This is an optimization exercise on Yosys and OpenROAD, whose aim is small area, a short achievable clock period and few clock cycles, not a production implementation. At most, simulation tests tie the RTL to the original design; equivalence was not proved. The series may have gaps, and a smaller design here may also do less where the tests do not look. For runs 3 and 4, only the layout was checked, not whether the RTL still works.

==> run_1/sizing.png <==
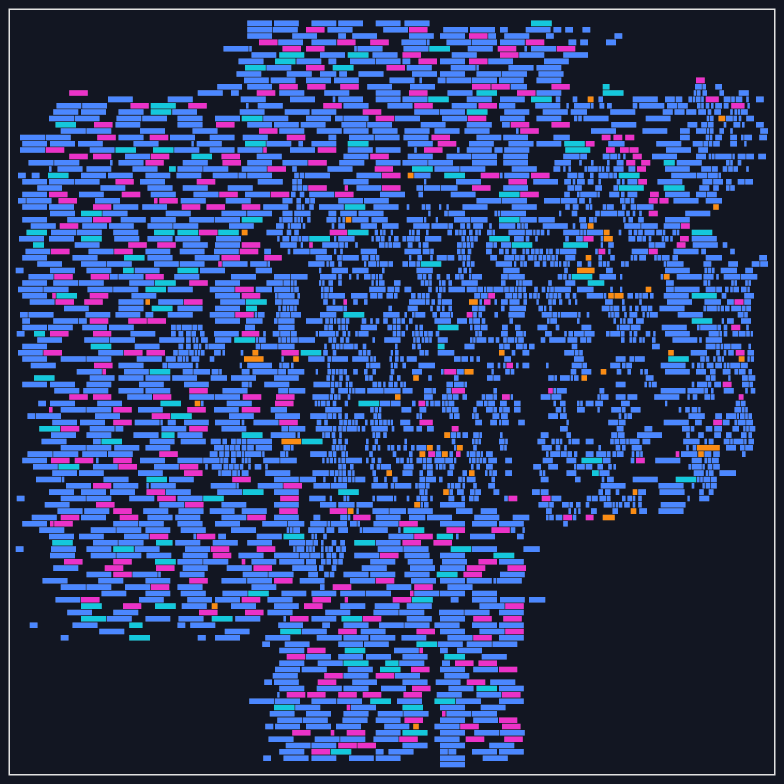
==> run_1/congestion_map.png <==
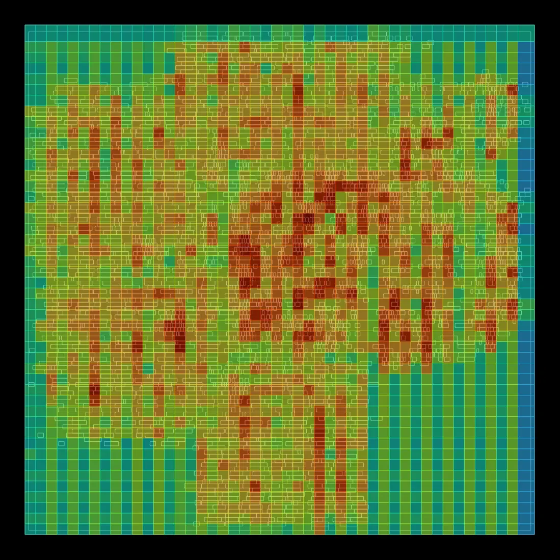
==> run_1/m1.png <==
Cells faint in the background.
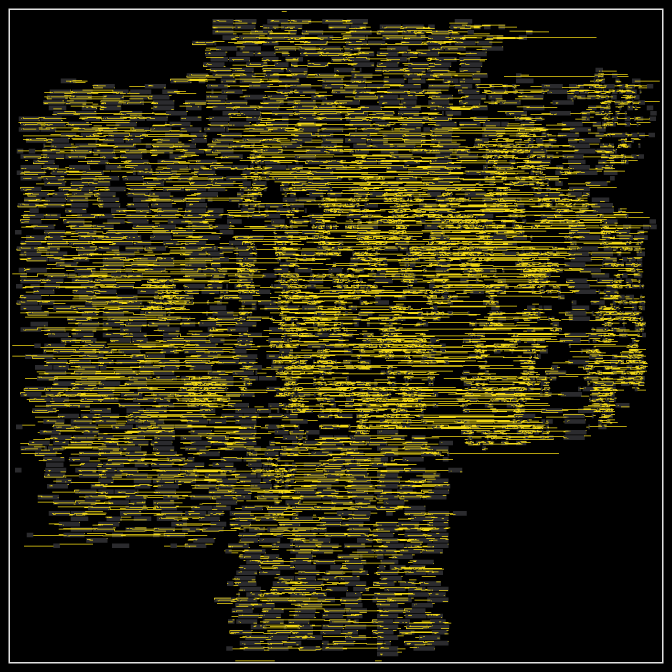
==> run_1/m4.png <==
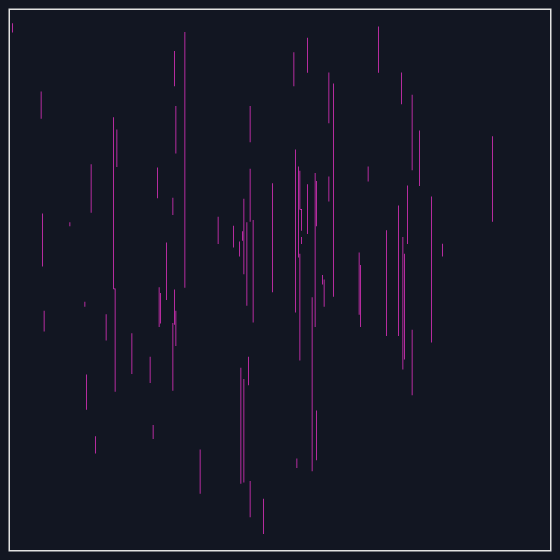
--- design.v ---
`timescale 1ns / 1ps
module dp_ram(
    input                         i_clk,
    input                         i_a_wr,
    input  [P_LOG2_RAM_DEPTH-1:0] i_a_addr,
    input          [P_DATA_W-1:0] i_a_data,
    output reg     [P_DATA_W-1:0] o_a_data,
    input                         i_b_wr,
    input  [P_LOG2_RAM_DEPTH-1:0] i_b_addr,
    input          [P_DATA_W-1:0] i_b_data,
    output reg     [P_DATA_W-1:0] o_b_data
    );
   function integer log2;
      input [31:0] value;
      begin
	 value = value-1;
	 for (log2=0; value>0; log2=log2+1)
	   value = value>>1;
      end
   endfunction
   parameter P_DATA_W    = 640;
   parameter P_LOG2_RAM_DEPTH = 9;
   reg [P_DATA_W-1:0] mem [0:2**P_LOG2_RAM_DEPTH-1];
   always @(posedge i_clk) 
   begin
      o_a_data         <= mem[i_a_addr];
      if(i_a_wr) begin
         o_a_data      <= i_a_data;
         mem[i_a_addr] <= i_a_data;
      end
   end
   always @(posedge i_clk) 
   begin
      o_b_data         <= mem[i_b_addr];
      if(i_b_wr) begin
         o_b_data      <= i_b_data;
         mem[i_b_addr] <= i_b_data;
      end
   end
endmodule
`timescale 1ns / 1ps
module fifo(
    input                 i_clk,
    input                 i_reset,
    input  [P_DATA_W-1:0] i_data,
    input                 i_read,
    input                 i_write,
    output [P_DATA_W-1:0] o_data,
    output                o_empty,
    output                o_full
    );
   parameter  P_DATA_W = 11;
   parameter  P_ADDR_W = 8;
   localparam P_DEPTH  = (1 << P_ADDR_W);
   reg  [P_ADDR_W-1:0] wr_addr;
   reg  [P_ADDR_W-1:0] rd_addr;
   reg  [P_DATA_W-1:0] output_data;
   wire [P_DATA_W-1:0] ram_data;
   reg  [P_ADDR_W-1:0] counter;
   assign o_full  = (counter == (P_DEPTH-1));
   assign o_empty = (counter == 0);
   assign o_data  = ram_data; 
   always @(posedge i_clk)
   begin
      if (i_reset) begin
         wr_addr <= 0;
      end else if (i_write) begin
         wr_addr <= wr_addr+1;
      end
   end
   always @(posedge i_clk)
   begin
      if (i_reset) begin
         rd_addr <= 0;
      end else if (i_read) begin
         rd_addr <= rd_addr+1;
      end
   end
   always @(posedge i_clk)
   begin
      if (i_reset) begin
         counter <= 0;
      end else if (i_read && !i_write) begin
         counter <= counter-1;
      end else if (i_write && !i_read) begin
         counter <= counter+1;
      end
   end
   dp_ram #(
      .P_DATA_W(P_DATA_W),
      .P_LOG2_RAM_DEPTH(P_ADDR_W)
      ) buffer (
         .i_clk(i_clk),
         .i_a_wr(i_write),
         .i_a_addr(wr_addr),
         .i_a_data(i_data),
         .o_a_data(),
         .i_b_wr(1'b0),
         .i_b_addr(rd_addr),
         .i_b_data(0),
         .o_b_data(ram_data)
    );
endmodule
`timescale 1ns / 1ps
module bresenham(
      input                        i_clk,
      input                        i_reset,
      input      [P_X_COORD_W-1:0] i_x0,
      input      [P_X_COORD_W-1:0] i_x1,
      input      [P_Y_COORD_W-1:0] i_y0,
      input      [P_Y_COORD_W-1:0] i_y1,
      input                        i_load_vals,
      output reg [P_X_COORD_W-1:0] o_x_val,
      output reg [P_Y_COORD_W-1:0] o_y_val,
      output                       o_vals_rdy,
      output                       o_waiting
    );
   parameter  P_X_COORD_W                 = 11;
   parameter  P_Y_COORD_W                 = 11;
   localparam P_ERROR_W                   = (P_X_COORD_W>P_Y_COORD_W) ? P_X_COORD_W : P_Y_COORD_W;
   localparam STATE__WAITING              = 0;
   localparam STATE__SETUP_IS_STEEP       = 1;
   localparam STATE__SETUP_REV_COORDS     = 2;
   localparam STATE__SETUP_ERROR_AND_STEP = 3;
   localparam STATE__DRAWING              = 4;
   reg                    [2:0] curr_state, next_state;
   reg signed [P_X_COORD_W-1:0] x, x0, x1;
   reg signed [P_Y_COORD_W-1:0] y, y0, y1;
   reg signed [P_X_COORD_W-1:0] delta_x;
   reg signed [P_X_COORD_W-1:0] delta_y;
   reg signed   [P_ERROR_W-1:0] error;
   reg signed             [1:0] ystep;
   reg                          steep;
   reg                          vals_rdy;
   reg                          waiting;
   assign o_vals_rdy   = vals_rdy;
   assign o_waiting    = (curr_state == STATE__WAITING) ? 1'b1 : 1'b0;
   always @(posedge i_clk)
   begin
      if (i_reset) begin
         x              <= 'b0;
         x0             <= 'b0;
         x1             <= 'b0;
         y              <= 'b0;
         y0             <= 'b0;
         y1             <= 'b0;
         error          <= 'b0;
         curr_state     <= STATE__WAITING;
      end else begin
         vals_rdy       <= 0;
         x0             <= x0;
         x1             <= x1;
         y0             <= y0;
         y1             <= y1;
         error          <= error;
         curr_state     <= next_state;
         case (curr_state)
            STATE__WAITING : begin
               if (i_load_vals) begin
                  x0    <= i_x0;
                  x1    <= i_x1;
                  y0    <= i_y0;
                  y1    <= i_y1;
                  error <= 'b0;
               end
            end
            STATE__SETUP_IS_STEEP : begin
               if (y1 > y0) begin
                  if (x1 > x0) begin 
                     steep <= (y1-y0) > (x1-x0);
                  end else begin
                     steep <= (y1-y0) > (x0-x1);
                  end
               end else begin
                  if (x1 > x0) begin 
                     steep <= (y0-y1) > (x1-x0);
                  end else begin
                     steep <= (y0-y1) > (x0-x1);
                  end
               end
            end
            STATE__SETUP_REV_COORDS : begin
               if (steep) begin
                  if (y0 > y1) begin
                     x0      <= y1;
                     x1      <= y0;
                     y0      <= x1;
                     y1      <= x0;
                     delta_x <= y0-y1;
                     delta_y <= (x1>x0 ? x1-x0 : x0-x1);
                  end else begin
                     x0      <= y0;
                     x1      <= y1;
                     y0      <= x0;
                     y1      <= x1;
                     delta_x <= y1-y0;
                     delta_y <= (x1>x0 ? x1-x0 : x0-x1);
                  end
               end else begin
                  if (x0 > x1) begin
                     x0      <= x1;
                     x1      <= x0;
                     y0      <= y1;
                     y1      <= y0;
                     delta_x <= x0-x1;
                     delta_y <= (y1>y0 ? y1-y0 : y0-y1);
                  end else begin
                     delta_x <= x1-x0;
                     delta_y <= (y1>y0 ? y1-y0 : y0-y1);
                  end
               end
            end
            STATE__SETUP_ERROR_AND_STEP : begin
               error <= delta_x >>> 1;
               ystep <= (y0<y1 ? 1 : -1);
               x     <= x0;
               y     <= y0;
            end
            STATE__DRAWING : begin
               if (steep) begin
                  o_x_val <= y;
                  o_y_val <= x;
               end else begin
                  o_x_val <= x;
                  o_y_val <= y;
               end
               x <= x+1;
               if (error-delta_y < 0) begin
                  error <= error-delta_y + delta_x;
                  y     <= y+ystep;
               end else begin
                  error <= error-delta_y;
               end
               vals_rdy <= 1;
            end
         endcase
      end
   end
   always @(curr_state, i_load_vals, x, x1)
   begin
      next_state = curr_state;
      case(curr_state)
         STATE__WAITING : begin
            if (i_load_vals) begin
               next_state = STATE__SETUP_IS_STEEP;
            end 
         end
         STATE__SETUP_IS_STEEP : begin
            next_state = STATE__SETUP_REV_COORDS;
         end
         STATE__SETUP_REV_COORDS : begin
            next_state = STATE__SETUP_ERROR_AND_STEP;
         end
         STATE__SETUP_ERROR_AND_STEP : begin
            next_state = STATE__DRAWING;
         end
         STATE__DRAWING : begin
            if (x == x1) begin
               next_state = STATE__WAITING;
            end 
         end         
      endcase
   end
endmodule
`timescale 1ns / 1ps
module draw_lines(
      input                                      i_clk,
      input                                      i_reset,
      input                    [P_X_COORD_W-1:0] i_x0,
      input                    [P_X_COORD_W-1:0] i_x1,
      input                    [P_Y_COORD_W-1:0] i_y0,
      input                    [P_Y_COORD_W-1:0] i_y1,
      input                                      i_start,
      input                                      i_load_fifo,
      output                                     o_waiting,
      output                                     o_fifo_full,
      output                                     o_wr,
      output                [P_LOG2_RAM_DEPTH-1:0] o_addr
    );
    parameter P_X_COORD_W = 11;
    parameter P_Y_COORD_W = 11;
    parameter P_SCREEN_W = 640;
    parameter P_SCREEN_H = 480;
    parameter P_DATA_W = 1;
    parameter P_LOG2_RAM_DEPTH = 19;
    parameter P_FIFO_ADDR_W = 4;
    localparam STATE__WAITING = 0;
    localparam STATE__CLEAR   = 1;
    localparam STATE__LOAD    = 2;
    localparam STATE__DRAW    = 3;
    reg [1:0] curr_state;
    reg [1:0] next_state;
    wire [P_LOG2_RAM_DEPTH-1:0] bres_addr;
    reg  [P_LOG2_RAM_DEPTH-1:0] buffer_addr;
    wire bres_wr;
    reg  buffer_wr;
    wire [P_DATA_W-1:0] bres_data;
    reg  [P_DATA_W-1:0] buffer_data;
    wire                   bres_waiting;
    wire                   load_vals;
    wire [P_X_COORD_W-1:0] fifo_x0;
    wire [P_X_COORD_W-1:0] fifo_x1;
    wire [P_Y_COORD_W-1:0] fifo_y0;
    wire [P_Y_COORD_W-1:0] fifo_y1;
    wire     [P_X_COORD_W-1:0] x_val;
    wire     [P_Y_COORD_W-1:0] y_val;
    wire fifo_empty;
    wire fifo_full;
    assign o_fifo_full = fifo_full;
    assign o_waiting  = (curr_state == STATE__WAITING) ? 1'b1 : 1'b0;
    fifo #(.P_DATA_W(P_X_COORD_W), .P_ADDR_W(P_FIFO_ADDR_W)) x0_in_buffer (
		.i_clk(i_clk), 
		.i_reset(i_reset), 
		.i_data(i_x0), 
		.i_read(load_vals), 
		.i_write(i_load_fifo), 
		.o_data(fifo_x0), 
		.o_empty(fifo_empty), 
		.o_full(fifo_full)
	 );
    fifo #(.P_DATA_W(P_X_COORD_W), .P_ADDR_W(P_FIFO_ADDR_W)) x1_in_buffer (
		.i_clk(i_clk), 
		.i_reset(i_reset), 
		.i_data(i_x1), 
		.i_read(load_vals), 
		.i_write(i_load_fifo), 
		.o_data(fifo_x1), 
		.o_empty(), 
		.o_full()
	 );
    fifo #(.P_DATA_W(P_Y_COORD_W), .P_ADDR_W(P_FIFO_ADDR_W)) y0_in_buffer (
		.i_clk(i_clk), 
		.i_reset(i_reset), 
		.i_data(i_y0), 
		.i_read(load_vals), 
		.i_write(i_load_fifo), 
		.o_data(fifo_y0), 
		.o_empty(), 
		.o_full()
	 );
    fifo #(.P_DATA_W(P_Y_COORD_W), .P_ADDR_W(P_FIFO_ADDR_W)) y1_in_buffer (
		.i_clk(i_clk), 
		.i_reset(i_reset), 
		.i_data(i_y1), 
		.i_read(load_vals), 
		.i_write(i_load_fifo), 
		.o_data(fifo_y1), 
		.o_empty(), 
		.o_full()
	 );
    always @(posedge i_clk) 
    begin
      if (i_reset) begin
         curr_state <= STATE__WAITING;
      end else begin
         curr_state <= next_state;
      end
    end
   always @(curr_state, i_start, bres_waiting, fifo_empty)
   begin
      next_state = curr_state;
      case(curr_state)
         STATE__WAITING : begin
            if (i_start == 1'b1) begin
               next_state = STATE__LOAD;
            end
         end
         STATE__LOAD : begin
            next_state = STATE__DRAW;
         end
         STATE__DRAW : begin
            if (bres_waiting && fifo_empty) begin
               next_state = STATE__WAITING;
            end else if (~fifo_empty && bres_waiting) begin
               next_state = STATE__LOAD;
            end
         end
      endcase
   end
	bresenham bres (
		.i_clk(i_clk), 
		.i_reset(i_reset), 
		.i_x0(fifo_x0), 
		.i_x1(fifo_x1), 
		.i_y0(fifo_y0), 
		.i_y1(fifo_y1), 
		.i_load_vals(load_vals), 
      .o_x_val(x_val),
      .o_y_val(y_val),
		.o_vals_rdy(bres_wr),
      .o_waiting(bres_waiting)
	);
   assign load_vals = (curr_state == STATE__LOAD) ? 1'b1 : 1'b0;
   assign o_wr   = buffer_wr;
   assign o_addr = buffer_addr;
   assign bres_addr  = P_SCREEN_W*y_val+x_val;
   assign bres_data  = 1;
   always @(bres_addr, 
            bres_wr, 
            bres_data, 
            curr_state)
   begin
      case (curr_state)
         STATE__DRAW : begin
            buffer_wr   = bres_wr;
            buffer_addr = bres_addr;
            buffer_data = bres_data;
         end
         default : begin
            buffer_wr   = 1'b0;
            buffer_addr = 0;
            buffer_data = 0;
         end
      endcase
   end
endmodule
--- run.sh ---
#!/bin/bash
# synth_recipe.tcl (not shown) runs the flow's synth.tcl, then flattens the netlist and writes it again
# the make line also repeats each setting of config.mk as NAME=value (left out here)
make -C /OpenROAD-flow-scripts/flow DESIGN_CONFIG=/design/flow/config.mk WORK_HOME=/design/flow/orfs CLKGATE_MAP_FILE= SYNTH_SCRIPT=/design/flow/synth_recipe.tcl finish
--- config.mk ---
export PLATFORM = sky130hd
export DESIGN_NAME = draw_lines
export DESIGN_NICKNAME = draw_lines
export VERILOG_FILES = /design/flow/design.v
export SDC_FILE = /design/flow/constraint.sdc
export NUM_CORES = 4
export LEC_CHECK = 0
export CAP_MARGIN = 20
export CORE_MARGIN = 2
export CORE_UTILIZATION = 40
export SLEW_MARGIN = 20
--- constraint.sdc ---
create_clock -name core_clock -period 5.0 [get_ports {i_clk}]
set_input_delay 1.0000 -clock core_clock [delete_from_list [all_inputs] [get_ports {i_clk}]]
set_output_delay 1.0000 -clock core_clock [all_outputs]
set_load 0.01 [all_outputs]
==> metrics list, run 1 <==
- Headroom to the max-slew limit came out at 0.297.
- Syn-to-layout area delta: 12.6%
* DRT iter0 DRCs: between 2,000 and 2,500
* Count of different cell masters after synthesis: 85
* Initial antenna violation count: 5
* TritonCTS clock tree: built
* H-Tree Depth: 3
- CTS Buffer Depth: 3
* Classification of the worst-slack hold path: reg2reg
- The number of max-slew violations in the final report is 0.
- Effective utilization at floorplan: 0.405
- In the final timing run, aggregate negative setup slack is 0 ns.
* Cts bufs inserted: 95
* Register-to-Register Path Depth: 18
- The first detailed-routing pass took 6 iterations.
* Cell area after synthesis: around 0.042 mm2
* Terminating pin of the worst hold path: bres.y0[6]
- Across all setup checks in the final design, the least slack found is about 0.33 ns.
* Die footprint: between 0.1 and 0.15 mm2
- The worst hold path begins at y0_in_buffer.buffer.o_b_data[6].
* Share of final-layout standard cells stronger than drive strength 1: 0.152
* Chip height: roughly 330 um
- After clock tree synthesis, the clock-pin slew on the worst setup and hold paths is roughly 0.06 ns.
- Via count of the first global-routing pass: 25,290
* CP Data Arrival Time: between 3 and 4 ns
* Leading post-synthesis cells by instance count: edfxtp_1, mux4_2, nor2_1, dfxtp_1, ha_1
* Worst hold path depth: 2
- In the post-synthesis netlist, the cell with the most instances is edfxtp_1.
- Critical Path Source Type: register
- Count of state elements after synthesis: 913
- Total number of yosys warnings: 5
- The tree is rooted in a clkbuf_16.
- The detail route stage leaves a number of antenna-violating nets equal to 0.
- Post-route fraction of the period consumed by the critical path: 0.934
* Util after Layout: 0.456
- The worst register-to-register path ends at bres.steep.
- Setup slack of the worst register-to-register path: ~0.44 ns
- Number of buffers added to fix hold violations after cts: 0
- Die Span X: 328 um
- Insertion delay of the later-clocked pin in the worst-skew pair: approximately 0.70 ns
- The share of the Yosys chip area taken by registers is 0.614.
- The final layout contains approximately 3,200 nets.
- Top-area cell type share of the netlist area: 0.537
- The flow ran to the end and the layout has no timing, DRC or antenna violations.
- When the netlist entered floorplanning its net count stood at around 3,100.
- A synthesized cell averages 14.4 um2.
- Unrepaired setup endpoints after global routing: no
* Clock sinks: between 900 and 1,000
- Site Rows: about 120
- The final hold violation count came to 0.
Testbench counts for the RTL of run 1, summed over its fixed seeds: cycles 129,814.
-- sizing.png (at the start) --
orange -> x3 and x4  # cells 47, share 1.5%
magenta -> x2  # cells 293, share 9.6%
cyan -> x6 and larger  # cells 123, share 4.0%
blue -> x1 and smaller  # cells 2,580, share 85%

-- congestion_map.png (at the start) --
post-DR wirelength/cell: 23.5 um
GR Layer Usage met1: 0.261
GR Util All Layers: 0.193

-- m1.png (at the start) --
share of all routed wire = 43%
nets with wire on the layer = 3,022
longest straight run = 93.8 um
main direction = horizontal

-- m4.png (at the start) --
nets with wire on the layer = 46
longest straight run = 155 um
share of all routed wire = 2.7%
wire length on this layer = 2,830 um
main direction = vertical
total via count after detailed routing: 25,020
Routed Wire Length: 104,000 um

==> run 1: critical path: stages (launching register included) <==
cell	delay [ns]
edfxtp_1	0.41
ha_1	0.31
ha_1	0.15
inv_1	0.06
fa_1	0.45
nor2b_1	0.11
o21ai_0	0.10
a21boi_1	0.18
o21ai_0	0.11
nand2_1	0.13
xnor2_1	0.20
xnor2_1	0.11
nor2_1	0.10
clkdlybuf4s50_1	0.55
==> run 1: placed cells by master (no fill, tap or decap), types with 55 or more instances in the layout <==
cell type | synthesis | routed
a21oi_1 | 132 | 132
a31oi_1 | 55 | 55
and2_1 | 71 | 70
clkbuf_16 | 0 | 99
clkdlybuf4s50_1 | 0 | 66
dfxtp_1 | 162 | 154
edfxtp_1 | 751 | 751
ha_1 | 156 | 156
inv_1 | 135 | 134
mux4_2 | 220 | 220
nand2_1 | 146 | 145
nand3_1 | 102 | 102
nor2_1 | 186 | 185
o21ai_0 | 139 | 139
xnor2_1 | 64 | 63
==> run 1: registers in the layout (all words and copies together), names as in the netlist, 176 cells and up <==
signal and flops:
x1_in_buffer.buffer.mem 176, y0_in_buffer.buffer.mem 176, y1_in_buffer.buffer.mem 176, x0_in_buffer.buffer.mem 176
==> run 1: worst max path at each step <==
stage / endpoint
3_5_place_dp: bres.steep
5_1_grt: o_addr[16]
2_1_floorplan: bres.steep
4_1_cts: o_addr[18]
6_report: o_addr[16]
3_3_place_gp: bres.steep
==> run 1: routing by layer <==
layer	wire [um]	vias to the layer above	global-route usage
met4	2830	4	0.0653
met1	44700	12740	0.261
met3	5680	173	0.0278
li1	-	11323	-
met2	50700	780	0.320
met5	24	-	0
==> run 1: layout make-up <==
type                    instances  area, um2
fillers                      9038      56500
well taps                    1380       1730
clock inverters                58        578
flip-flops and latches        913      25800
diodes                          1       2.50
multi-input cells            1713      15100
inverters                     136        513
repair buffers                101        946
clock buffers                 122       2620
==> run 1: logic make-up after synthesis <==
group	Yosys count	share of synthesized area
DFF	913	0.614
and+or+nand+nor	658	0.0755
AOI/OAI and AO/OA	489	0.0733
buffers and inverters	295	0.0274
muxes	290	0.136
adders and majority gates	167	0.0515
xor gates and xnor gates	109	0.0227
==> run 1: repair_timing <==
item,CTS,global route
endpoints found under the setup margin,1,2
resized for setup,1,6
gates cloned,0,0
buffers inserted,1,0
pin swaps,0,1
==> run 1: per-stage QoR <==
stage	area, um2	std cells
floorplan	42000	2921
global placement	44100	4242
detailed placement	44100	4242
CTS	47300	4423
global route	47300	4424
finish	47300	4424
==> run_1/layers.png <==
Only two layers are drawn.
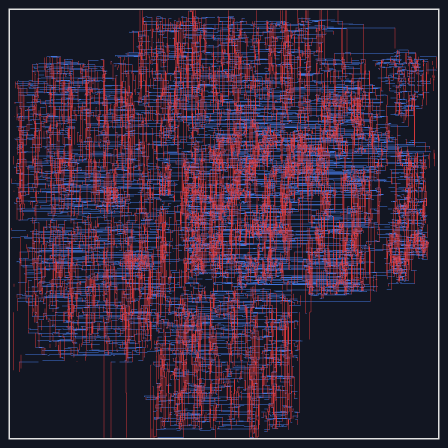

--- run 2 (changed files replaced; the others as in run 1) ---
==> design.v <==
module draw_lines(
      input          i_clk,
      input          i_reset,
      input   [10:0] i_x0,
      input   [10:0] i_x1,
      input   [10:0] i_y0,
      input   [10:0] i_y1,
      input          i_start,
      input          i_load_fifo,
      output         o_waiting,
      output         o_fifo_full,
      output         o_wr,
      output  [18:0] o_addr
    );
   localparam NR = 12;           
   localparam RW = 38;           
   reg        drawing;           
   reg  [3:0] count;             
   reg        full;              
   reg  [NR-1:0] r_v;            
   reg           p1_v, p2_v, e_v;
   reg        e_last;            
   wire finish = drawing & e_v & e_last;       
   wire [NR+2:0] vall = {e_v, p2_v, p1_v, r_v};    
   wire [NR+2:0] take;
   genvar gi;
   generate
      for (gi = 1; gi <= NR+2; gi = gi + 1) begin : g_take
         assign take[gi] = vall[gi-1] & (~&vall[NR+2:gi] | finish);
      end
   endgenerate
   assign take[0] = i_load_fifo;
   always @(posedge i_clk) begin
      if (i_reset) begin
         drawing <= 1'b0;
         count   <= 4'd0;
         full    <= 1'b0;
         r_v     <= {NR{1'b0}};
         p1_v    <= 1'b0;
         p2_v    <= 1'b0;
         e_v     <= 1'b0;
      end else begin
         if (i_start & ~drawing)
            drawing <= 1'b1;
         else if (finish & (count == 4'd1))
            drawing <= 1'b0;
         count <= count + {3'd0, i_load_fifo} - {3'd0, finish};
         full  <= (count + {3'd0, i_load_fifo} - {3'd0, finish}) == 4'd15;
         r_v   <= (r_v & ~take[NR:1]) | take[NR-1:0];
         p1_v  <= (p1_v & ~take[NR+1]) | take[NR];
         p2_v  <= (p2_v & ~take[NR+2]) | take[NR+1];
         e_v   <= (e_v & ~finish) | take[NR+2];
      end
   end
   assign o_waiting   = ~drawing;
   assign o_fifo_full = full;
   reg [RW-1:0] r_d [0:NR-1];
   always @(posedge i_clk) begin
      if (take[0])
         r_d[0] <= {i_x0[9:0], i_y0[8:0], i_x1[9:0], i_y1[8:0]};
   end
   generate
      for (gi = 1; gi < NR; gi = gi + 1) begin : g_raw
         always @(posedge i_clk) begin
            if (take[gi])
               r_d[gi] <= r_d[gi-1];
         end
      end
   endgenerate
   wire [9:0] h_x0 = r_d[NR-1][37:28];
   wire [8:0] h_y0 = r_d[NR-1][27:19];
   wire [9:0] h_x1 = r_d[NR-1][18:9];
   wire [8:0] h_y1 = r_d[NR-1][8:0];
   wire [10:0] dxp = {1'b0, h_x1} - {1'b0, h_x0};
   wire [10:0] dxn = {1'b0, h_x0} - {1'b0, h_x1};
   wire  [9:0] dyp = {1'b0, h_y1} - {1'b0, h_y0};
   wire  [9:0] dyn = {1'b0, h_y0} - {1'b0, h_y1};
   wire [18:0] a0  = {h_y0, 9'd0} + {2'd0, h_y0, 7'd0} + {9'd0, h_x0};
   wire [18:0] a1  = {h_y1, 9'd0} + {2'd0, h_y1, 7'd0} + {9'd0, h_x1};
   reg  [9:0] p1_adx;
   reg  [8:0] p1_ady;
   reg        p1_sx, p1_sy;      
   reg [18:0] p1_a0, p1_a1;
   always @(posedge i_clk) begin
      if (take[NR]) begin
         p1_sx  <= dxp[10];
         p1_sy  <= dyp[9];
         p1_adx <= dxp[10] ? dxn[9:0] : dxp[9:0];
         p1_ady <= dyp[9]  ? dyn[8:0] : dyp[8:0];
         p1_a0  <= a0;
         p1_a1  <= a1;
      end
   end
   wire [10:0] t_xy  = {1'b0, p1_adx} - {2'b0, p1_ady};         
   wire [10:0] t_yx  = {2'b0, p1_ady} - {1'b0, p1_adx};         
   wire [10:0] e0_ns = {2'b0, p1_adx[9:1]} - {2'b0, p1_ady};    
   wire [10:0] e0_s  = {3'b0, p1_ady[8:1]} - {1'b0, p1_adx};    
   wire        steep = t_xy[10];
   wire        swap  = steep ? p1_sy : p1_sx;
   reg [18:0] p2_addr;
   reg [10:0] p2_e;
   reg  [9:0] p2_d1;             
   reg  [9:0] p2_db;
   reg  [9:0] p2_cnt;            
   reg        p2_last;           
   reg        p2_steep, p2_bpos;
   always @(posedge i_clk) begin
      if (take[NR+1]) begin
         p2_addr  <= swap ? p1_a1 : p1_a0;
         p2_e     <= steep ? e0_s : e0_ns;
         p2_d1    <= steep ? t_yx[9:0] : t_xy[9:0];
         p2_db    <= steep ? p1_adx : {1'b0, p1_ady};
         p2_cnt   <= steep ? {1'b0, p1_ady} : p1_adx;
         p2_last  <= steep ? 1'b0 : (p1_adx == 10'd0);
         p2_steep <= steep;
         p2_bpos  <= ~(p1_sx ^ p1_sy);
      end
   end
   reg [18:0] e_addr;
   reg [10:0] e_err;             
   reg  [9:0] e_d1;
   reg  [9:0] e_db;
   reg  [9:0] e_cnt;
   reg        e_steep, e_bpos;
   wire        e_step = e_err[10];
   wire [18:0] e_inc  = ~e_step ? (e_steep ? 19'd640 : 19'd1) :
                        e_steep ? (e_bpos ? 19'd641 : 19'd639) :
                                  (e_bpos ? 19'd641 : -19'd639);
   wire [10:0] e_err_s  = e_err + {1'b0, e_d1};
   wire [10:0] e_err_ns = e_err - {1'b0, e_db};
   always @(posedge i_clk) begin
      if (take[NR+2]) begin
         e_addr  <= p2_addr;
         e_err   <= p2_e;
         e_d1    <= p2_d1;
         e_db    <= p2_db;
         e_cnt   <= p2_cnt;
         e_last  <= p2_last;
         e_steep <= p2_steep;
         e_bpos  <= p2_bpos;
      end else if (drawing & e_v) begin
         e_addr  <= e_addr + e_inc;
         e_err   <= e_step ? e_err_s : e_err_ns;
         e_cnt   <= e_cnt - 10'd1;
         e_last  <= (e_cnt == 10'd1);
      end
   end
   assign o_wr   = drawing & e_v;
   assign o_addr = e_addr;
endmodule
==> run_2/layers.png <==
Only two layers are drawn.
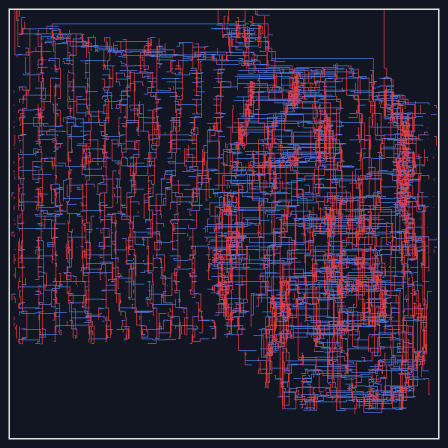
blue -> M1  # wire length 17,800 um
red -> M2  # wire length 19,400 um
post-DR wirelength/cell: 14.5 um
Routed Wire Length: 39,900 um
total via count after detailed routing: 13,110

==> run 2 against run 1 <==
Net effect:
- still clean on timing, DRC and antenna
- synthesized area decreased by 36%
- setup slack gained 1.3 ns
- via count decreased by 48%
- die area shrank 36%
- synthesized cell count is 42% lower
- fmax is 38% higher
- count of clock-buffer cells in the layout down 35
==> metrics list, run 2 <==
- Crit-path slowest cell: mux2i_4
- Seq/Total Area, Yosys: 0.731
- STA puts the critical path data arrival time at 3.74 ns.
- The final hold violation count was 0.
- A synthesized cell averages roughly 16 um2.
- In this run the tightest slew margin relative to its limit is 0.330.
- Cts bufs inserted: a little under 70
* CTS Root Buffer Type: clkbuf_16
* Total number of yosys warnings: 2
- Sum of negative setup slack: 0 ns
- Most common cell after layout, fill and taps aside: edfxtp_1
- After filler insertion, the fill cell instance count of the layout stands at ~5,700.
- Effective utilization at floorplan: 0.402
* Startpoint of the most critical hold path: r_d[8][0]
- Number of cells in the finished layout apart from fillers: 2,747
- Clock sinks: between 600 and 700
- Count of state elements after synthesis: ~660
- The min-delay analysis places its worst path in the category reg2reg.
- Net count of the mapped netlist: approximately 1,900
* Setup slack of the worst register-to-register path: ~1.6 ns
- The die covers between 0.06 and 0.07 mm2.
- The first routing iteration left between 700 and 800 violations.
- Leading cell type by number of instances after synthesis: edfxtp_1
- On the worst path, the slowest cell contributes a delay of roughly 0.83 ns.
- The clock passes through at most 3 buffers.
- Antenna diode count: 0
- Flip-flop count of the largest register after layout: ~460
* Share of final-layout standard cells stronger than drive strength 1: 0.0896
- Post-route fraction of the period consumed by the critical path: 0.679
- The run finished with no timing, DRC or antenna violations.
* Total Nets Final: between 2,000 and 2,500
* Fin worst setup slack: about 1.6 ns
- Post-CTS resize count: 0
- The count of nets left with antenna violations once routing finished came out at 0.
- Counting flops per register, the top entry is r_d.
- Setup repair after global routing left no endpoint under its margin.
* Worst reg2reg path endpoint: p2_addr[0]
- The critical path goes through inv_1, fa_1, nor2b_1, o21a_1, o21ai_1, a21oi_4, mux2i_4, mux2_2.
* Site Rows: 95
- Initial antenna violation count: 0
- Leading post-synthesis cells by instance count: edfxtp_1, ha_1, nor2_1, inv_1, o21ai_0
- Via count of the first global-routing pass: ~13,000
- The first TritonRoute pass finished after 5 iterations.
- Top-area cell type share of the netlist area: 0.715
Testbench counts for the RTL of run 2, summed over its fixed seeds: cycles 117,814.
==> run_2/top_view.png <==
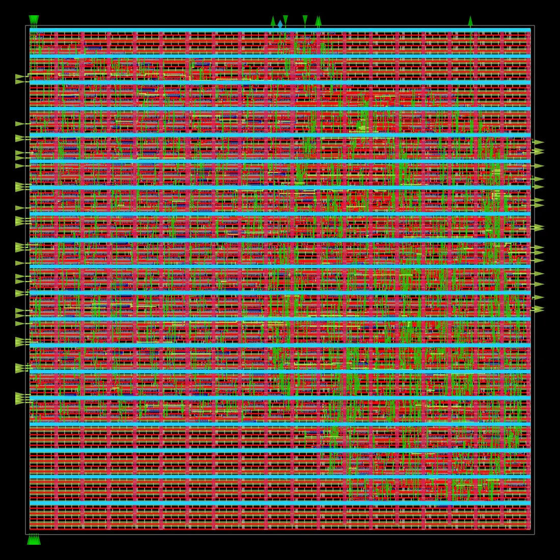
Die Span X: 263 um
chip height: 263 um
total non-filler cell area in the finished layout: 0.0312 mm2

==> run 2: changes by cell type after synthesis, sizes merged, moves of 79 or more <==
cell    before  now
mux4       220    0
nand3      102    6
dfxtp      162   21
edfxtp     751  641
clkbuf     101   22
nor2       187  100
==> run 2: logic make-up (layout without fill, tap and decap cells) <==
logic type               Yosys count  count (layout)  synth area share
flip-flops                       662             662             0.731
AND/OR/NAND/NOR                  317             317            0.0559
AO/OA/AOI/OAI                    298             298            0.0677
adder cells (fa/ha/maj)          159             159            0.0781
buffers and inverters            130             304            0.0189
XOR/XNOR                          88              88            0.0286
multiplexers                      45              45            0.0199
other                              1               1          0.000139
==> run 2: cell type report <==
cell class / instances / area, um2 / area share
repair buffers: 78 / 851 / 0.0273
flip-flops and latches: 662 / 19700 / 0.631
clock inverters: 39 / 474 / 0.0152
clock buffers: 87 / 1860 / 0.0595
multi-input cells: 908 / 6860 / 0.220
inverters: 100 / 375 / 0.0120
well taps: 873 / 1090 / 0.0350
==> run 2: worst max path at each step <==
| stage | start | endpoint | slack [ns] | depth (start not counted) |
|---|---|---|---|---|
| 2_1_floorplan | drawing | r_d[1][0] | 0.25 | 6 |
| 3_3_place_gp | p1_adx[1] | p2_addr[1] | 1.63 | 8 |
| 3_5_place_dp | p1_adx[1] | p2_addr[4] | 1.58 | 8 |
| 4_1_cts | p1_adx[1] | p2_addr[0] | 1.57 | 8 |
| 5_1_grt | e_db[2] | e_err[9] | 1.31 | 11 |
| 6_report | p1_adx[1] | p2_addr[0] | 1.61 | 8 |
==> run 2: per-stage QoR <==
stage	hold WS (ns)	util
after detailed placement	0.405	0.429
after CTS	0.399	0.464
after global placement	0.400	0.429
final	0.404	0.466
after global routing	0.409	0.466
after floorplan	0.400	-
==> run 2: routing by layer <==
layer	part of all wire	global-route usage	up-vias	routed length [um]
li1	-	-	6594	-
met2	0.49	0.199	218	19400
met1	0.45	0.146	6218	17800
met4	0.028	0.0409	0	1100
met5	0	0	-	0
met3	0.038	0.0255	80	1500
==> run 2: worst max-delay path, delay by kind of cell, from the launching register on <==
kind	cells	cell delay, ns
buffers and inverters	1	0.18
and+or+nand+nor	1	0.15
DFF	1	0.50
adders and majority gates	1	0.48
muxes	2	1.25
AOI/OAI and AO/OA	3	0.57
==> run_2/sizing.png <==
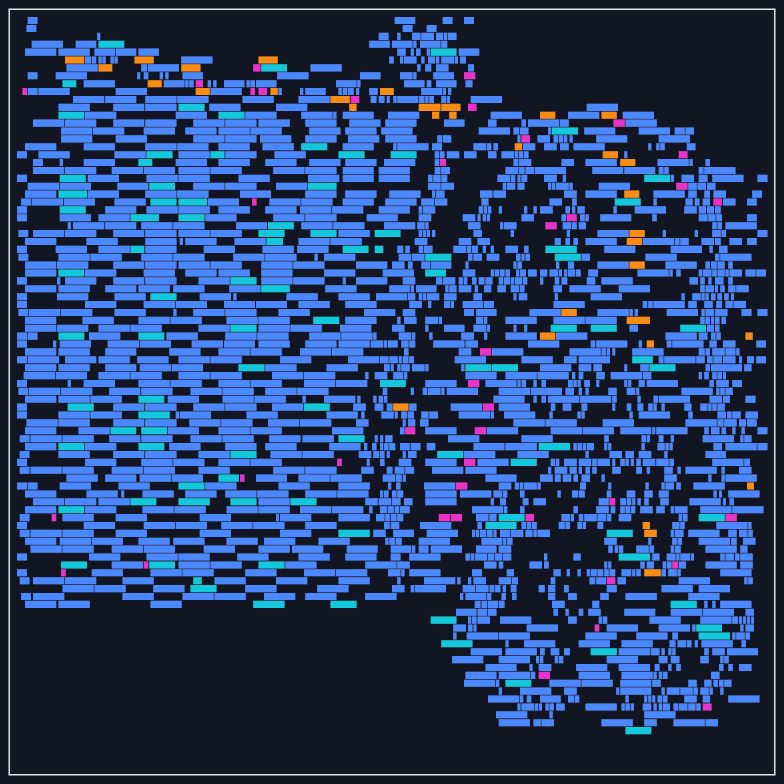

## Run 3: files that changed since run 2, shown whole
==> design.v <==
module draw_lines(
      input          i_clk,
      input          i_reset,
      input   [10:0] i_x0,
      input   [10:0] i_x1,
      input   [10:0] i_y0,
      input   [10:0] i_y1,
      input          i_start,
      input          i_load_fifo,
      output         o_waiting,
      output         o_fifo_full,
      output         o_wr,
      output  [18:0] o_addr
    );
   localparam NR = 12;           
   localparam RW = 38;           
   reg        idle;              
   reg        wr;                
   reg  [3:0] count;             
   reg        full;              
   reg  [NR-1:0] r_v;            
   reg           x_v, y_v, e_v;
   reg        e_last;            
   wire finish = wr & e_last;    
   wire [NR+2:0] vall = {e_v, y_v, x_v, r_v};      
   wire [NR+2:0] take;
   genvar gi;
   generate
      for (gi = 1; gi <= NR+2; gi = gi + 1) begin : g_take
         assign take[gi] = vall[gi-1] & (~&vall[NR+2:gi] | finish);
      end
   endgenerate
   assign take[0] = i_load_fifo;
   wire       done       = finish & (count == 4'd1);
   wire       idle_nx    = idle ? ~i_start : done;
   wire       e_v_nx     = (e_v & ~finish) | take[NR+2];
   wire [3:0] count_nx   = count + {3'd0, i_load_fifo} - {3'd0, finish};
   always @(posedge i_clk) begin
      if (i_reset) begin
         idle    <= 1'b1;
         wr      <= 1'b0;
         count   <= 4'd0;
         full    <= 1'b0;
         r_v     <= {NR{1'b0}};
         x_v     <= 1'b0;
         y_v     <= 1'b0;
         e_v     <= 1'b0;
      end else begin
         idle  <= idle_nx;
         wr    <= ~idle_nx & e_v_nx;
         count <= count_nx;
         full  <= count_nx == 4'd15;
         r_v   <= (r_v & ~take[NR:1]) | take[NR-1:0];
         x_v   <= (x_v & ~take[NR+1]) | take[NR];
         y_v   <= (y_v & ~take[NR+2]) | take[NR+1];
         e_v   <= e_v_nx;
      end
   end
   assign o_waiting   = idle;
   assign o_fifo_full = full;
   assign o_wr        = wr;
   reg [RW-1:0] r_d [0:NR-1];
   always @(posedge i_clk) begin
      if (take[0])
         r_d[0] <= {i_x0[9:0], i_y0[8:0], i_x1[9:0], i_y1[8:0]};
   end
   generate
      for (gi = 1; gi < NR; gi = gi + 1) begin : g_raw
         always @(posedge i_clk) begin
            if (take[gi])
               r_d[gi] <= r_d[gi-1];
         end
      end
   endgenerate
   wire [9:0] h_x0 = r_d[NR-1][37:28];
   wire [8:0] h_y0 = r_d[NR-1][27:19];
   wire [9:0] h_x1 = r_d[NR-1][18:9];
   wire [8:0] h_y1 = r_d[NR-1][8:0];
   reg  [10:0] x_dx;             
   reg   [9:0] x_dy;             
   reg  [18:0] x_a0, x_a1;       
   always @(posedge i_clk) begin
      if (take[NR]) begin
         x_dx <= {1'b0, h_x1} - {1'b0, h_x0};
         x_dy <= {1'b0, h_y1} - {1'b0, h_y0};
         x_a0 <= {h_y0, 9'd0} + {2'd0, h_y0, 7'd0} + {9'd0, h_x0};
         x_a1 <= {h_y1, 9'd0} + {2'd0, h_y1, 7'd0} + {9'd0, h_x1};
      end
   end
   wire        sx  = x_dx[10];
   wire        sy  = x_dy[9];
   wire [11:0] dxe = {x_dx[10], x_dx};
   wire [11:0] dye = {{2{x_dy[9]}}, x_dy};
   wire [11:0] s1  = dye - dxe;
   wire [11:0] s2  = dye + dxe;
   wire        steep = (s1[11] & s2[11]) | (~s1[11] & ~s2[11] & (|s1) & (|s2));
   wire        swap  = steep ? sy : sx;
   wire [10:0] ndx   = -x_dx;
   wire  [9:0] ndy   = -x_dy;
   reg   [9:0] y_adx;
   reg   [8:0] y_ady;
   reg         y_steep, y_bpos;
   reg  [18:0] y_addr;
   always @(posedge i_clk) begin
      if (take[NR+1]) begin
         y_adx   <= sx ? ndx[9:0] : x_dx[9:0];
         y_ady   <= sy ? ndy[8:0] : x_dy[8:0];
         y_steep <= steep;
         y_bpos  <= ~(sx ^ sy);
         y_addr  <= swap ? x_a1 : x_a0;
      end
   end
   wire [10:0] t_xy  = {1'b0, y_adx} - {2'b0, y_ady};         
   wire [10:0] t_yx  = {2'b0, y_ady} - {1'b0, y_adx};         
   wire [10:0] e0_ns = {2'b0, y_adx[9:1]} - {2'b0, y_ady};    
   wire [10:0] e0_s  = {3'b0, y_ady[8:1]} - {1'b0, y_adx};    
   reg [18:0] e_addr;
   reg [10:0] e_err;             
   reg  [9:0] e_d1;              
   reg  [9:0] e_db;
   reg  [9:0] e_cnt;             
   reg        e_steep, e_bpos;
   wire        e_step = e_err[10];
   wire [18:0] e_inc  = ~e_step ? (e_steep ? 19'd640 : 19'd1) :
                        e_steep ? (e_bpos ? 19'd641 : 19'd639) :
                                  (e_bpos ? 19'd641 : -19'd639);
   wire [10:0] e_err_s  = e_err + {1'b0, e_d1};
   wire [10:0] e_err_ns = e_err - {1'b0, e_db};
   always @(posedge i_clk) begin
      if (take[NR+2]) begin
         e_addr  <= y_addr;
         e_err   <= y_steep ? e0_s : e0_ns;
         e_d1    <= y_steep ? t_yx[9:0] : t_xy[9:0];
         e_db    <= y_steep ? y_adx : {1'b0, y_ady};
         e_cnt   <= y_steep ? {1'b0, y_ady} : y_adx;
         e_last  <= y_steep ? 1'b0 : (y_adx == 10'd0);
         e_steep <= y_steep;
         e_bpos  <= y_bpos;
      end else if (wr) begin
         e_addr  <= e_addr + e_inc;
         e_err   <= e_step ? e_err_s : e_err_ns;
         e_cnt   <= e_cnt - 10'd1;
         e_last  <= (e_cnt == 10'd1);
      end
   end
   assign o_addr = e_addr;
endmodule
==> run_3/sizing.png <==
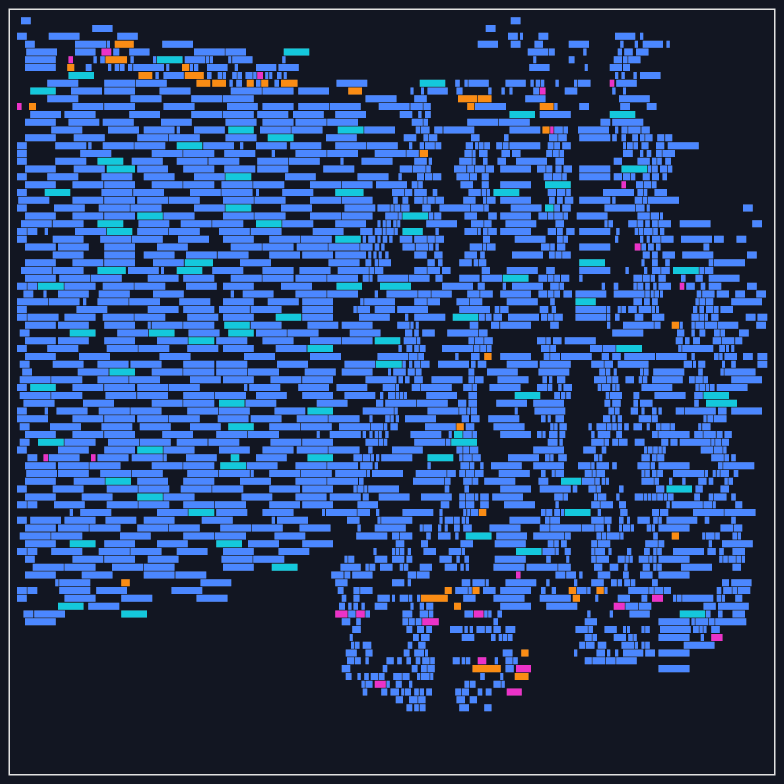
blue -> x1 and smaller  # cells 1,887, share 93%
orange -> x3 and x4  # cells 35, share 1.7%
magenta -> x2  # cells 24, share 1.2%
cyan -> x6 and larger  # cells 79, share 3.9%
buffers outside the clock class: 87
total non-filler cell area in the finished layout: 0.0314 mm2

==> run_3/layers.png <==
Only two layers are drawn.
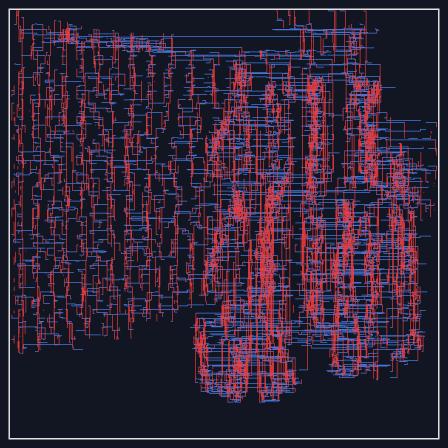
blue -> M1  # wire length 20.1 mm
red -> M2  # wire length 23.0 mm
post-DR wirelength/cell: 15.9 um
total via count after detailed routing: 14,720
GR Util All Layers: 0.132
Routed Wire Length: 46,200 um

==> run 3 against run 2 <==
Net effect:
- still clean
- cell area is 0.64% higher
- via count up 12%
- critical path type unchanged
==> metrics list, run 3 <==
- The run finished with no timing, DRC or antenna violations.
- Unrepaired setup endpoints after global routing: no
- The number of max-slew violations in the final report came to 0.
- Critical Path Max Stage Delay: a little under 0.8 ns
- Die Span X: roughly 270 um
- r_d holds more flip-flops than any other register.
- Of the post-synthesis cell area, the dominant cell type holds 0.675.
- Initial antenna violation count: 0
* CTS Root Buffer Type: clkbuf_16
* Number of cells in the finished layout apart from fillers: slightly below 3,000
* Effective utilization at floorplan: 0.402
- Of the cells placed in the final design, the portion with a size suffix greater than 1 is 0.0681.
* Post-CTS resize count: 0
- Measured along the y axis, the die boundary spans between 200 and 300 um.
- The slowest stage of the critical path belongs to the cell or4b_4.
- The number of cells on the worst reg-to-reg path is 10.
* Leading post-synthesis cells by instance count: edfxtp_1, ha_1, inv_1, nor2_1, nand2_1
- Number of buffers added to fix hold violations after cts: 0
* Seq/Total Area, Yosys: 0.691
- Mapped Avg Cell Area: around 15 um2
* Tightest slew margin relative to the limit: 0.344
- TritonCTS built the clock tree.
- Once detail routing completed, the nets flagged for antenna violations numbered 0.
- The synthesized netlist contains 68 unique library cells.
- Placed Instances: about 2,800
- Net count of the mapped netlist: 2,089
* Total Nets Final: about 2,200
* Uppermost metal layer occupied by signal nets: met4
- Critical Path Source Type: register
* Commonest cells after routing, fill and taps aside: edfxtp_1, ha_1, inv_1
* CP Data Arrival Time: 4.00 ns
- Syn-to-layout area delta: 14.1%
* Hold Slack: just over 0.4 ns
* Worst hold path depth: 0
* Flip-flop count of the largest register after layout: ~460
- Via count of the first global-routing pass: about 15,000
* Cts bufs inserted: 67
- Clock-pin slew was measured on the worst setup and hold paths at roughly 0.060 ns.
- The clock drives 640 sinks.
* Routed wire length on met3: roughly 1800 um
- Post-route fraction of the period consumed by the critical path: 0.738
- Leading cell type by number of instances after synthesis: edfxtp_1
- Yosys printed 2 warnings.
- The number of antenna diodes in the final layout is 0.
- Wl on met1: between 20,000 and 25,000 um
==> run 3: changes by cell type after synthesis, moves of 14 or more <==
| cell | delta |
|---|---|
| edfxtp_1 | -23 |
| o2111ai_1 | +39 |
| nor2b_1 | +20 |
| and2_1 | +22 |
| clkbuf_1 | +14 |
| o32ai_1 | +19 |
| inv_1 | +20 |
| o21ai_0 | -15 |
| nand3_1 | +27 |
==> run 3: layout make-up <==
class	count	area (um2)	share of cell area
Clock buffer	84	1740	0.0555
Multi-Input combinational cell	1062	7950	0.253
Timing Repair Buffer	87	898	0.0286
Sequential cell	640	19000	0.606
Clock inverter	32	239	0.00762
Inverter	120	450	0.0144
Tap cell	882	1100	0.0352
==> run 3: logic make-up (layout without fill, tap and decap cells) <==
group	Yosys count	in the layout	share of synthesized area
buf+inv	176	323	0.0257
mux	19	19	0.00710
fa+ha+maj	163	163	0.0782
simple gates	416	416	0.0768
xor+xnor	93	93	0.0296
compound gates	371	371	0.0918
flops	640	640	0.691
==> run 3: metal layers <==
metal | vias up | global-route usage
met3 | 104 | 0.0274
met5 | - | 0
met4 | 0 | 0.0498
li1 | 7294 | -
met2 | 328 | 0.230
met1 | 6994 | 0.162
==> run 3: worst paths after layout <==
path                                 start           to  slack, ns
worst max-delay path               x_dy[0]   y_addr[10]       1.31
worst min-delay path            r_d[9][15]  r_d[10][15]       0.40
worst max register to register     x_dy[0]   y_addr[10]       1.31
worst min register to register  r_d[9][15]  r_d[10][15]       0.40
==> run 3: worst max-delay path: cells and delay by family (launching register included) <==
family / cells / cell delay (ns)
AOI/OAI and AO/OA: 4 / 1.10
buffers and inverters: 1 / 0.12
and+or+nand+nor: 3 / 1.08
DFF: 1 / 0.47
adders and majority gates: 2 / 0.61
==> run 3: metrics by stage <==
step	cell area, um2	setup slack, ns
final	31400	1.31
after global routing	31400	1.07
after CTS	31200	1.33
after detailed placement	29300	1.35
after global placement	29300	1.33
after floorplan	27500	0.533
==> run_3/congestion_map.png <==
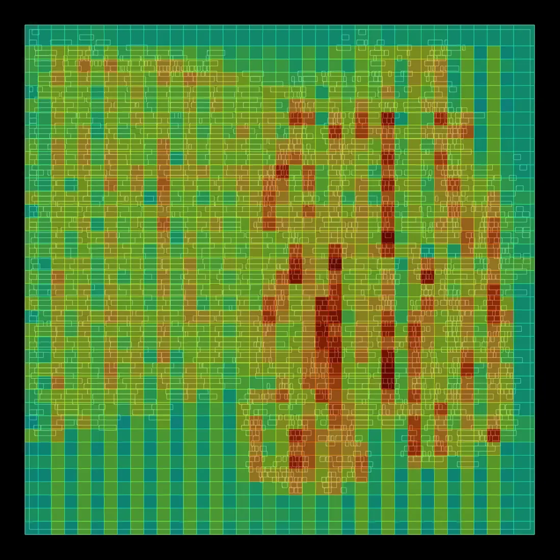

==> run 4, diff against run 3 <==
--- a/config.mk
+++ b/config.mk
@@ -8,4 +8,5 @@
 export CAP_MARGIN = 20
 export CORE_MARGIN = 2
 export CORE_UTILIZATION = 40
+export SETUP_SLACK_MARGIN = 2.9
 export SLEW_MARGIN = 20
==> run_4/congestion_map.png <==
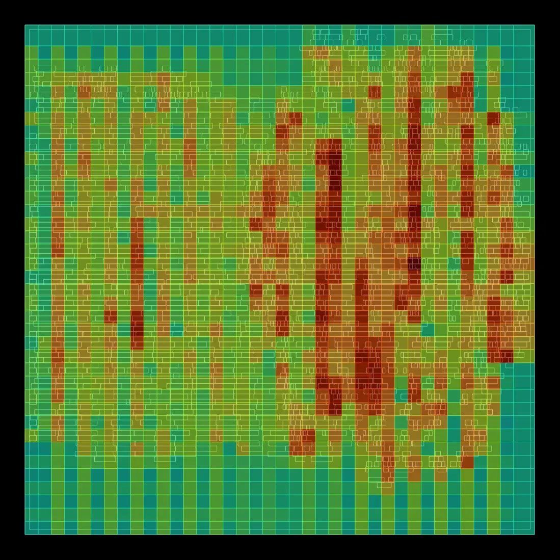
GR Layer Usage met1: 0.172
post-DR wirelength/cell: 18.3 um
Util after Layout: 0.512
met3 Track Usage GR: 0.0220

==> run_4/ff_map.png <==
The bar under the picture is 100 um long. Other sequential cells in the stronger grey, the rest of the logic in the fainter grey.
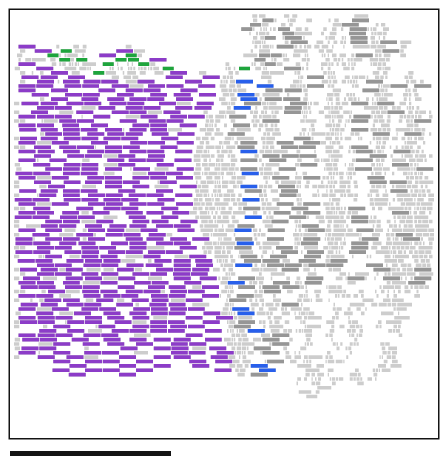
green -> `r_v`  # sequential cells 12, where top left
blue -> `x_a0`  # sequential cells 19
purple -> `r_d`  # sequential cells 456
not coloured = 153

==> run 4 against run 3 <==
Net effect:
- first-iteration DRC count is 13% lower
- clock skew up 0.0043 ns
- non-clock buffer count is 198 higher
- sequential share of layout area down 6.3 points
- core utilization rose by 5.3 points
- final cell count grew 7.4%
- still clean
- synthesized area unchanged
- highest routed layer unchanged
- wire length rose by 24%
- largest cell class unchanged
==> metrics list, run 4 <==
- Total via count after detailed routing: around 16,000
- By instance count, the cell type seen most on the critical path is buf_6.
* CTS Root Buffer Type: clkbuf_16
- The tightest min-delay check is of the reg2reg type.
- FILL cells: around 5,600
- Initial antenna violation count: 0
- Total Nets Final: between 2,000 and 2,500
- The via count of the first global-routing pass was between 15,000 and 20,000.
- Counting flops and latches in the post-synthesis netlist gives 640.
- Leading cell type by number of instances after synthesis: edfxtp_1
* Routed Wire Length: 57,200 um
- The floorplan step set the die width to between 200 and 300 um.
- In this design, the largest share of critical-path delay is due to simple AND/OR/NAND/NOR gates.
- Most common cell after layout, fill and taps aside: edfxtp_1
* Net count of the mapped netlist: approximately 2,100
* Remaining antenna violation count after routing: 0
- Yosys mapped the design onto 68 distinct sky130hd cell types.
* Unrepaired setup endpoints after global routing: yes
- The run finished with no timing, DRC or antenna violations.
- Setup slack of the worst register-to-register path: roughly 1.8 ns
- The critical path goes through buf_6, ha_4, fa_2, nand2b_4, a21oi_4, o2bb2ai_4, o21ai_2, mux2i_4, buf_6, or4b_4, o2111ai_1, nand3_1.
- Post-route fraction of the period consumed by the critical path: 0.645
* TritonCTS clock tree: built
- Die footprint: 0.0709 mm2
* Number of cells in the finished layout apart from fillers: around 3,100
- Leading post-synthesis cells by instance count: edfxtp_1, ha_1, inv_1, nor2_1, nand2_1
- Measured along the y axis, the die boundary spans 266 um.
* Insertion delay of the later-clocked pin in the worst-skew pair: between 0.6 and 0.7 ns
- Number of buffers added to fix hold violations after cts: 0
* Commonest cells after routing, fill and taps aside: edfxtp_1, buf_4, ha_1
* CTS clock-pin slew for the worst setup and hold paths: roughly 0.070 ns
* Largest Register: r_d
- Mapped Avg Cell Area: 14.6 um2
- CTS Buffer Depth: 3
- Counting both buffers and inverters, the worst setup path holds a total of 2.
- The pre-antenna-repair detailed-routing pass consisted of 4 iterations.
- Across every metal layer, demand over resource in global routing totals 0.157.
- Top-area cell type share of the netlist area: 0.675
* Site Rows: between 90 and 100
## run 4: repair_timing
action                                  in CTS  in global routing
endpoints found under the setup margin     450                356
gates resized for setup                    269                161
pin swaps                                  113                 91
buffers inserted                           158                 44
gates cloned                                19                  9
## run 4: area by class of cell
type	instances	area, um2	share of cell area
clock inverters	34	459	0.0131
well taps	882	1100	0.0315
repair buffers	285	2690	0.0768
flip-flops and latches	640	19000	0.543
inverters	120	462	0.0132
clock buffers	76	1570	0.0449
multi-input cells	1085	9720	0.278
## run 4: logic make-up (layout without fill, tap and decap cells)
| family | count (synthesis) | in the layout | share of synthesized area |
|---|---|---|---|
| and+or+nand+nor | 416 | 435 | 0.0768 |
| xor gates and xnor gates | 93 | 93 | 0.0296 |
| DFF | 640 | 640 | 0.691 |
| adders and majority gates | 163 | 163 | 0.0782 |
| AOI/OAI and AO/OA | 371 | 375 | 0.0918 |
| muxes | 19 | 19 | 0.00710 |
| buffers and inverters | 176 | 515 | 0.0257 |
## run 4: stage by stage
step | utilization | instance area, um2
after floorplan | - | 27900
after global placement | 0.432 | 29500
after detailed placement | 0.432 | 29500
after CTS | 0.494 | 33800
after global routing | 0.512 | 35000
final | 0.512 | 35000
## run 4: path summary, 6_finish.rpt
path | cells after the start | start | end
worst min-delay path | 0 | r_d[10][19] | r_d[11][19]
worst min register to register | 0 | r_d[10][19] | r_d[11][19]
worst max-delay path | 12 | x_dx[0] | y_addr[13]
worst max register to register | 12 | x_dx[0] | y_addr[13]
## run 4: routing by layer
metal | GRT usage | vias to the layer above | routed length (um)
li1 | - | 7779 | -
met1 | 0.172 | 7879 | 21700
met2 | 0.300 | 321 | 31400
met3 | 0.0220 | 120 | 1800
met4 | 0.0644 | 0 | 2240
met5 | 0 | - | 0
==> run_4/layers.png <==
Only two layers are drawn.
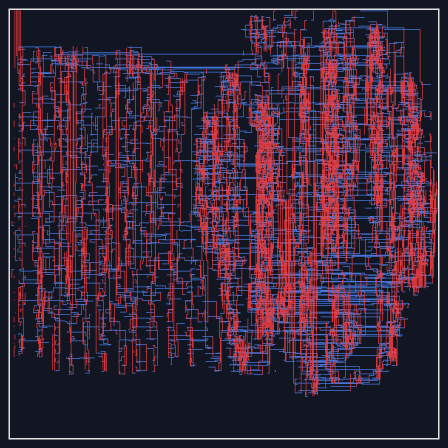

--- run 5 (changed files replaced; the others as in run 4) ---
==> design.v <==
module draw_lines(
      input          i_clk,
      input          i_reset,
      input   [10:0] i_x0,
      input   [10:0] i_x1,
      input   [10:0] i_y0,
      input   [10:0] i_y1,
      input          i_start,
      input          i_load_fifo,
      output         o_waiting,
      output         o_fifo_full,
      output         o_wr,
      output  [18:0] o_addr
    );
   localparam NR = 12;           
   localparam RW = 38;           
   function [11:0] ks_add;
      input [11:0] a, b;
      input        ci;
      reg   [11:0] p, g, pp, gg;
      integer i, d;
      begin
         p = a ^ b;
         g = a & b;
         gg = {g[11:1], g[0] | (p[0] & ci)};
         pp = p;
         for (d = 1; d < 12; d = d * 2) begin
            for (i = 11; i >= d; i = i - 1) begin
               gg[i] = gg[i] | (pp[i] & gg[i-d]);
               pp[i] = pp[i] & pp[i-d];
            end
         end
         ks_add = p ^ {gg[10:0], ci};
      end
   endfunction
   reg        idle;              
   reg        wr;                
   reg  [3:0] count;             
   reg        full;              
   reg  [NR-1:0] r_v;            
   reg           x_v, y_v, e_v;
   reg        e_last;            
   wire emit   = ~idle & e_v;    
   wire finish = emit & e_last;  
   wire [NR+2:0] vall = {e_v, y_v, x_v, r_v};      
   wire [NR+2:0] take;
   genvar gi;
   generate
      for (gi = 1; gi <= NR+2; gi = gi + 1) begin : g_take
         assign take[gi] = vall[gi-1] & (~&vall[NR+2:gi] | finish);
      end
   endgenerate
   assign take[0] = i_load_fifo;
   wire [3:0] count_nx = count + {3'd0, i_load_fifo} - {3'd0, finish};
   always @(posedge i_clk) begin
      if (i_reset) begin
         idle    <= 1'b1;
         wr      <= 1'b0;
         count   <= 4'd0;
         full    <= 1'b0;
         r_v     <= {NR{1'b0}};
         x_v     <= 1'b0;
         y_v     <= 1'b0;
         e_v     <= 1'b0;
      end else begin
         idle  <= idle ? ~i_start : (count == 4'd0);
         wr    <= emit;
         count <= count_nx;
         full  <= count_nx == 4'd15;
         r_v   <= (r_v & ~take[NR:1]) | take[NR-1:0];
         x_v   <= (x_v & ~take[NR+1]) | take[NR];
         y_v   <= (y_v & ~take[NR+2]) | take[NR+1];
         e_v   <= (e_v & ~finish) | take[NR+2];
      end
   end
   assign o_waiting   = idle;
   assign o_fifo_full = full;
   assign o_wr        = wr;
   reg [RW-1:0] r_d [0:NR-1];
   always @(posedge i_clk) begin
      if (take[0])
         r_d[0] <= {i_x0[9:0], i_y0[8:0], i_x1[9:0], i_y1[8:0]};
   end
   generate
      for (gi = 1; gi < NR; gi = gi + 1) begin : g_raw
         always @(posedge i_clk) begin
            if (take[gi])
               r_d[gi] <= r_d[gi-1];
         end
      end
   endgenerate
   wire [9:0] h_x0 = r_d[NR-1][37:28];
   wire [8:0] h_y0 = r_d[NR-1][27:19];
   wire [9:0] h_x1 = r_d[NR-1][18:9];
   wire [8:0] h_y1 = r_d[NR-1][8:0];
   wire [10:0] dxp = {1'b0, h_x1} - {1'b0, h_x0};
   wire [10:0] dxn = {1'b0, h_x0} - {1'b0, h_x1};
   wire  [9:0] dyp = {1'b0, h_y1} - {1'b0, h_y0};
   wire  [9:0] dyn = {1'b0, h_y0} - {1'b0, h_y1};
   reg  [RW-1:0] x_pts;          
   reg     [9:0] x_adx;
   reg     [8:0] x_ady;
   reg           x_sx, x_sy;     
   always @(posedge i_clk) begin
      if (take[NR]) begin
         x_pts <= r_d[NR-1];
         x_sx  <= dxp[10];
         x_sy  <= dyp[9];
         x_adx <= dxp[10] ? dxn[9:0] : dxp[9:0];
         x_ady <= dyp[9]  ? dyn[8:0] : dyp[8:0];
      end
   end
   wire        steep = {1'b0, x_ady} > x_adx;
   reg  [RW-1:0] y_pts;
   reg     [9:0] y_adx;
   reg     [8:0] y_ady;
   reg           y_steep, y_bpos, y_swap;
   always @(posedge i_clk) begin
      if (take[NR+1]) begin
         y_pts   <= x_pts;
         y_adx   <= x_adx;
         y_ady   <= x_ady;
         y_steep <= steep;
         y_bpos  <= ~(x_sx ^ x_sy);
         y_swap  <= steep ? x_sy : x_sx;
      end
   end
   wire [10:0] t_xy  = {1'b0, y_adx} - {2'b0, y_ady};         
   wire [10:0] t_yx  = {2'b0, y_ady} - {1'b0, y_adx};         
   wire [10:0] e0_ns = {2'b0, y_adx[9:1]} - {2'b0, y_ady};    
   wire [10:0] e0_s  = {3'b0, y_ady[8:1]} - {1'b0, y_adx};    
   reg  [9:0] e_x;
   reg  [8:0] e_y;
   reg [10:0] e_err;             
   reg  [9:0] e_d1;              
   reg  [9:0] e_db;
   reg  [9:0] e_cnt;             
   reg        e_steep, e_bpos;
   wire        e_step   = e_err[10];
   wire [11:0] e_err_s_w  = ks_add({e_err[10], e_err}, {2'b0, e_d1}, 1'b0);
   wire [11:0] e_err_ns_w = ks_add({e_err[10], e_err}, {2'b11, ~e_db}, 1'b1);
   wire [10:0] e_err_s  = e_err_s_w[10:0];
   wire [10:0] e_err_ns = e_err_ns_w[10:0];
   wire        x_mv = ~e_steep | e_step;
   wire        x_up = ~e_steep | e_bpos;
   wire        y_mv =  e_steep | e_step;
   wire        y_up =  e_steep | e_bpos;
   wire  [9:0] e_x_nx = x_mv ? (x_up ? e_x + 10'd1 : e_x - 10'd1) : e_x;
   wire  [8:0] e_y_nx = y_mv ? (y_up ? e_y + 9'd1 : e_y - 9'd1) : e_y;
   always @(posedge i_clk) begin
      if (take[NR+2]) begin
         e_x     <= y_swap ? y_pts[18:9] : y_pts[37:28];
         e_y     <= y_swap ? y_pts[8:0]  : y_pts[27:19];
         e_err   <= y_steep ? e0_s : e0_ns;
         e_d1    <= y_steep ? t_yx[9:0] : t_xy[9:0];
         e_db    <= y_steep ? y_adx : {1'b0, y_ady};
         e_cnt   <= y_steep ? {1'b0, y_ady} : y_adx;
         e_last  <= y_steep ? 1'b0 : (y_adx == 10'd0);
         e_steep <= y_steep;
         e_bpos  <= y_bpos;
      end else if (emit) begin
         e_x     <= e_x_nx;
         e_y     <= e_y_nx;
         e_err   <= e_step ? e_err_s : e_err_ns;
         e_cnt   <= e_cnt - 10'd1;
         e_last  <= (e_cnt == 10'd1);
      end
   end
   reg [18:0] addr;
   wire [11:0] s_a = {1'b0, e_y, 2'b0};
   wire [11:0] s_b = {3'b0, e_y};
   wire [11:0] s_c = {9'b0, e_x[9:7]};
   wire [11:0] s_sum = s_a ^ s_b ^ s_c;
   wire [11:0] s_cry = (s_a & s_b) | (s_a & s_c) | (s_b & s_c);
   always @(posedge i_clk) begin
      addr[6:0]  <= e_x[6:0];
      addr[18:7] <= ks_add(s_sum, {s_cry[10:0], 1'b0}, 1'b0);
   end
   assign o_addr = addr;
endmodule
==> config.mk <==
export PLATFORM = sky130hd
export DESIGN_NAME = draw_lines
export DESIGN_NICKNAME = draw_lines
export VERILOG_FILES = /design/flow/design.v
export SDC_FILE = /design/flow/constraint.sdc
export NUM_CORES = 4
export LEC_CHECK = 0
export ABC_AREA = 1
export CAP_MARGIN = 20
export CORE_MARGIN = 2
export CORE_UTILIZATION = 40
export SETUP_SLACK_MARGIN = 3.5
export SLEW_MARGIN = 20
==> run_5/layers.png <==
Only two layers are drawn.
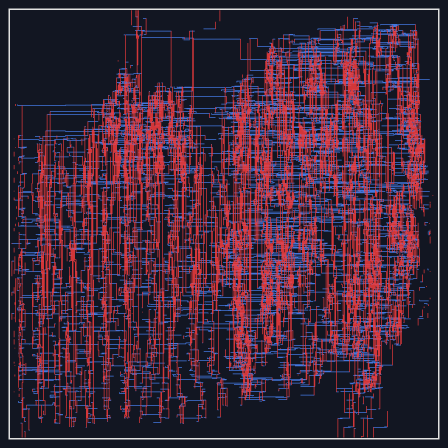
red -> M2  # wire length 36.8 mm
blue -> M1  # wire length 24.4 mm

==> run 5 against run 4 <==
Net effect:
- cell area grew 11%
- via count grew 3.7%
- sequential share of layout area shrank 2.9 points
- fmax grew 38%
- synthesized area grew 0.54%
==> metrics list, run 5 <==
* Commonest cells after routing, fill and taps aside: edfxtp_1, nand2_1, inv_1
* Flip-flop count of the largest register after layout: 456
* Post-route fraction of the period consumed by the critical path: 0.468
* TritonCTS clock tree: built
- The floorplan has between 90 and 100 rows.
- When the netlist entered floorplanning its net count stood at around 2,200.
* Top-area cell type share of the netlist area: 0.693
- In the global route stage, overall resource usage came out at 0.173.
* CTS clock-pin slew for the worst setup and hold paths: approximately 0.07 ns
* DRT iter0 DRCs: between 800 and 900
- Post-DR wirelength/cell: 19.1 um
- Tightest slew margin relative to the limit: 0.595
- For the worst setup path, the data arrival time is ~2.7 ns.
- Seq/Total Area, Yosys: 0.723
- Of the total synthesized cell area, the portion taken by XOR and XNOR cells is 0.0228.
- r_d holds more flip-flops than any other register.
- Syn-to-layout area delta: 40.9%
- Most common cell after layout, fill and taps aside: edfxtp_1
* Sum of negative setup slack: 0 ns
* Chip height: approximately 270 um
* FILL cells: 5,190
- The largest registers in the layout are r_d (456), x_pts (38), y_pts (38).
- The flow ran to the end and the layout has no timing, DRC or antenna violations.
- Across all setup checks in the final design, the least slack found is roughly 2.7 ns.
Testbench counts for the RTL of run 5, summed over its fixed seeds: cycles 117,974.
==> run_5/ff_map.png <==
The bar under the picture is 100 um long. Other sequential cells in the stronger grey, the rest of the logic in the fainter grey.
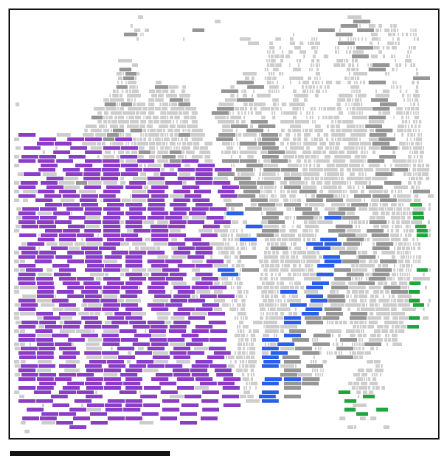
purple -> `r_d`  # sequential cells 456
blue -> `x_pts`  # sequential cells 38
green -> `addr`  # sequential cells 19
not coloured = 166
FF+latch area: 0.0200 mm2
Util after Layout: 0.569

run 5: cell types whose count changed after synthesis, sizes merged, moves of 39 or more:
cell / change
inv: +110
nor2b: -54
nand2: +292
nand3: +39
o2111ai: -39
xnor2: -39
run 5: kinds of logic (layout without fill, tap and decap cells):
kind of cell / Yosys count / after routing
DFF: 679 / 679
muxes: 2 / 2
buffers and inverters: 268 / 787
xor gates and xnor gates: 72 / 72
adders and majority gates: 146 / 146
and+or+nand+nor: 575 / 582
AOI/OAI and AO/OA: 271 / 274
run 5: path summary, 6_finish.rpt:
kind                                   end       start  depth (start not counted)  slack [ns]
worst max-delay path             r_d[3][1]         e_v                         14        2.66
worst min-delay path            r_d[4][28]  r_d[3][28]                          0        0.40
worst max register to register   r_d[3][1]         e_v                         14        2.66
worst min register to register  r_d[4][28]  r_d[3][28]                          0        0.40
run 5: worst max-delay path: stages, from the launching register on:
cell      delay, ns
dfxtp_4        0.36
buf_12         0.12
nand3_4        0.08
buf_6          0.12
buf_6          0.11
inv_8          0.04
buf_6          0.11
nor2_4         0.12
nand2_4        0.08
nor2_4         0.15
nand3_4        0.12
o21ai_4        0.24
clkinv_4       0.14
buf_12         0.17
buf_16         0.13
run 5: cell type report:
| class | count | area [um2] | area share |
|---|---|---|---|
| clock inverter | 48 | 561 | 0.0144 |
| timing repair inverter | 16 | 201 | 0.00517 |
| timing repair buffer | 412 | 5480 | 0.141 |
| clock buffer | 80 | 1810 | 0.0465 |
| tap | 882 | 1100 | 0.0283 |
| sequential | 679 | 20000 | 0.514 |
| multi-input combinational | 1076 | 8820 | 0.226 |
| inverter | 231 | 986 | 0.0253 |
run 5: per-layer routing:
metal | track usage | vias to the layer above | share of wire
met5 | 0 | - | 0
met3 | 0.0317 | 110 | 0.034
li1 | - | 8070 | -
met4 | 0.0680 | 0 | 0.029
met2 | 0.329 | 351 | 0.56
met1 | 0.189 | 8158 | 0.37
run 5: repair_timing:
item | 4_1_cts | 5_1_grt
setup endpoints to repair | 736 | 722
pin swaps | 132 | 118
gates cloned | 55 | 34
hold buffers | 0 | 0
buffers inserted | 203 | 78
gates resized for setup | 452 | 269
==> run_5/top_view.png <==
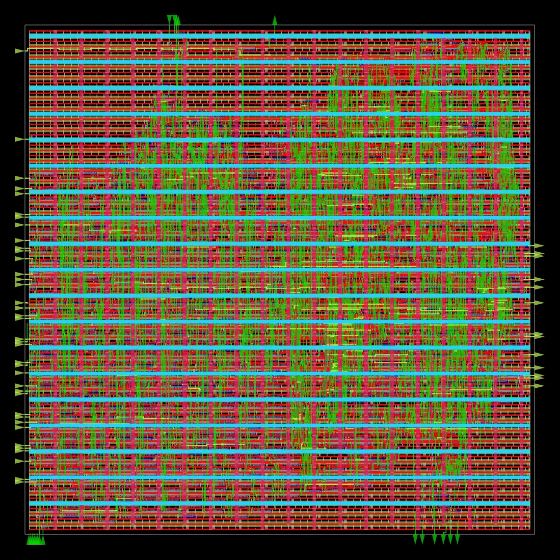

==> run 6, diff against run 5 <==
--- a/config.mk
+++ b/config.mk
@@ -9,5 +9,5 @@
 export CAP_MARGIN = 20
 export CORE_MARGIN = 2
 export CORE_UTILIZATION = 40
-export SETUP_SLACK_MARGIN = 3.5
+export SETUP_SLACK_MARGIN = 3.0
 export SLEW_MARGIN = 20
==> run_6/top_view.png <==
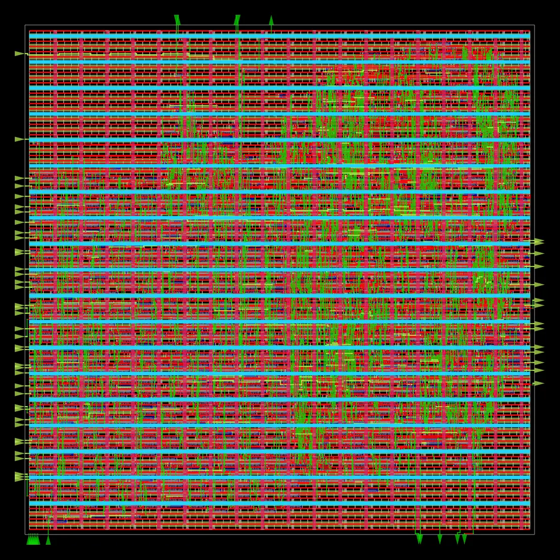
total non-filler cell area in the finished layout: 0.0345 mm2
top-level I/O count: 70
Die Span X: 267 um
die footprint: 0.0713 mm2
number of cells in the finished layout apart from fillers: 3,219

==> run 6 against run 5 <==
Net effect:
- fmax rose by 5.2%
- cell area down 11%
- non-clock buffer count decreased by 187
- via count decreased by 7.8%
- die area unchanged
- sequential share of layout area is 6.5 points higher
- synthesized area is the same
- setup slack better by 0.12 ns
- core utilization fell by 6.5 points
==> metrics list, run 6 <==
- The largest single stage delay on the critical path is approximately 0.4 ns.
- DRT iter0 DRCs: about 780
- After synthesis the netlist holds a flip-flop and latch count of 679.
- Worst hold path depth: 0
* CTS clock-pin slew for the worst setup and hold paths: about 0.060 ns
- The register with the most flip-flops in the final layout is r_d.
* Leading post-synthesis cells by instance count: edfxtp_1, nand2_1, inv_1, ha_1, a21oi_1
- The run finished with no timing, DRC or antenna violations.
- Total via count after detailed routing: ~15,000
* Cell area after synthesis: around 0.028 mm2
- Total Nets Final: around 2,500
- By instance count, the leading cell after synthesis is edfxtp_1.
- The library cell used most frequently in the layout, excluding fill and tap cells, is edfxtp_1.
* Insertion delay of the later-clocked pin in the worst-skew pair: 0.62 ns
- Total number of yosys warnings: 2
- Via count of the first global-routing pass: 15,418
- The worst setup path is launched from a register.
- The initial antenna violation count was 1.
- TritonCTS built the clock tree.
* Util after Layout: 0.505
- When the netlist entered floorplanning its net count stood at 2,207.
* Top-area cell type share of the netlist area: 0.693
* Biggest regs: r_d (456), x_pts (38), y_pts (38)
- In this design, the largest share of critical-path delay is due to simple AND/OR/NAND/NOR gates.
- Stages on worst setup path: 11
- The tightest min-delay check is of the reg2reg type.
- After detailed routing, the average wire length per cell comes to ~16 um.
- FILL cells: 5,698
- Setup repair after global routing could not meet its margin everywhere.
==> run_6/sizing.png <==
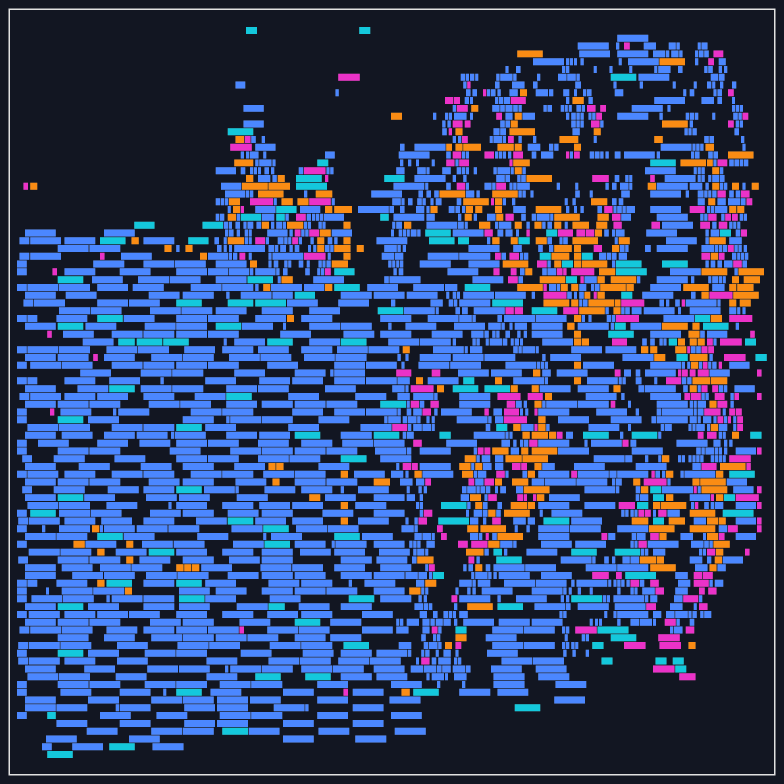
blue -> x1 and smaller  # cells 1,710, share 73%
orange -> x3 and x4  # cells 264, share 11%
cyan -> x6 and larger  # cells 128, share 5.5%
magenta -> x2  # cells 235, share 10%

run 6: cell type report:
class | instances | area, um2 | share of cell area
flip-flops and latches | 679 | 20000 | 0.579
clock inverters | 41 | 452 | 0.0131
inverters | 231 | 927 | 0.0268
multi-input cells | 1071 | 8220 | 0.238
repair buffers | 225 | 1980 | 0.0573
clock buffers | 85 | 1830 | 0.0529
well taps | 882 | 1100 | 0.0319
repair inverters | 5 | 37.5 | 0.00109
run 6: per-layer routing:
layer / global-route usage / share of wire
met1: 0.173 / 0.41
met2: 0.261 / 0.52
met3: 0.0280 / 0.037
met4: 0.0442 / 0.028
met5: 0 / 0
run 6: path summary, 6_finish.rpt:
check | startpoint | to | slack, ns
hold reg to reg | r_d[10][10] | r_d[11][10] | 0.40
hold / removal | r_d[10][10] | r_d[11][10] | 0.40
setup reg to reg | r_d[11][28] | x_adx[8] | 2.77
setup / recovery | r_d[11][28] | x_adx[8] | 2.77
run 6: stage by stage:
stage,hold slack [ns],worst slack [ns]
floorplan,0.387,2.91
global placement,0.401,1.99
detailed placement,0.405,1.99
CTS,0.405,2.76
global route,0.420,2.66
finish,0.400,2.77
run 6: repair_timing:
item | 4_1_cts | 5_1_grt
pin swaps | 54 | 124
endpoints found under the hold margin | 0 | 0
endpoints found under the setup margin | 517 | 362
gates resized for setup | 249 | 240
setup buffers | 82 | 69
cloned | 10 | 0
run 6: cell families after synthesis:
| kind of cell | count (synthesis) | synth area share |
|---|---|---|
| simple gates | 575 | 0.0885 |
| xor+xnor | 72 | 0.0228 |
| flops | 679 | 0.723 |
| fa+ha+maj | 146 | 0.0699 |
| buf+inv | 268 | 0.0389 |
| mux | 2 | 0.000724 |
| compound gates | 271 | 0.0566 |
==> run_6/ff_map.png <==
The bar under the picture is 100 um long. Other sequential cells in the stronger grey, the rest of the logic in the fainter grey.
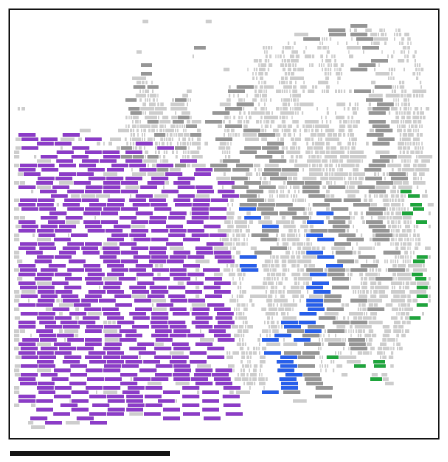

==> run 7, diff against run 6 <==
--- a/design.v
+++ b/design.v
@@ -111,24 +111,23 @@
       end
    end
    wire        steep = {1'b0, x_ady} > x_adx;
-   reg  [RW-1:0] y_pts;
-   reg     [9:0] y_adx;
-   reg     [8:0] y_ady;
-   reg           y_steep, y_bpos, y_swap;
+   wire        swap  = steep ? x_sy : x_sx;
+   reg   [9:0] y_xs;
+   reg   [8:0] y_ys;
+   reg   [9:0] y_da, y_db;
+   reg         y_steep, y_bpos;
    always @(posedge i_clk) begin
       if (take[NR+1]) begin
-         y_pts   <= x_pts;
-         y_adx   <= x_adx;
-         y_ady   <= x_ady;
+         y_xs    <= swap ? x_pts[18:9] : x_pts[37:28];
+         y_ys    <= swap ? x_pts[8:0]  : x_pts[27:19];
+         y_da    <= steep ? {1'b0, x_ady} : x_adx;
+         y_db    <= steep ? x_adx : {1'b0, x_ady};
          y_steep <= steep;
          y_bpos  <= ~(x_sx ^ x_sy);
-         y_swap  <= steep ? x_sy : x_sx;
       end
    end
-   wire [10:0] t_xy  = {1'b0, y_adx} - {2'b0, y_ady};         
-   wire [10:0] t_yx  = {2'b0, y_ady} - {1'b0, y_adx};         
-   wire [10:0] e0_ns = {2'b0, y_adx[9:1]} - {2'b0, y_ady};    
-   wire [10:0] e0_s  = {3'b0, y_ady[8:1]} - {1'b0, y_adx};    
+   wire [9:0]  d1 = y_da - y_db;                             
+   wire [10:0] e0 = {2'b0, y_da[9:1]} - {1'b0, y_db};        
    reg  [9:0] e_x;
    reg  [8:0] e_y;
    reg [10:0] e_err;             
@@ -149,13 +148,13 @@
    wire  [8:0] e_y_nx = y_mv ? (y_up ? e_y + 9'd1 : e_y - 9'd1) : e_y;
    always @(posedge i_clk) begin
       if (take[NR+2]) begin
-         e_x     <= y_swap ? y_pts[18:9] : y_pts[37:28];
-         e_y     <= y_swap ? y_pts[8:0]  : y_pts[27:19];
-         e_err   <= y_steep ? e0_s : e0_ns;
-         e_d1    <= y_steep ? t_yx[9:0] : t_xy[9:0];
-         e_db    <= y_steep ? y_adx : {1'b0, y_ady};
-         e_cnt   <= y_steep ? {1'b0, y_ady} : y_adx;
-         e_last  <= y_steep ? 1'b0 : (y_adx == 10'd0);
+         e_x     <= y_xs;
+         e_y     <= y_ys;
+         e_err   <= e0;
+         e_d1    <= d1;
+         e_db    <= y_db;
+         e_cnt   <= y_da;
+         e_last  <= (y_da == 10'd0);
          e_steep <= y_steep;
          e_bpos  <= y_bpos;
       end else if (emit) begin
==> run_7/ff_map.png <==
The bar under the picture is 100 um long. Other sequential cells in the stronger grey, the rest of the logic in the fainter grey.
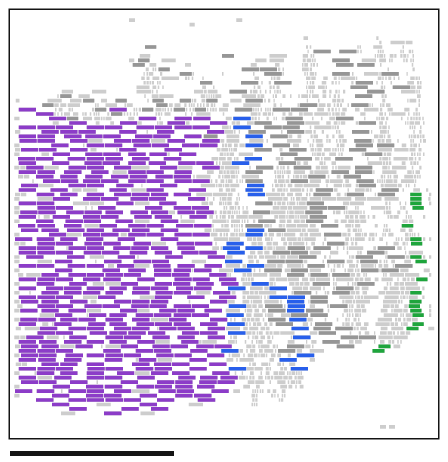
purple -> `r_d`  # sequential cells 456
green -> `addr`  # sequential cells 19
blue -> `x_pts`  # sequential cells 38
Seq area share: 0.580

==> run 7 against run 6 <==
Net effect:
- sequential cell count down 19
- worst hold slack better by 0.0050 ns
- synthesized cell count down 7.0%
- global-route usage down 0.63 points
- non-clock buffer count down 19
- critical endpoint is now y_ys[3]
- largest cell class unchanged
- highest routed layer unchanged
==> metrics list, run 7 <==
* Biggest regs: r_d (456), x_pts (38), addr (19)
- Number of pins exceeding their max-slew limit in the final report: 0
* Routed Wire Length: between 40,000 and 50,000 um
- Number of buffers added to fix hold violations after cts: 0
- Critical Path Source Type: register
- GR Layer Usage met1: 0.151
- Leading cell type by number of instances after synthesis: edfxtp_1
- The floorplan has 94 rows.
- Area after DPL: roughly 0.028 mm2
* Setup slack of the worst register-to-register path: between 2 and 3 ns
* DRT iter0 DRCs: 690
* Multi-input combinational cell area: 0.00800 mm2
* Remaining antenna violation count after routing: 0
- Each instance of the synthesized netlist takes up on average roughly 14 um2.
- The register with the most flip-flops in the layout has 456 of them.
- The flow ran to the end and the layout has no timing, DRC or antenna violations.
- Setup slack at placement: about 2.3 ns
- 70 I/O pins were placed.
- Yosys mapped the design onto 52 distinct sky130hd cell types.
- Syn-to-layout area delta: 27.3%
- Of the synthesized area, sequential elements account for 0.737.
- For this run, the total global-route usage over all layers was measured as 0.138.
- CP Data Arrival Time: 2.50 ns
* Hold Slack: between 0.4 and 0.5 ns
- Total number of yosys warnings: 2
- Leading post-synthesis cells by instance count: edfxtp_1, nand2_1, inv_1, ha_1, nand3_1
- The worst pin sits at a relative slew slack of 0.375.
- Share of final-layout standard cells stronger than drive strength 1: 0.282
* FILL cells: roughly 5,400
- The initial utilization of the core area, before any placement, comes to 0.402.
- Unrepaired setup endpoints after global routing: yes
* Die footprint: ~0.068 mm2
- The share of synthesized area in the top cell type comes to 0.706.
* Number of cells in the finished layout apart from fillers: 3,056
- CTS Buffer Depth: 3
* H-Tree Depth: 3
- The detailed router placed roughly 15,000 vias in this run.
* Total Nets Final: between 2,000 and 2,500
* Clock sinks: 660
- TritonCTS clock tree: built
- Adding up every negative setup slack in the final design gives 0 ns.
- Post-DR wirelength/cell: between 15 and 20 um
- Leaving out fill and tap cells, the most frequent cell in the layout is edfxtp_1.
- After routing the design area is between 0.03 and 0.04 mm2.
- Met3 Track Usage GR: 0.0265
- Count of state elements after synthesis: between 600 and 700
- Insertion delay of the later-clocked pin in the worst-skew pair: between 0.6 and 0.7 ns
* Commonest cells after routing, fill and taps aside: edfxtp_1, nand2_1, inv_1
* Antenna diode count: 0
* Classification of the worst-slack hold path: reg2reg
- Clock-pin slew was measured on the worst setup and hold paths at roughly 0.06 ns.
* CTS Root Buffer Type: clkbuf_16
- The final hold violation count was 0.
- The initial antenna violation count is 0.
- In the final layout, flip-flops and latches occupy 0.0194 mm2.
Testbench counts for the RTL of run 7, summed over its fixed seeds: cycles 117,974.
==> run_7/top_view.png <==
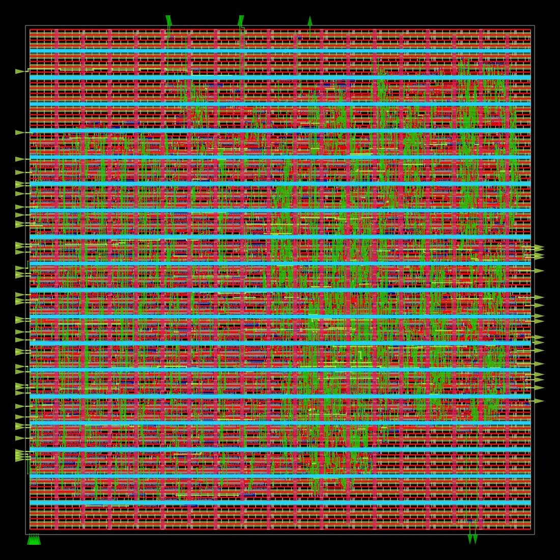
Util after Layout: 0.511
chip height: 261 um

## run 7: cell types whose count changed in the layout (fill, tap and decap cells not counted), sizes merged, moves of 6 or more
cell and delta:
a21oi -23, buf -20, clkinv -7, clkinvlp -10, edfxtp -19, ha -17
inv -18, nand2 -43, nand3 +35, nor2 +15, o21ai -6, xor2 -9
## run 7: layout make-up
| class | count | share of cell area |
|---|---|---|
| sequential | 660 | 0.580 |
| timing repair buffer | 206 | 0.0579 |
| clock buffer | 87 | 0.0535 |
| multi-input combinational | 996 | 0.239 |
| tap | 864 | 0.0323 |
| inverter | 208 | 0.0248 |
| timing repair inverter | 1 | 0.000261 |
| clock inverter | 34 | 0.0128 |
## run 7: worst paths after layout
path	from	endpoint	cells past startpoint
worst min-delay path	r_d[3][36]	r_d[4][36]	0
worst max register to register	x_ady[6]	y_ys[3]	9
worst max-delay path	x_ady[6]	y_ys[3]	9
worst min register to register	r_d[3][36]	r_d[4][36]	0
## run 7: what timing repair did
item                                    CTS  global route
endpoints found under the setup margin  402           306
endpoints found under the hold margin     0             0
resized for setup                       294           247
cloned                                   18             8
buffers inserted                         69            61
pin swaps                                42            82
## run 7: kinds of logic after synthesis
logic type,synth area share
flops,0.737
mux,0.000380
compound gates,0.0490
other cells,0.000142
fa+ha+maj,0.0638
xor+xnor,0.0200
buf+inv,0.0372
simple gates,0.0922
## run 7: per-layer routing
metal / part of all wire / wire length, um / vias to the layer above
li1: - / - / 7197
met1: 0.39 / 18700 / 6993
met2: 0.55 / 26700 / 229
met3: 0.033 / 1590 / 91
met4: 0.031 / 1480 / 0
met5: 0 / 0 / -
## run 7: critical path, cell delays in order (launching register included)
cell      delay, ns
edfxtp_1       0.46
ha_1           0.33
nand4_2        0.15
nor2_4         0.13
o21ai_2        0.09
nand3_4        0.17
buf_4          0.17
nand3_2        0.17
nand3_2        0.15
nand2_1        0.07
==> run_7/congestion_map.png <==
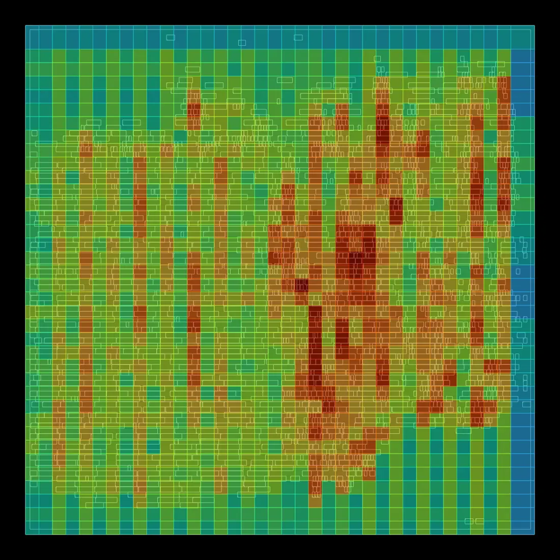

==> run 8, diff against run 7 <==
--- a/config.mk
+++ b/config.mk
@@ -9,5 +9,7 @@
 export CAP_MARGIN = 20
 export CORE_MARGIN = 2
 export CORE_UTILIZATION = 40
+export CTS_CLUSTER_DIAMETER = 100
+export CTS_CLUSTER_SIZE = 30
 export SETUP_SLACK_MARGIN = 3.0
 export SLEW_MARGIN = 20
==> run_8/congestion_map.png <==
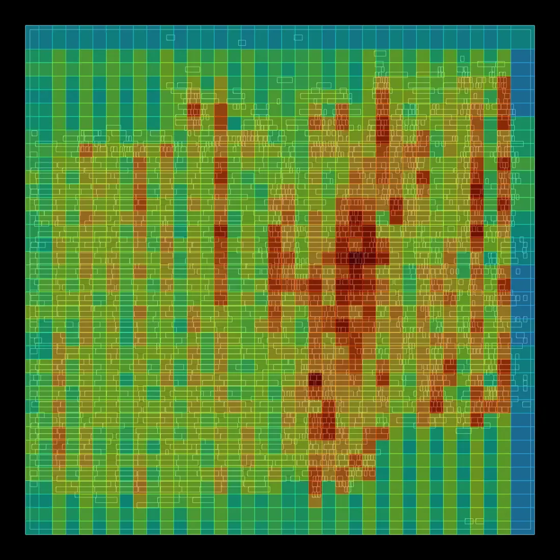
Util after Layout: 0.489
post-DR wirelength/cell: 15.4 um
met3 Track Usage GR: 0.0155
busiest grt layer: met2
grt met2 use: 0.252

==> run_8/sizing.png <==
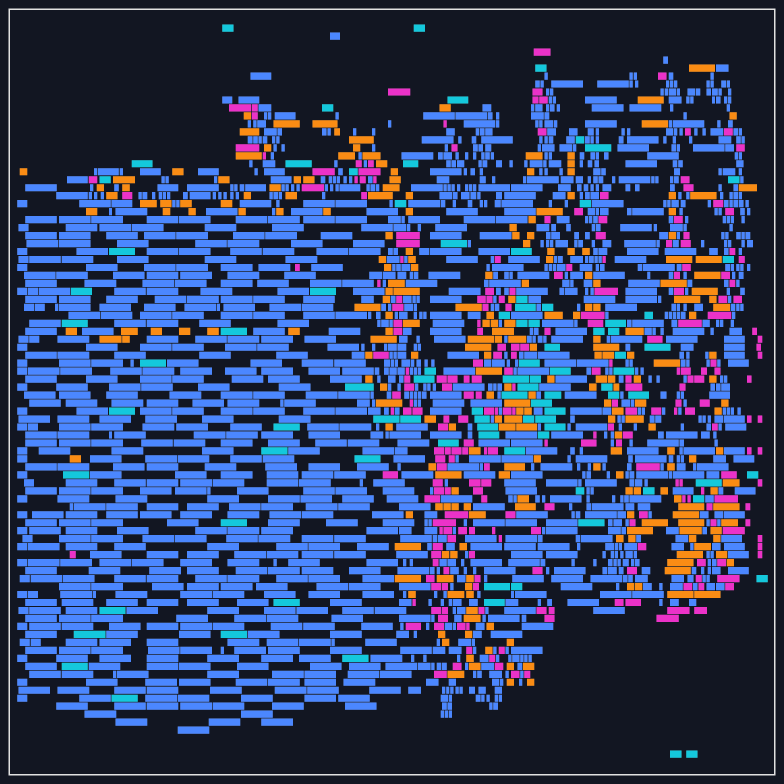
orange -> x3 and x4  # cells 241, share 11%
cyan -> x6 and larger  # cells 90, share 4.2%
blue -> x1 and smaller  # cells 1,568, share 73%
magenta -> x2  # cells 242, share 11%
total non-filler cell area in the finished layout: 0.0320 mm2
fin worst setup slack: 2.80 ns

==> run 8 against run 7 <==
Net effect:
- fmax fell by 1.9%
- critical endpoint is now y_da[7]
- via count shrank 1.4%
- sequential share of layout area is 2.7 points higher
- largest cell class unchanged
- still clean
==> metrics list, run 8 <==
- In the global route stage, overall resource usage came out at 0.132.
- The worst setup path is launched from a register.
- Most common cell after layout, fill and taps aside: edfxtp_1
* Site Rows: between 90 and 100
- Total number of yosys warnings: 2
- Run status: finished clean
- FILL cells: 5,531
- Biggest regs: r_d (456), x_pts (38), addr (19)
- In this run the mean area of a mapped cell was ~14 um2.
- Effective utilization at floorplan: 0.402
- Flip-flop count of the largest register after layout: 456
- Capturing element of the worst setup path: y_da[7]
- The synthesized netlist occupies a cell area of approximately 0.026 mm2.
- For this block, the initial DRC count from the detailed router was roughly 680.
- The repair_antennas step left the layout with diodes totalling 0.
* Classification of the worst-slack hold path: reg2reg
- After clock tree synthesis, the clock-pin slew on the worst setup and hold paths is around 0.11 ns.
- The routed design has between 40,000 and 50,000 um of wire.
- r_d holds more flip-flops than any other register.
* Register-to-Register Path Depth: 11
* Hold violation count in the final report: 0
* Die Span X: between 200 and 300 um
- Chip height: about 260 um
* Die footprint: just under 0.07 mm2
- Syn-to-layout area delta: 21.7%
- Insertion delay of the later-clocked pin in the worst-skew pair: 0.61 ns
* Unrepaired setup endpoints after global routing: yes
* Leading post-synthesis cells by instance count: edfxtp_1, nand2_1, inv_1, ha_1, nand3_1
- Startpoint of the worst setup timing path: x_ady[3]
- Dividing the final minimum period by the clock period gives 0.440.
* Tightest slew margin relative to the limit: 0.380
* Via count of the first global-routing pass: roughly 14,000
- The startpoint identified for the worst register-to-register timing path is x_ady[3].
- FF+latch area: between 0.015 and 0.02 mm2
- TritonCTS clock tree: built
- Buffers inserted during clock tree synthesis total 27.
* H-Tree Depth: 1
- Total via count after detailed routing: around 14,000
- First-pass DRT Iterations: 5
## run 8: cell counts after synthesis
Identical to the previous run, type by type.
## run 8: layout make-up
cell class,count,area share
inverters,208,0.0255
flip-flops and latches,660,0.607
well taps,864,0.0338
repair buffers,230,0.0656
repair inverters,3,0.00105
clock buffers,43,0.0230
clock inverters,7,0.00289
multi-input cells,990,0.242
## run 8: cell families (layout without fill, tap and decap cells)
group | Yosys count | in the layout | share of synthesized area
adder cells (fa/ha/maj) | 127 | 127 | 0.0638
flip-flops | 660 | 660 | 0.737
multiplexers | 1 | 1 | 0.000380
other | 1 | 1 | 0.000142
AO/OA/AOI/OAI | 230 | 232 | 0.0490
AND/OR/NAND/NOR | 554 | 569 | 0.0922
XOR/XNOR | 60 | 60 | 0.0200
buffers and inverters | 240 | 491 | 0.0372
## run 8: how the worst min path moves through the flow
stage / from / endpoint / cells past startpoint
2_1_floorplan: e_x[1] / addr[1] / 0
3_3_place_gp: r_d[9][2] / r_d[10][2] / 0
3_5_place_dp: y_steep / e_steep / 0
4_1_cts: r_d[1][12] / r_d[2][12] / 0
5_1_grt: r_d[1][12] / r_d[2][12] / 0
6_report: r_d[10][34] / r_d[11][34] / 0
## run 8: metal layers
metal | global-route usage | vias to the layer above | wire (um)
li1 | - | 7104 | -
met2 | 0.252 | 223 | 25400
met1 | 0.154 | 6893 | 18300
met5 | 0 | - | 0
met3 | 0.0155 | 85 | 1270
met4 | 0.0375 | 0 | 1360
## run 8: worst max-delay path, cell delays in order (launching register included)
cell and delay [ns]:
edfxtp_1 0.48, ha_4 0.29, nand2_1 0.08, inv_1 0.06, o21ai_2 0.11, a21o_1 0.20, nand3_4 0.16, nand2_8 0.18
buf_12 0.18, inv_12 0.05, nand2_1 0.07, o21ai_2 0.09
## run 8: repair_timing
item,CTS,global route
pin swaps,55,103
hold buffers,0,0
setup endpoints to repair,387,347
gates cloned,19,2
gates resized for setup,301,212
buffers inserted,87,68
## run 8: per-stage QoR
stage	hold WS, ns	area [um2]	setup WS, ns	cells
2_1_floorplan	0.371	26500	2.92	1873
3_3_place_gp	0.400	28000	2.30	2777
3_5_place_dp	0.405	28000	2.27	2777
4_1_cts	0.398	30400	2.86	2933
5_1_grt	0.410	32000	2.76	3005
6_report	0.398	32000	2.80	3005
==> run_8/top_view.png <==
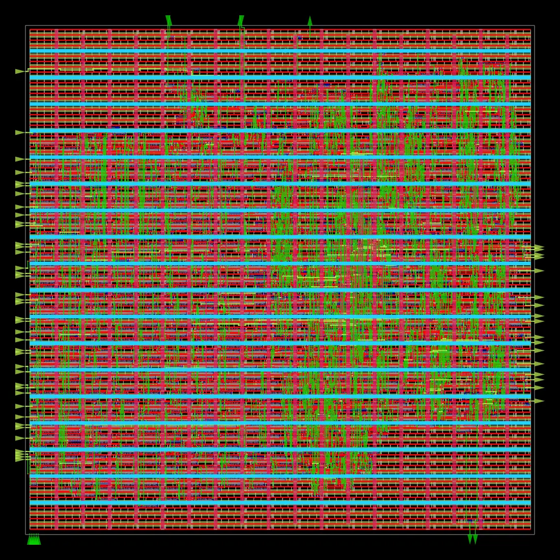

==> run 9, diff against run 8 <==
--- a/config.mk
+++ b/config.mk
@@ -10,6 +10,6 @@
 export CORE_MARGIN = 2
 export CORE_UTILIZATION = 40
 export CTS_CLUSTER_DIAMETER = 100
-export CTS_CLUSTER_SIZE = 30
-export SETUP_SLACK_MARGIN = 3.0
+export CTS_CLUSTER_SIZE = 20
+export SETUP_SLACK_MARGIN = 2.9
 export SLEW_MARGIN = 20
==> run_9/top_view.png <==
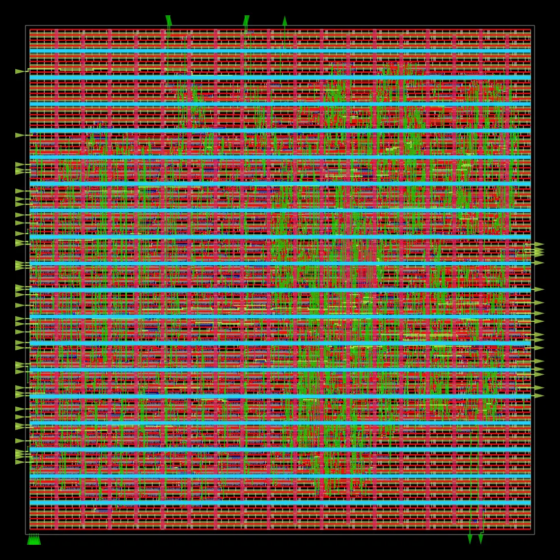
die footprint: 0.0679 mm2
number of cells in the finished layout apart from fillers: 2,957
Site Rows: 94
Routed Wire Length: 45,700 um

==> run_9/congestion_map.png <==
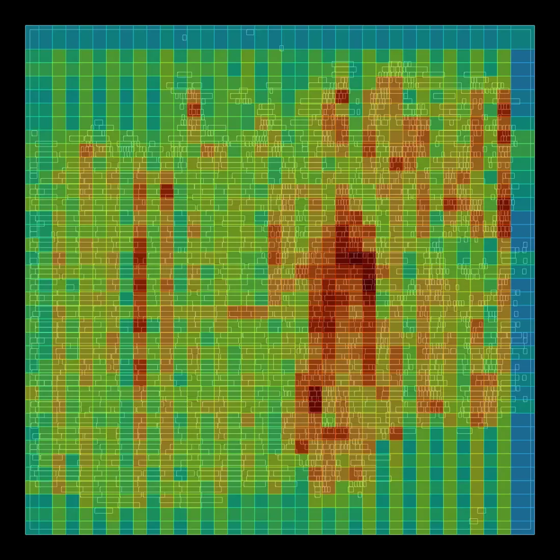
GR Layer Usage met1: 0.151
Util after Layout: 0.476
post-DR wirelength/cell: 15.4 um

==> run 9 against run 8 <==
Net effect:
- still clean
- setup slack got worse by 0.041 ns
- fmax fell by 1.8%
- die area did not move
- sequential cell count did not move
- core utilization fell by 1.3 points
- critical path type unchanged
- largest cell class unchanged
==> metrics list, run 9 <==
- The run finished with no timing, DRC or antenna violations.
* Total via count after detailed routing: around 14,000
* CTS Buffer Depth: 3
- A synthesized cell averages roughly 14 um2.
- Share of final-layout standard cells stronger than drive strength 1: 0.202
- Clock-pin slew was measured on the worst setup and hold paths at 0.08 ns.
- Total non-filler cell area in the finished layout: roughly 0.031 mm2
- DRT iter0 DRCs: 634
- Net count of the mapped netlist: 2,048
- In this run the remaining antenna-violating nets after routing total 0.
- Hold violation count in the final report: 0
- Total Nets Final: 2,252
- The number of different library cells used by synthesis comes to 52.
* Top-area cell type share of the netlist area: 0.706
- Tightest slew margin relative to the limit: 0.413
- The number of clock buffers added by TritonCTS is 39.
- Total number of yosys warnings: 2
- Sorting the synthesized cells by how often they occur yields edfxtp_1, nand2_1, inv_1, ha_1, nand3_1.
- On the final layout, the worst hold slack is 0.404 ns.
- Initial antenna violation count: 0
- The later pin in the worst-skew pair is clocked with a latency of around 0.60 ns.
- Relative to the synthesized area, the layout overhead comes to 18.5%.
* Biggest regs: r_d (456), x_pts (38), addr (19)
- Commonest cells after routing, fill and taps aside: edfxtp_1, nand2_1, inv_1
- Buffers inserted to repair hold after CTS numbered 0.
* GR Util All Layers: 0.131
* Top-level I/O count: 70
- Multi-input combinational cell area: ~0.0072 mm2
- The first TritonRoute pass finished after 7 iterations.
* Critical Path Source Type: register
- Seq/Total Area, Yosys: 0.737
- Worst reg2reg path endpoint: y_ys[6]
- Measured along the x axis, the die boundary spans 261 um.
- Setup slack closes at about 2.8 ns.
- The via count of the first global-routing pass is ~14,000.
- Cell area after synthesis: 0.0263 mm2
- Register-to-Register Path Depth: 13
- Number of pins exceeding their max-slew limit in the final report: 0
- Largest Register: r_d
* Worst flop-to-flop path startpoint: x_adx[5]
* Post-route fraction of the period consumed by the critical path: 0.448
- Leaving out fill and tap cells, the most frequent cell in the layout is edfxtp_1.
- Setup slack on the worst reg-to-reg path comes out at ~2.8 ns.
* FF+latch area: a little under 0.02 mm2
- For this design, the sink count on the clock tree is 660.
- The path class of the tightest hold or removal check is reg2reg.
- Area after DPL: between 0.02 and 0.03 mm2
- Sum of negative setup slack: 0 ns
* Flip-flop count of the largest register after layout: around 460
- From bottom edge to top edge, the die measures ~260 um.
==> run 9: per-stage QoR <==
| stage | utilization | cells |
|---|---|---|
| 2_1_floorplan | - | 1873 |
| 6_report | 0.476 | 2957 |
| 3_3_place_gp | 0.428 | 2777 |
| 4_1_cts | 0.459 | 2897 |
| 5_1_grt | 0.476 | 2957 |
| 3_5_place_dp | 0.428 | 2777 |
==> run 9: cell families after synthesis <==
group / share of synthesized area
xor gates and xnor gates: 0.0200
buffers and inverters: 0.0372
other: 0.000142
AOI/OAI and AO/OA: 0.0490
muxes: 0.000380
and+or+nand+nor: 0.0922
DFF: 0.737
adders and majority gates: 0.0638
==> run 9: worst max-delay path, cell delays in order (launching register included) <==
cell	delay, ns
edfxtp_1	0.48
inv_2	0.09
ha_4	0.28
nand2_2	0.04
inv_2	0.08
nand3_4	0.07
nor2_4	0.11
buf_6	0.11
nand3_4	0.12
nand2_8	0.13
buf_12	0.18
nand2_8	0.10
nand3_2	0.11
nand2_2	0.09
==> run 9: worst min path at each step <==
stage / startpoint / to / slack [ns] / depth (start not counted)
after global placement: r_d[6][4] / r_d[7][4] / 0.40 / 0
after detailed placement: y_steep / e_steep / 0.40 / 0
after global routing: r_d[9][24] / r_d[10][24] / 0.42 / 0
final: r_d[8][23] / r_d[9][23] / 0.40 / 0
after CTS: r_d[7][5] / r_d[8][5] / 0.41 / 0
after floorplan: e_x[1] / addr[1] / 0.37 / 0
==> run 9: per-layer routing <==
layer / track usage / part of all wire / routed length, um
met3: 0.0179 / 0.030 / 1350
met1: 0.151 / 0.39 / 18000
met2: 0.243 / 0.54 / 24700
met4: 0.0552 / 0.035 / 1620
met5: 0 / 0 / 0
==> run 9: timing repair <==
action                                  4_1_cts  5_1_grt
pin swaps                                    32       45
endpoints found under the setup margin      328      310
gates cloned                                 17        3
gates resized for setup                     207      157
buffers inserted                             46       55
==> run 9: cell type report <==
type                            instances  area share
Multi-Input combinational cell        992       0.232
Clock buffer                           50      0.0326
Sequential cell                       660       0.623
Tap cell                              864      0.0347
Inverter                              208      0.0256
Clock inverter                          7     0.00317
Timing Repair Buffer                  176      0.0495
==> run_9/m4.png <==
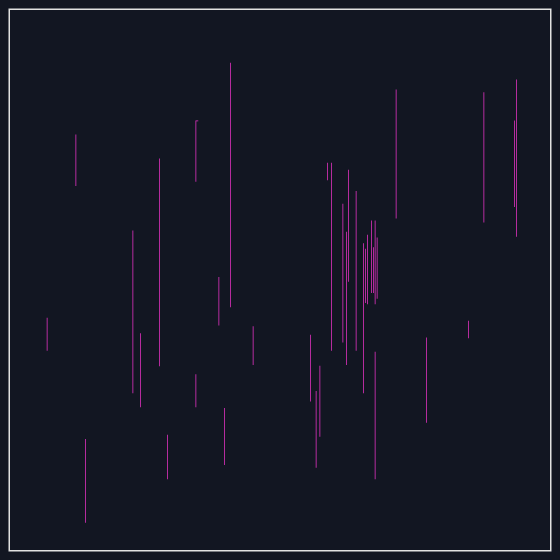

==> run 10, diff against run 9 <==
--- a/config.mk
+++ b/config.mk
@@ -11,5 +11,5 @@
 export CORE_UTILIZATION = 40
 export CTS_CLUSTER_DIAMETER = 100
 export CTS_CLUSTER_SIZE = 20
-export SETUP_SLACK_MARGIN = 2.9
+export SETUP_SLACK_MARGIN = 3.2
 export SLEW_MARGIN = 20
==> run_10/m4.png <==
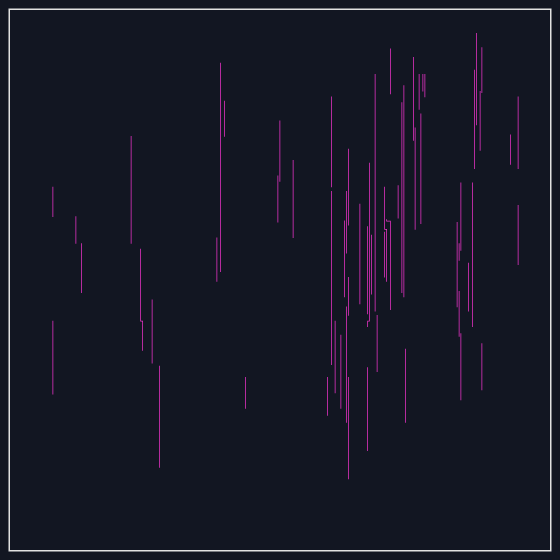
longest straight run = 114 um
nets with wire on the layer = 46
main direction = vertical

==> run 10 against run 9 <==
Net effect:
- still clean
- synthesized cell count is the same
- setup slack worse by 0.018 ns
- sequential cell count did not move
==> metrics list, run 10 <==
- Register-to-Register Path Depth: 11
- Count of state elements after synthesis: 660
- Remaining antenna violation count after routing: 0
* Post-route fraction of the period consumed by the critical path: 0.452
- Counting every net in the synthesized netlist gives between 2,000 and 2,500.
- Cell area after synthesis: between 0.02 and 0.03 mm2
- The number of buffers and inverters on the critical path is 3.
- In this run the core area contains 94 standard-cell rows.
- Count of different cell masters after synthesis: 52
* Stages on worst setup path: 11
- Commonest cells after routing, fill and taps aside: edfxtp_1, nand2_1, inv_1
- Initial antenna violation count: 0
- Syn-to-layout area delta: 31.8%
- Unrepaired setup endpoints after global routing: yes
* CTS clock-pin slew for the worst setup and hold paths: 0.08 ns
- Most common cell after layout, fill and taps aside: edfxtp_1
- FILL cells: between 5,000 and 6,000
* Critical Path Max Stage Delay: about 0.48 ns
* DRT iter0 DRCs: approximately 650
- The number of antenna diodes in the final layout is 0.
- STA puts the critical path data arrival time at about 2.6 ns.
- The worst pin sits at a relative slew slack of 0.353.
* Cts bufs inserted: 39
- The flow ran to the end and the layout has no timing, DRC or antenna violations.
* Post-DR wirelength/cell: roughly 17 um
- The setup check on the worst reg-to-reg path leaves a slack of roughly 2.7 ns.
- Total Nets Final: ~2,400
- Effective utilization at floorplan: 0.402
- Number of pins exceeding their max-slew limit in the final report: 0
- The via count of the first global-routing pass is approximately 15,000.
==> run_10/top_view.png <==
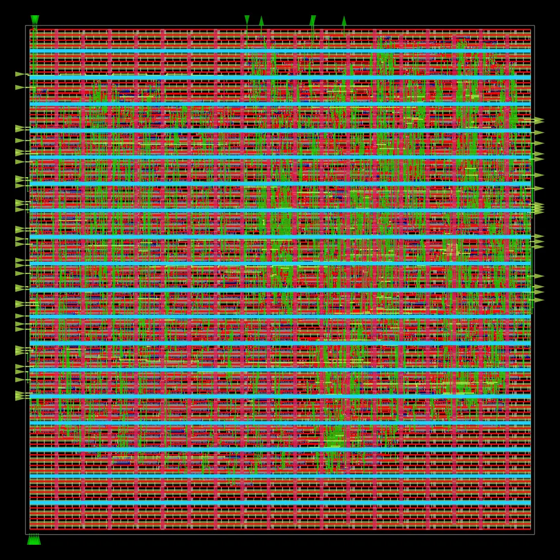
number of cells in the finished layout apart from fillers: 3,093
total non-filler cell area in the finished layout: 0.0347 mm2
Die Span X: 261 um
Util after Layout: 0.530

## run 10: cell counts after synthesis
Identical to the previous run, type by type.
## run 10: area by class of cell
class                   count  area [um2]  area share
repair buffers            303        3240      0.0933
clock buffers              54        1030      0.0298
inverters                 208         856      0.0247
repair inverters            5        65.1     0.00188
flip-flops and latches    660       19400       0.560
multi-input cells         992        8880       0.256
well taps                 864        1080      0.0312
clock inverters             7         100     0.00288
## run 10: worst min path at each step
stage                  endpoint        from  slack (ns)  cells after the start
finish               r_d[11][3]  r_d[10][3]        0.40                      0
global route         r_d[7][19]  r_d[6][19]        0.41                      0
CTS                  r_d[6][25]  r_d[5][25]        0.40                      0
detailed placement  r_d[10][10]  r_d[9][10]        0.40                      0
global placement      r_d[9][1]   r_d[8][1]        0.40                      0
floorplan               addr[1]      e_x[1]        0.37                      0
## run 10: cell families (layout without fill, tap and decap cells)
family	Yosys count	after routing	synth area share
simple gates	554	570	0.0922
buf+inv	240	577	0.0372
flops	660	660	0.737
compound gates	230	233	0.0490
other cells	1	1	0.000142
mux	1	1	0.000380
xor+xnor	60	60	0.0200
fa+ha+maj	127	127	0.0638
## run 10: what timing repair did
item / 4_1_cts / 5_1_grt
cloned: 28 / 7
hold buffers: 0 / 0
gates resized for setup: 457 / 304
buffers inserted: 146 / 77
endpoints found under the setup margin: 629 / 517
pin swaps: 123 / 170
## run 10: per-layer routing
metal | vias up | share of wire
li1 | 7288 | -
met1 | 7194 | 0.37
met2 | 299 | 0.55
met3 | 142 | 0.033
met4 | 0 | 0.045
met5 | - | 0
## run 10: stage by stage
| step | setup slack (ns) | cell area (um2) |
|---|---|---|
| 5_1_grt | 2.68 | 34700 |
| 3_3_place_gp | 2.30 | 28400 |
| 3_5_place_dp | 2.30 | 28400 |
| 2_1_floorplan | 2.92 | 26800 |
| 6_report | 2.74 | 34700 |
| 4_1_cts | 2.86 | 32700 |
==> run_10/congestion_map.png <==
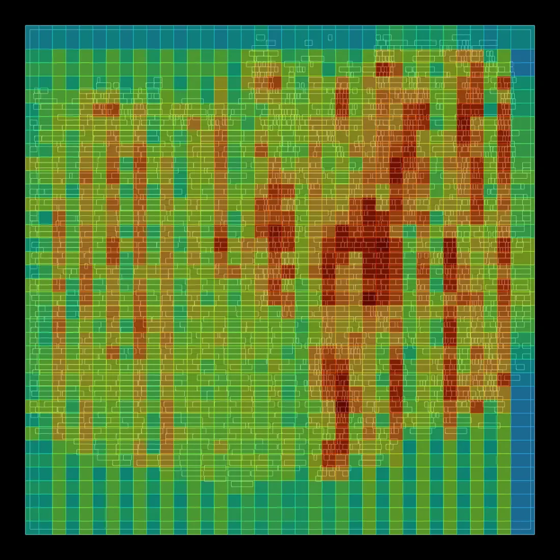

==> run 11, diff against run 10 <==
--- a/config.mk
+++ b/config.mk
@@ -11,5 +11,5 @@
 export CORE_UTILIZATION = 40
 export CTS_CLUSTER_DIAMETER = 100
 export CTS_CLUSTER_SIZE = 20
-export SETUP_SLACK_MARGIN = 3.2
+export SETUP_SLACK_MARGIN = 3.0
 export SLEW_MARGIN = 20
==> run_11/congestion_map.png <==
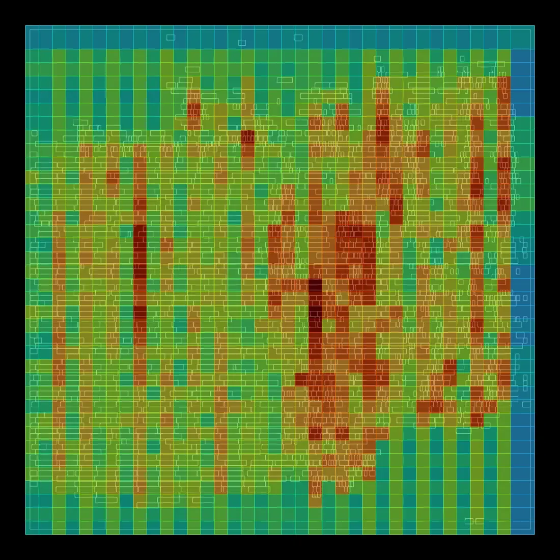
post-DR wirelength/cell: 15.9 um
met3 Track Usage GR: 0.0184
grt met2 use: 0.262
Util after Layout: 0.491
GR Layer Usage met1: 0.152

==> run_11/top_view.png <==
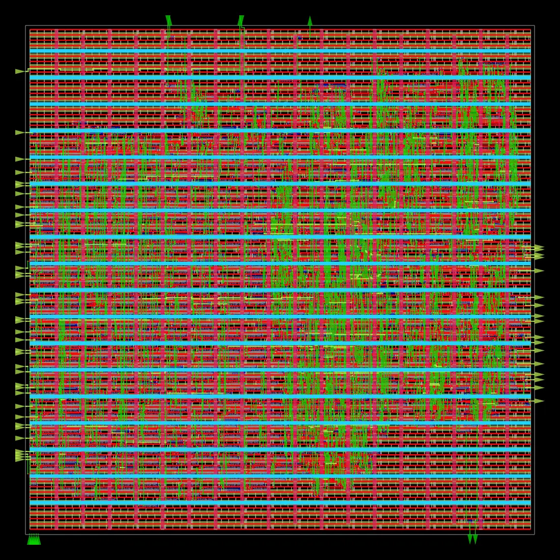
number of cells in the finished layout apart from fillers: 2,985
Routed Wire Length: 47,500 um

==> run 11 against run 10 <==
Net effect:
- synthesized cell count unchanged
- core utilization down 3.9 points
- via count down 4.8%
- critical endpoint is now y_xs[2]
- highest routed layer unchanged
==> metrics list, run 11 <==
- Run status: finished clean
* Share of final-layout standard cells stronger than drive strength 1: 0.258
- At the later pin of the worst-skew pair, clock insertion delay measures around 0.59 ns.
- On the critical path, the stage with the largest delay is an instance of edfxtp_1.
- After synthesis the netlist holds a flip-flop and latch count of 660.
- Remaining antenna violation count after routing: 0
* Cells traversed along the worst timing path: inv_2, ha_4, nand2_1, inv_1, o21ai_2, a21o_1, nand3_4, nand2_8, buf_12, nand2_8, nand3_2, nand2_2
- Busiest grt layer: met2
* Critical Path Max Stage Delay: approximately 0.38 ns
- Clock tree synthesis selected as its root buffer the cell clkbuf_16.
- Site Rows: 94
- The register with the most flip-flops in the final layout is r_d.
- For this run, the post-layout net count is between 2,000 and 2,500.
- Adder and majority cell fraction of the synthesized area: 0.0638
* Commonest cells after routing, fill and taps aside: edfxtp_1, nand2_1, inv_1
* Critical path's top delay family: simple AND/OR/NAND/NOR gates
- After routing the design area is ~0.032 mm2.
- The clock net in this run drives a total of 660 sinks.
- Headroom to the max-slew limit came out at 0.370.
* DRT iter0 DRCs: just over 600
* Most repeated library cell on the critical path: nand2_8
- Critical Path Source Type: register
- Fin worst setup slack: between 2 and 3 ns
* Simple logic cell fraction of the synthesized area: 0.0922
* CTS Buffer Depth: 3
- Via count of the first global-routing pass: roughly 14,000
- Combinational family with the most area after synthesis: simple AND/OR/NAND/NOR gates
- At the worst endpoint, the arrival time is 2.48 ns.
- Leading post-synthesis cells by instance count: edfxtp_1, nand2_1, inv_1, ha_1, nand3_1
* FILL cells: ~5,500
* Total number of yosys warnings: 2
* XOR/XNOR Fraction of Synth Area: 0.0200
* Sum of negative setup slack: 0 ns
- The register with the most flip-flops in the layout has 456 of them.
- Summing every instance area after synthesis gives approximately 0.026 mm2.
- Each instance of the synthesized netlist takes up on average 14.1 um2.
- The share of the synthesized area in compound gates (AO/OA/AOI/OAI) is 0.0490.
- Leaving out fill and tap cells, the most frequent cell in the layout is edfxtp_1.
* TritonCTS clock tree: built
[run 11: cell counts after synthesis]
Identical to the previous run, type by type.
[run 11: cell type report]
class                           count  share of cell area
Clock buffer                       52              0.0319
Clock inverter                      7             0.00303
Inverter                          208              0.0254
Multi-Input combinational cell    996               0.245
Sequential cell                   660               0.604
Tap cell                          864              0.0336
Timing Repair Buffer              198              0.0569
[run 11: timing repair]
action / in CTS / in global routing
resized for setup: 297 / 202
pin swaps: 55 / 84
gates cloned: 20 / 4
setup buffers: 68 / 55
setup endpoints to repair: 384 / 380
[run 11: path summary, 6_finish.rpt]
| check | startpoint | depth (start not counted) | to | slack, ns |
|---|---|---|---|---|
| hold / removal | r_d[10][34] | 0 | r_d[11][34] | 0.41 |
| setup / recovery | x_adx[3] | 12 | y_xs[2] | 2.86 |
| hold reg to reg | r_d[10][34] | 0 | r_d[11][34] | 0.41 |
| setup reg to reg | x_adx[3] | 12 | y_xs[2] | 2.86 |
[run 11: routing by layer]
layer / part of all wire / routed length (um) / up-vias
met5: 0 / 0 / -
met1: 0.38 / 18200 / 6822
met3: 0.030 / 1420 / 75
li1: - / - / 7091
met2: 0.56 / 26700 / 217
met4: 0.025 / 1190 / 0
[run 11: cell families (layout without fill, tap and decap cells)]
group | after synthesis | count (layout)
flip-flops | 660 | 660
AND/OR/NAND/NOR | 554 | 575
buffers and inverters | 240 | 465
AO/OA/AOI/OAI | 230 | 232
adder cells (fa/ha/maj) | 127 | 127
XOR/XNOR | 60 | 60
other | 1 | 1
multiplexers | 1 | 1
[run 11: worst reg2reg max path, stage by stage, from the launching register on]
cell and delay, ns:
edfxtp_1 0.38, inv_2 0.14, ha_4 0.22, nand2_1 0.07, inv_1 0.05, o21ai_2 0.13, a21o_1 0.20, nand3_4 0.14
nand2_8 0.14, buf_12 0.14, nand2_8 0.08, nand3_2 0.12, nand2_2 0.08
[run 11: metrics by stage]
stage	instances
4_1_cts	2924
2_1_floorplan	1873
6_report	2985
3_5_place_dp	2777
3_3_place_gp	2777
5_1_grt	2985
==> run_11/sizing.png <==
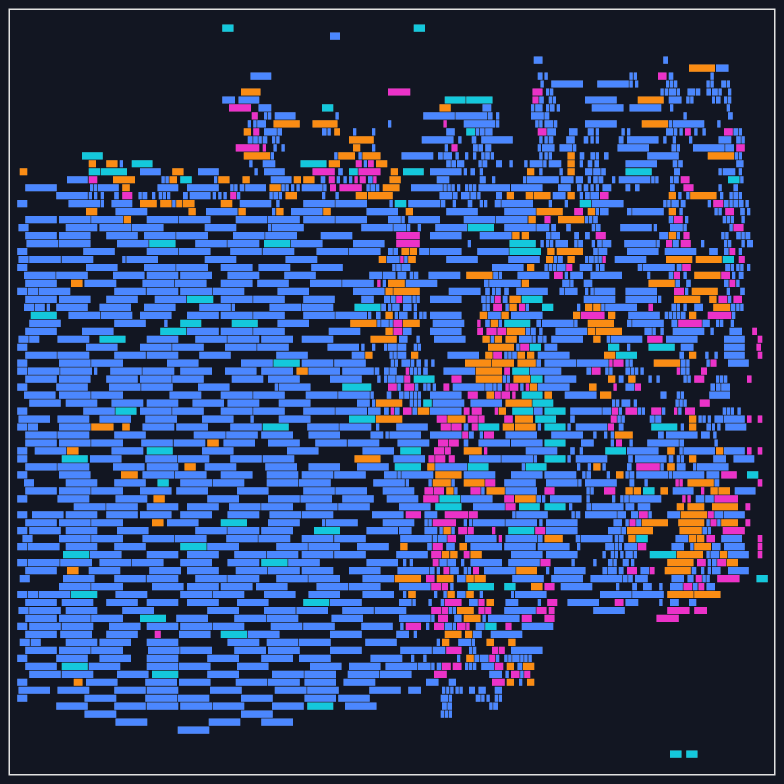

==> run 12, diff against run 11 <==
--- a/config.mk
+++ b/config.mk
@@ -9,7 +9,8 @@
 export CAP_MARGIN = 20
 export CORE_MARGIN = 2
 export CORE_UTILIZATION = 40
+export CTS_BUF_LIST = sky130_fd_sc_hd__clkbuf_8
 export CTS_CLUSTER_DIAMETER = 100
-export CTS_CLUSTER_SIZE = 20
+export CTS_CLUSTER_SIZE = 15
 export SETUP_SLACK_MARGIN = 3.0
 export SLEW_MARGIN = 20
==> run_12/sizing.png <==
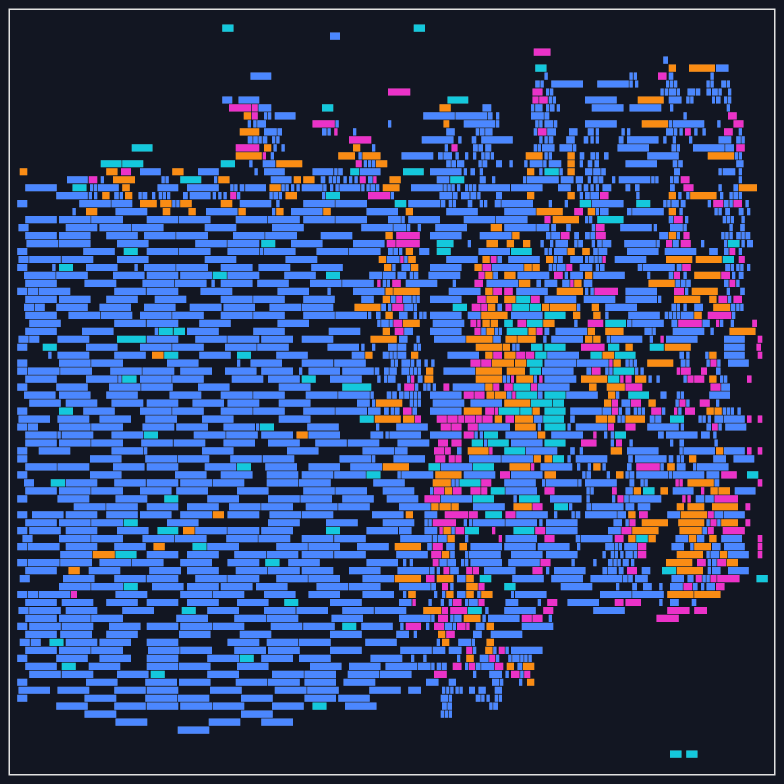
orange -> x3 and x4  # cells 244, share 11%
blue -> x1 and smaller  # cells 1,549, share 71%
magenta -> x2  # cells 257, share 12%
cyan -> x6 and larger  # cells 121, share 5.6%
buffers outside the clock class: 229
fin worst setup slack: 2.83 ns

==> run 12 against run 11 <==
Net effect:
- count of clock-buffer cells in the layout decreased by 3
- cell area increased by 0.84%
- non-clock buffer count grew 31
- setup slack worse by 0.031 ns
- synthesized area unchanged
- critical path type unchanged
==> metrics list, run 12 <==
- During I/O placement, the number of pins put on the boundary was 70.
- Flip-flop count of the largest register after layout: about 460
* Chip height: ~260 um
* Remaining antenna violation count after routing: 0
- After the last flow step, the layout net total stands at about 2,300.
- Die footprint: just under 0.07 mm2
* Number of pins exceeding their max-slew limit in the final report: 0
* Cell area after synthesis: around 0.026 mm2
* Count of different cell masters after synthesis: 52
* Cells traversed along the worst timing path: inv_2, ha_4, nand4_4, nor2_4, o21ai_2, nand3_4, buf_12, buf_6, nand3b_4, nand3_2, nand2_2
* Clock sinks: 660
- In the layout the commonest cells are edfxtp_1, nand2_1, inv_1.
- Critical Path Source Type: register
* Run status: finished clean
- The via count of the first global-routing pass was about 14,000.
- Counting the buffers created by CTS gives 49.
- The root buffer cell chosen for the clock tree is clkbuf_8.
- Site Rows: 94
- Multi-input combinational cell area: 0.00806 mm2
* Leading post-synthesis cells by instance count: edfxtp_1, nand2_1, inv_1, ha_1, nand3_1
* Unrepaired setup endpoints after global routing: yes
- Post-route fraction of the period consumed by the critical path: 0.434
- When the netlist entered floorplanning its net count stood at 2,048.
* DRT iter0 DRCs: approximately 660
- Share of final-layout standard cells stronger than drive strength 1: 0.287
- Post-DR wirelength/cell: about 16 um
* Setup slack of the worst register-to-register path: 2.83 ns
- The floorplan step set the die width to between 200 and 300 um.
- Crit-path slowest cell: edfxtp_1
- First-pass DRT Iterations: 4
- Registers take between 0.015 and 0.02 mm2.
* Total number of yosys warnings: 2
==> run_12/layers.png <==
Only two layers are drawn.
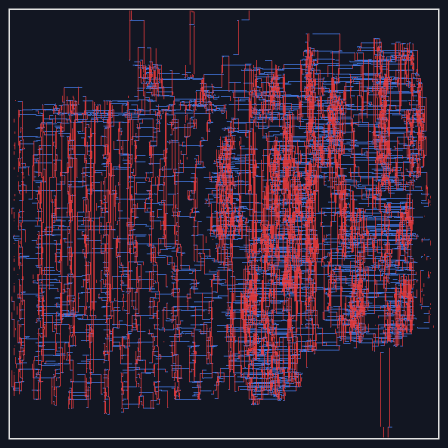
red -> M2  # wire length 26.7 mm
blue -> M1  # wire length 18,500 um

## run 12: worst max-delay path, delay by kind of cell (launching register included)
kind	cells	cell delay, ns
simple gates	6	0.76
buf+inv	3	0.35
flops	1	0.44
compound gates	1	0.09
fa+ha+maj	1	0.28
## run 12: worst paths after layout
check,start,end,cells after the start
max,x_adx[8],y_ys[2],11
min,r_d[5][23],r_d[6][23],0
max reg2reg,x_adx[8],y_ys[2],11
min reg2reg,r_d[5][23],r_d[6][23],0
## run 12: per-stage QoR
| step | setup slack (ns) | cell area (um2) | std cells | hold WS [ns] | util |
|---|---|---|---|---|---|
| 4_1_cts | 2.79 | 30500 | 2954 | 0.403 | 0.466 |
| 5_1_grt | 2.74 | 32400 | 3036 | 0.411 | 0.495 |
| 6_report | 2.83 | 32400 | 3036 | 0.409 | 0.495 |
| 3_5_place_dp | 2.27 | 28000 | 2777 | 0.405 | 0.428 |
| 2_1_floorplan | 2.92 | 26500 | 1873 | 0.371 | - |
| 3_3_place_gp | 2.30 | 28000 | 2777 | 0.400 | 0.428 |
## run 12: layout make-up
class	count	share of cell area
clock buffers	49	0.0208
flip-flops and latches	660	0.599
diodes	1	0.0000772
clock inverters	29	0.00436
repair inverters	3	0.00112
multi-input cells	993	0.248
well taps	864	0.0333
inverters	208	0.0251
repair buffers	229	0.0679
## run 12: routing by layer
layer  vias to the layer above  GRT usage
li1                       7160          -
met1                      6927      0.150
met2                       244      0.259
met3                        90     0.0210
met4                         0     0.0521
met5                         -          0
## run 12: kinds of logic after synthesis
| family | Yosys count | share of synthesized area |
|---|---|---|
| multiplexers | 1 | 0.000380 |
| adder cells (fa/ha/maj) | 127 | 0.0638 |
| flip-flops | 660 | 0.737 |
| AO/OA/AOI/OAI | 230 | 0.0490 |
| other | 1 | 0.000142 |
| XOR/XNOR | 60 | 0.0200 |
| buffers and inverters | 240 | 0.0372 |
| AND/OR/NAND/NOR | 554 | 0.0922 |
## run 12: what timing repair did
item,CTS,global route
cloned,17,8
pin swaps,69,107
gates resized for setup,311,253
setup endpoints to repair,386,321
setup buffers,82,70

separate check: timing with driven ports:
The flow's constraints put no driver on any port. The routed layouts listed below were extracted and timed again, unchanged, in two steps. Step 1 assumes that a clkbuf_16 drives the clock port and a buf_2 every other input. Step 2, shift: input delay + t, output delay - t, t = (earliest + latest rising clock arrival at the registers) / 2. This alone moves slack from input paths to output paths. Three values: no drivers, after step 1, after step 2; two values: the first two.
run	shift t [ns]	setup slack, ns	cell pins on the clock port's net
run 1	0.745	0.330 / 0.260 / 0.443	1
run 2	0.661	1.605 / 1.605 / 1.605	1
run 3	0.640	1.309 / 1.309 / 1.309	1
run 4	0.685	1.777 / 1.777 / 1.777	1
run 5	0.673	2.658 / 2.658 / 2.599	1
run 6	0.669	2.774 / 2.774 / 2.470	1
run 7	0.654	2.842 / 2.842 / 2.457	1
run 8	0.662	2.800 / 2.800 / 2.470	1
run 9	0.639	2.758 / 2.758 / 2.497	1
run 10	0.640	2.740 / 2.740 / 2.569	1
run 11	0.635	2.862 / 2.862 / 2.584	1
run 12	0.702	2.831 / 2.831 / 2.455	1
After both steps every run listed still meets setup and hold. For run 7, which loses most, drivers alone change the setup slack by 0.000 ns; drivers and shift together by -0.385 ns.
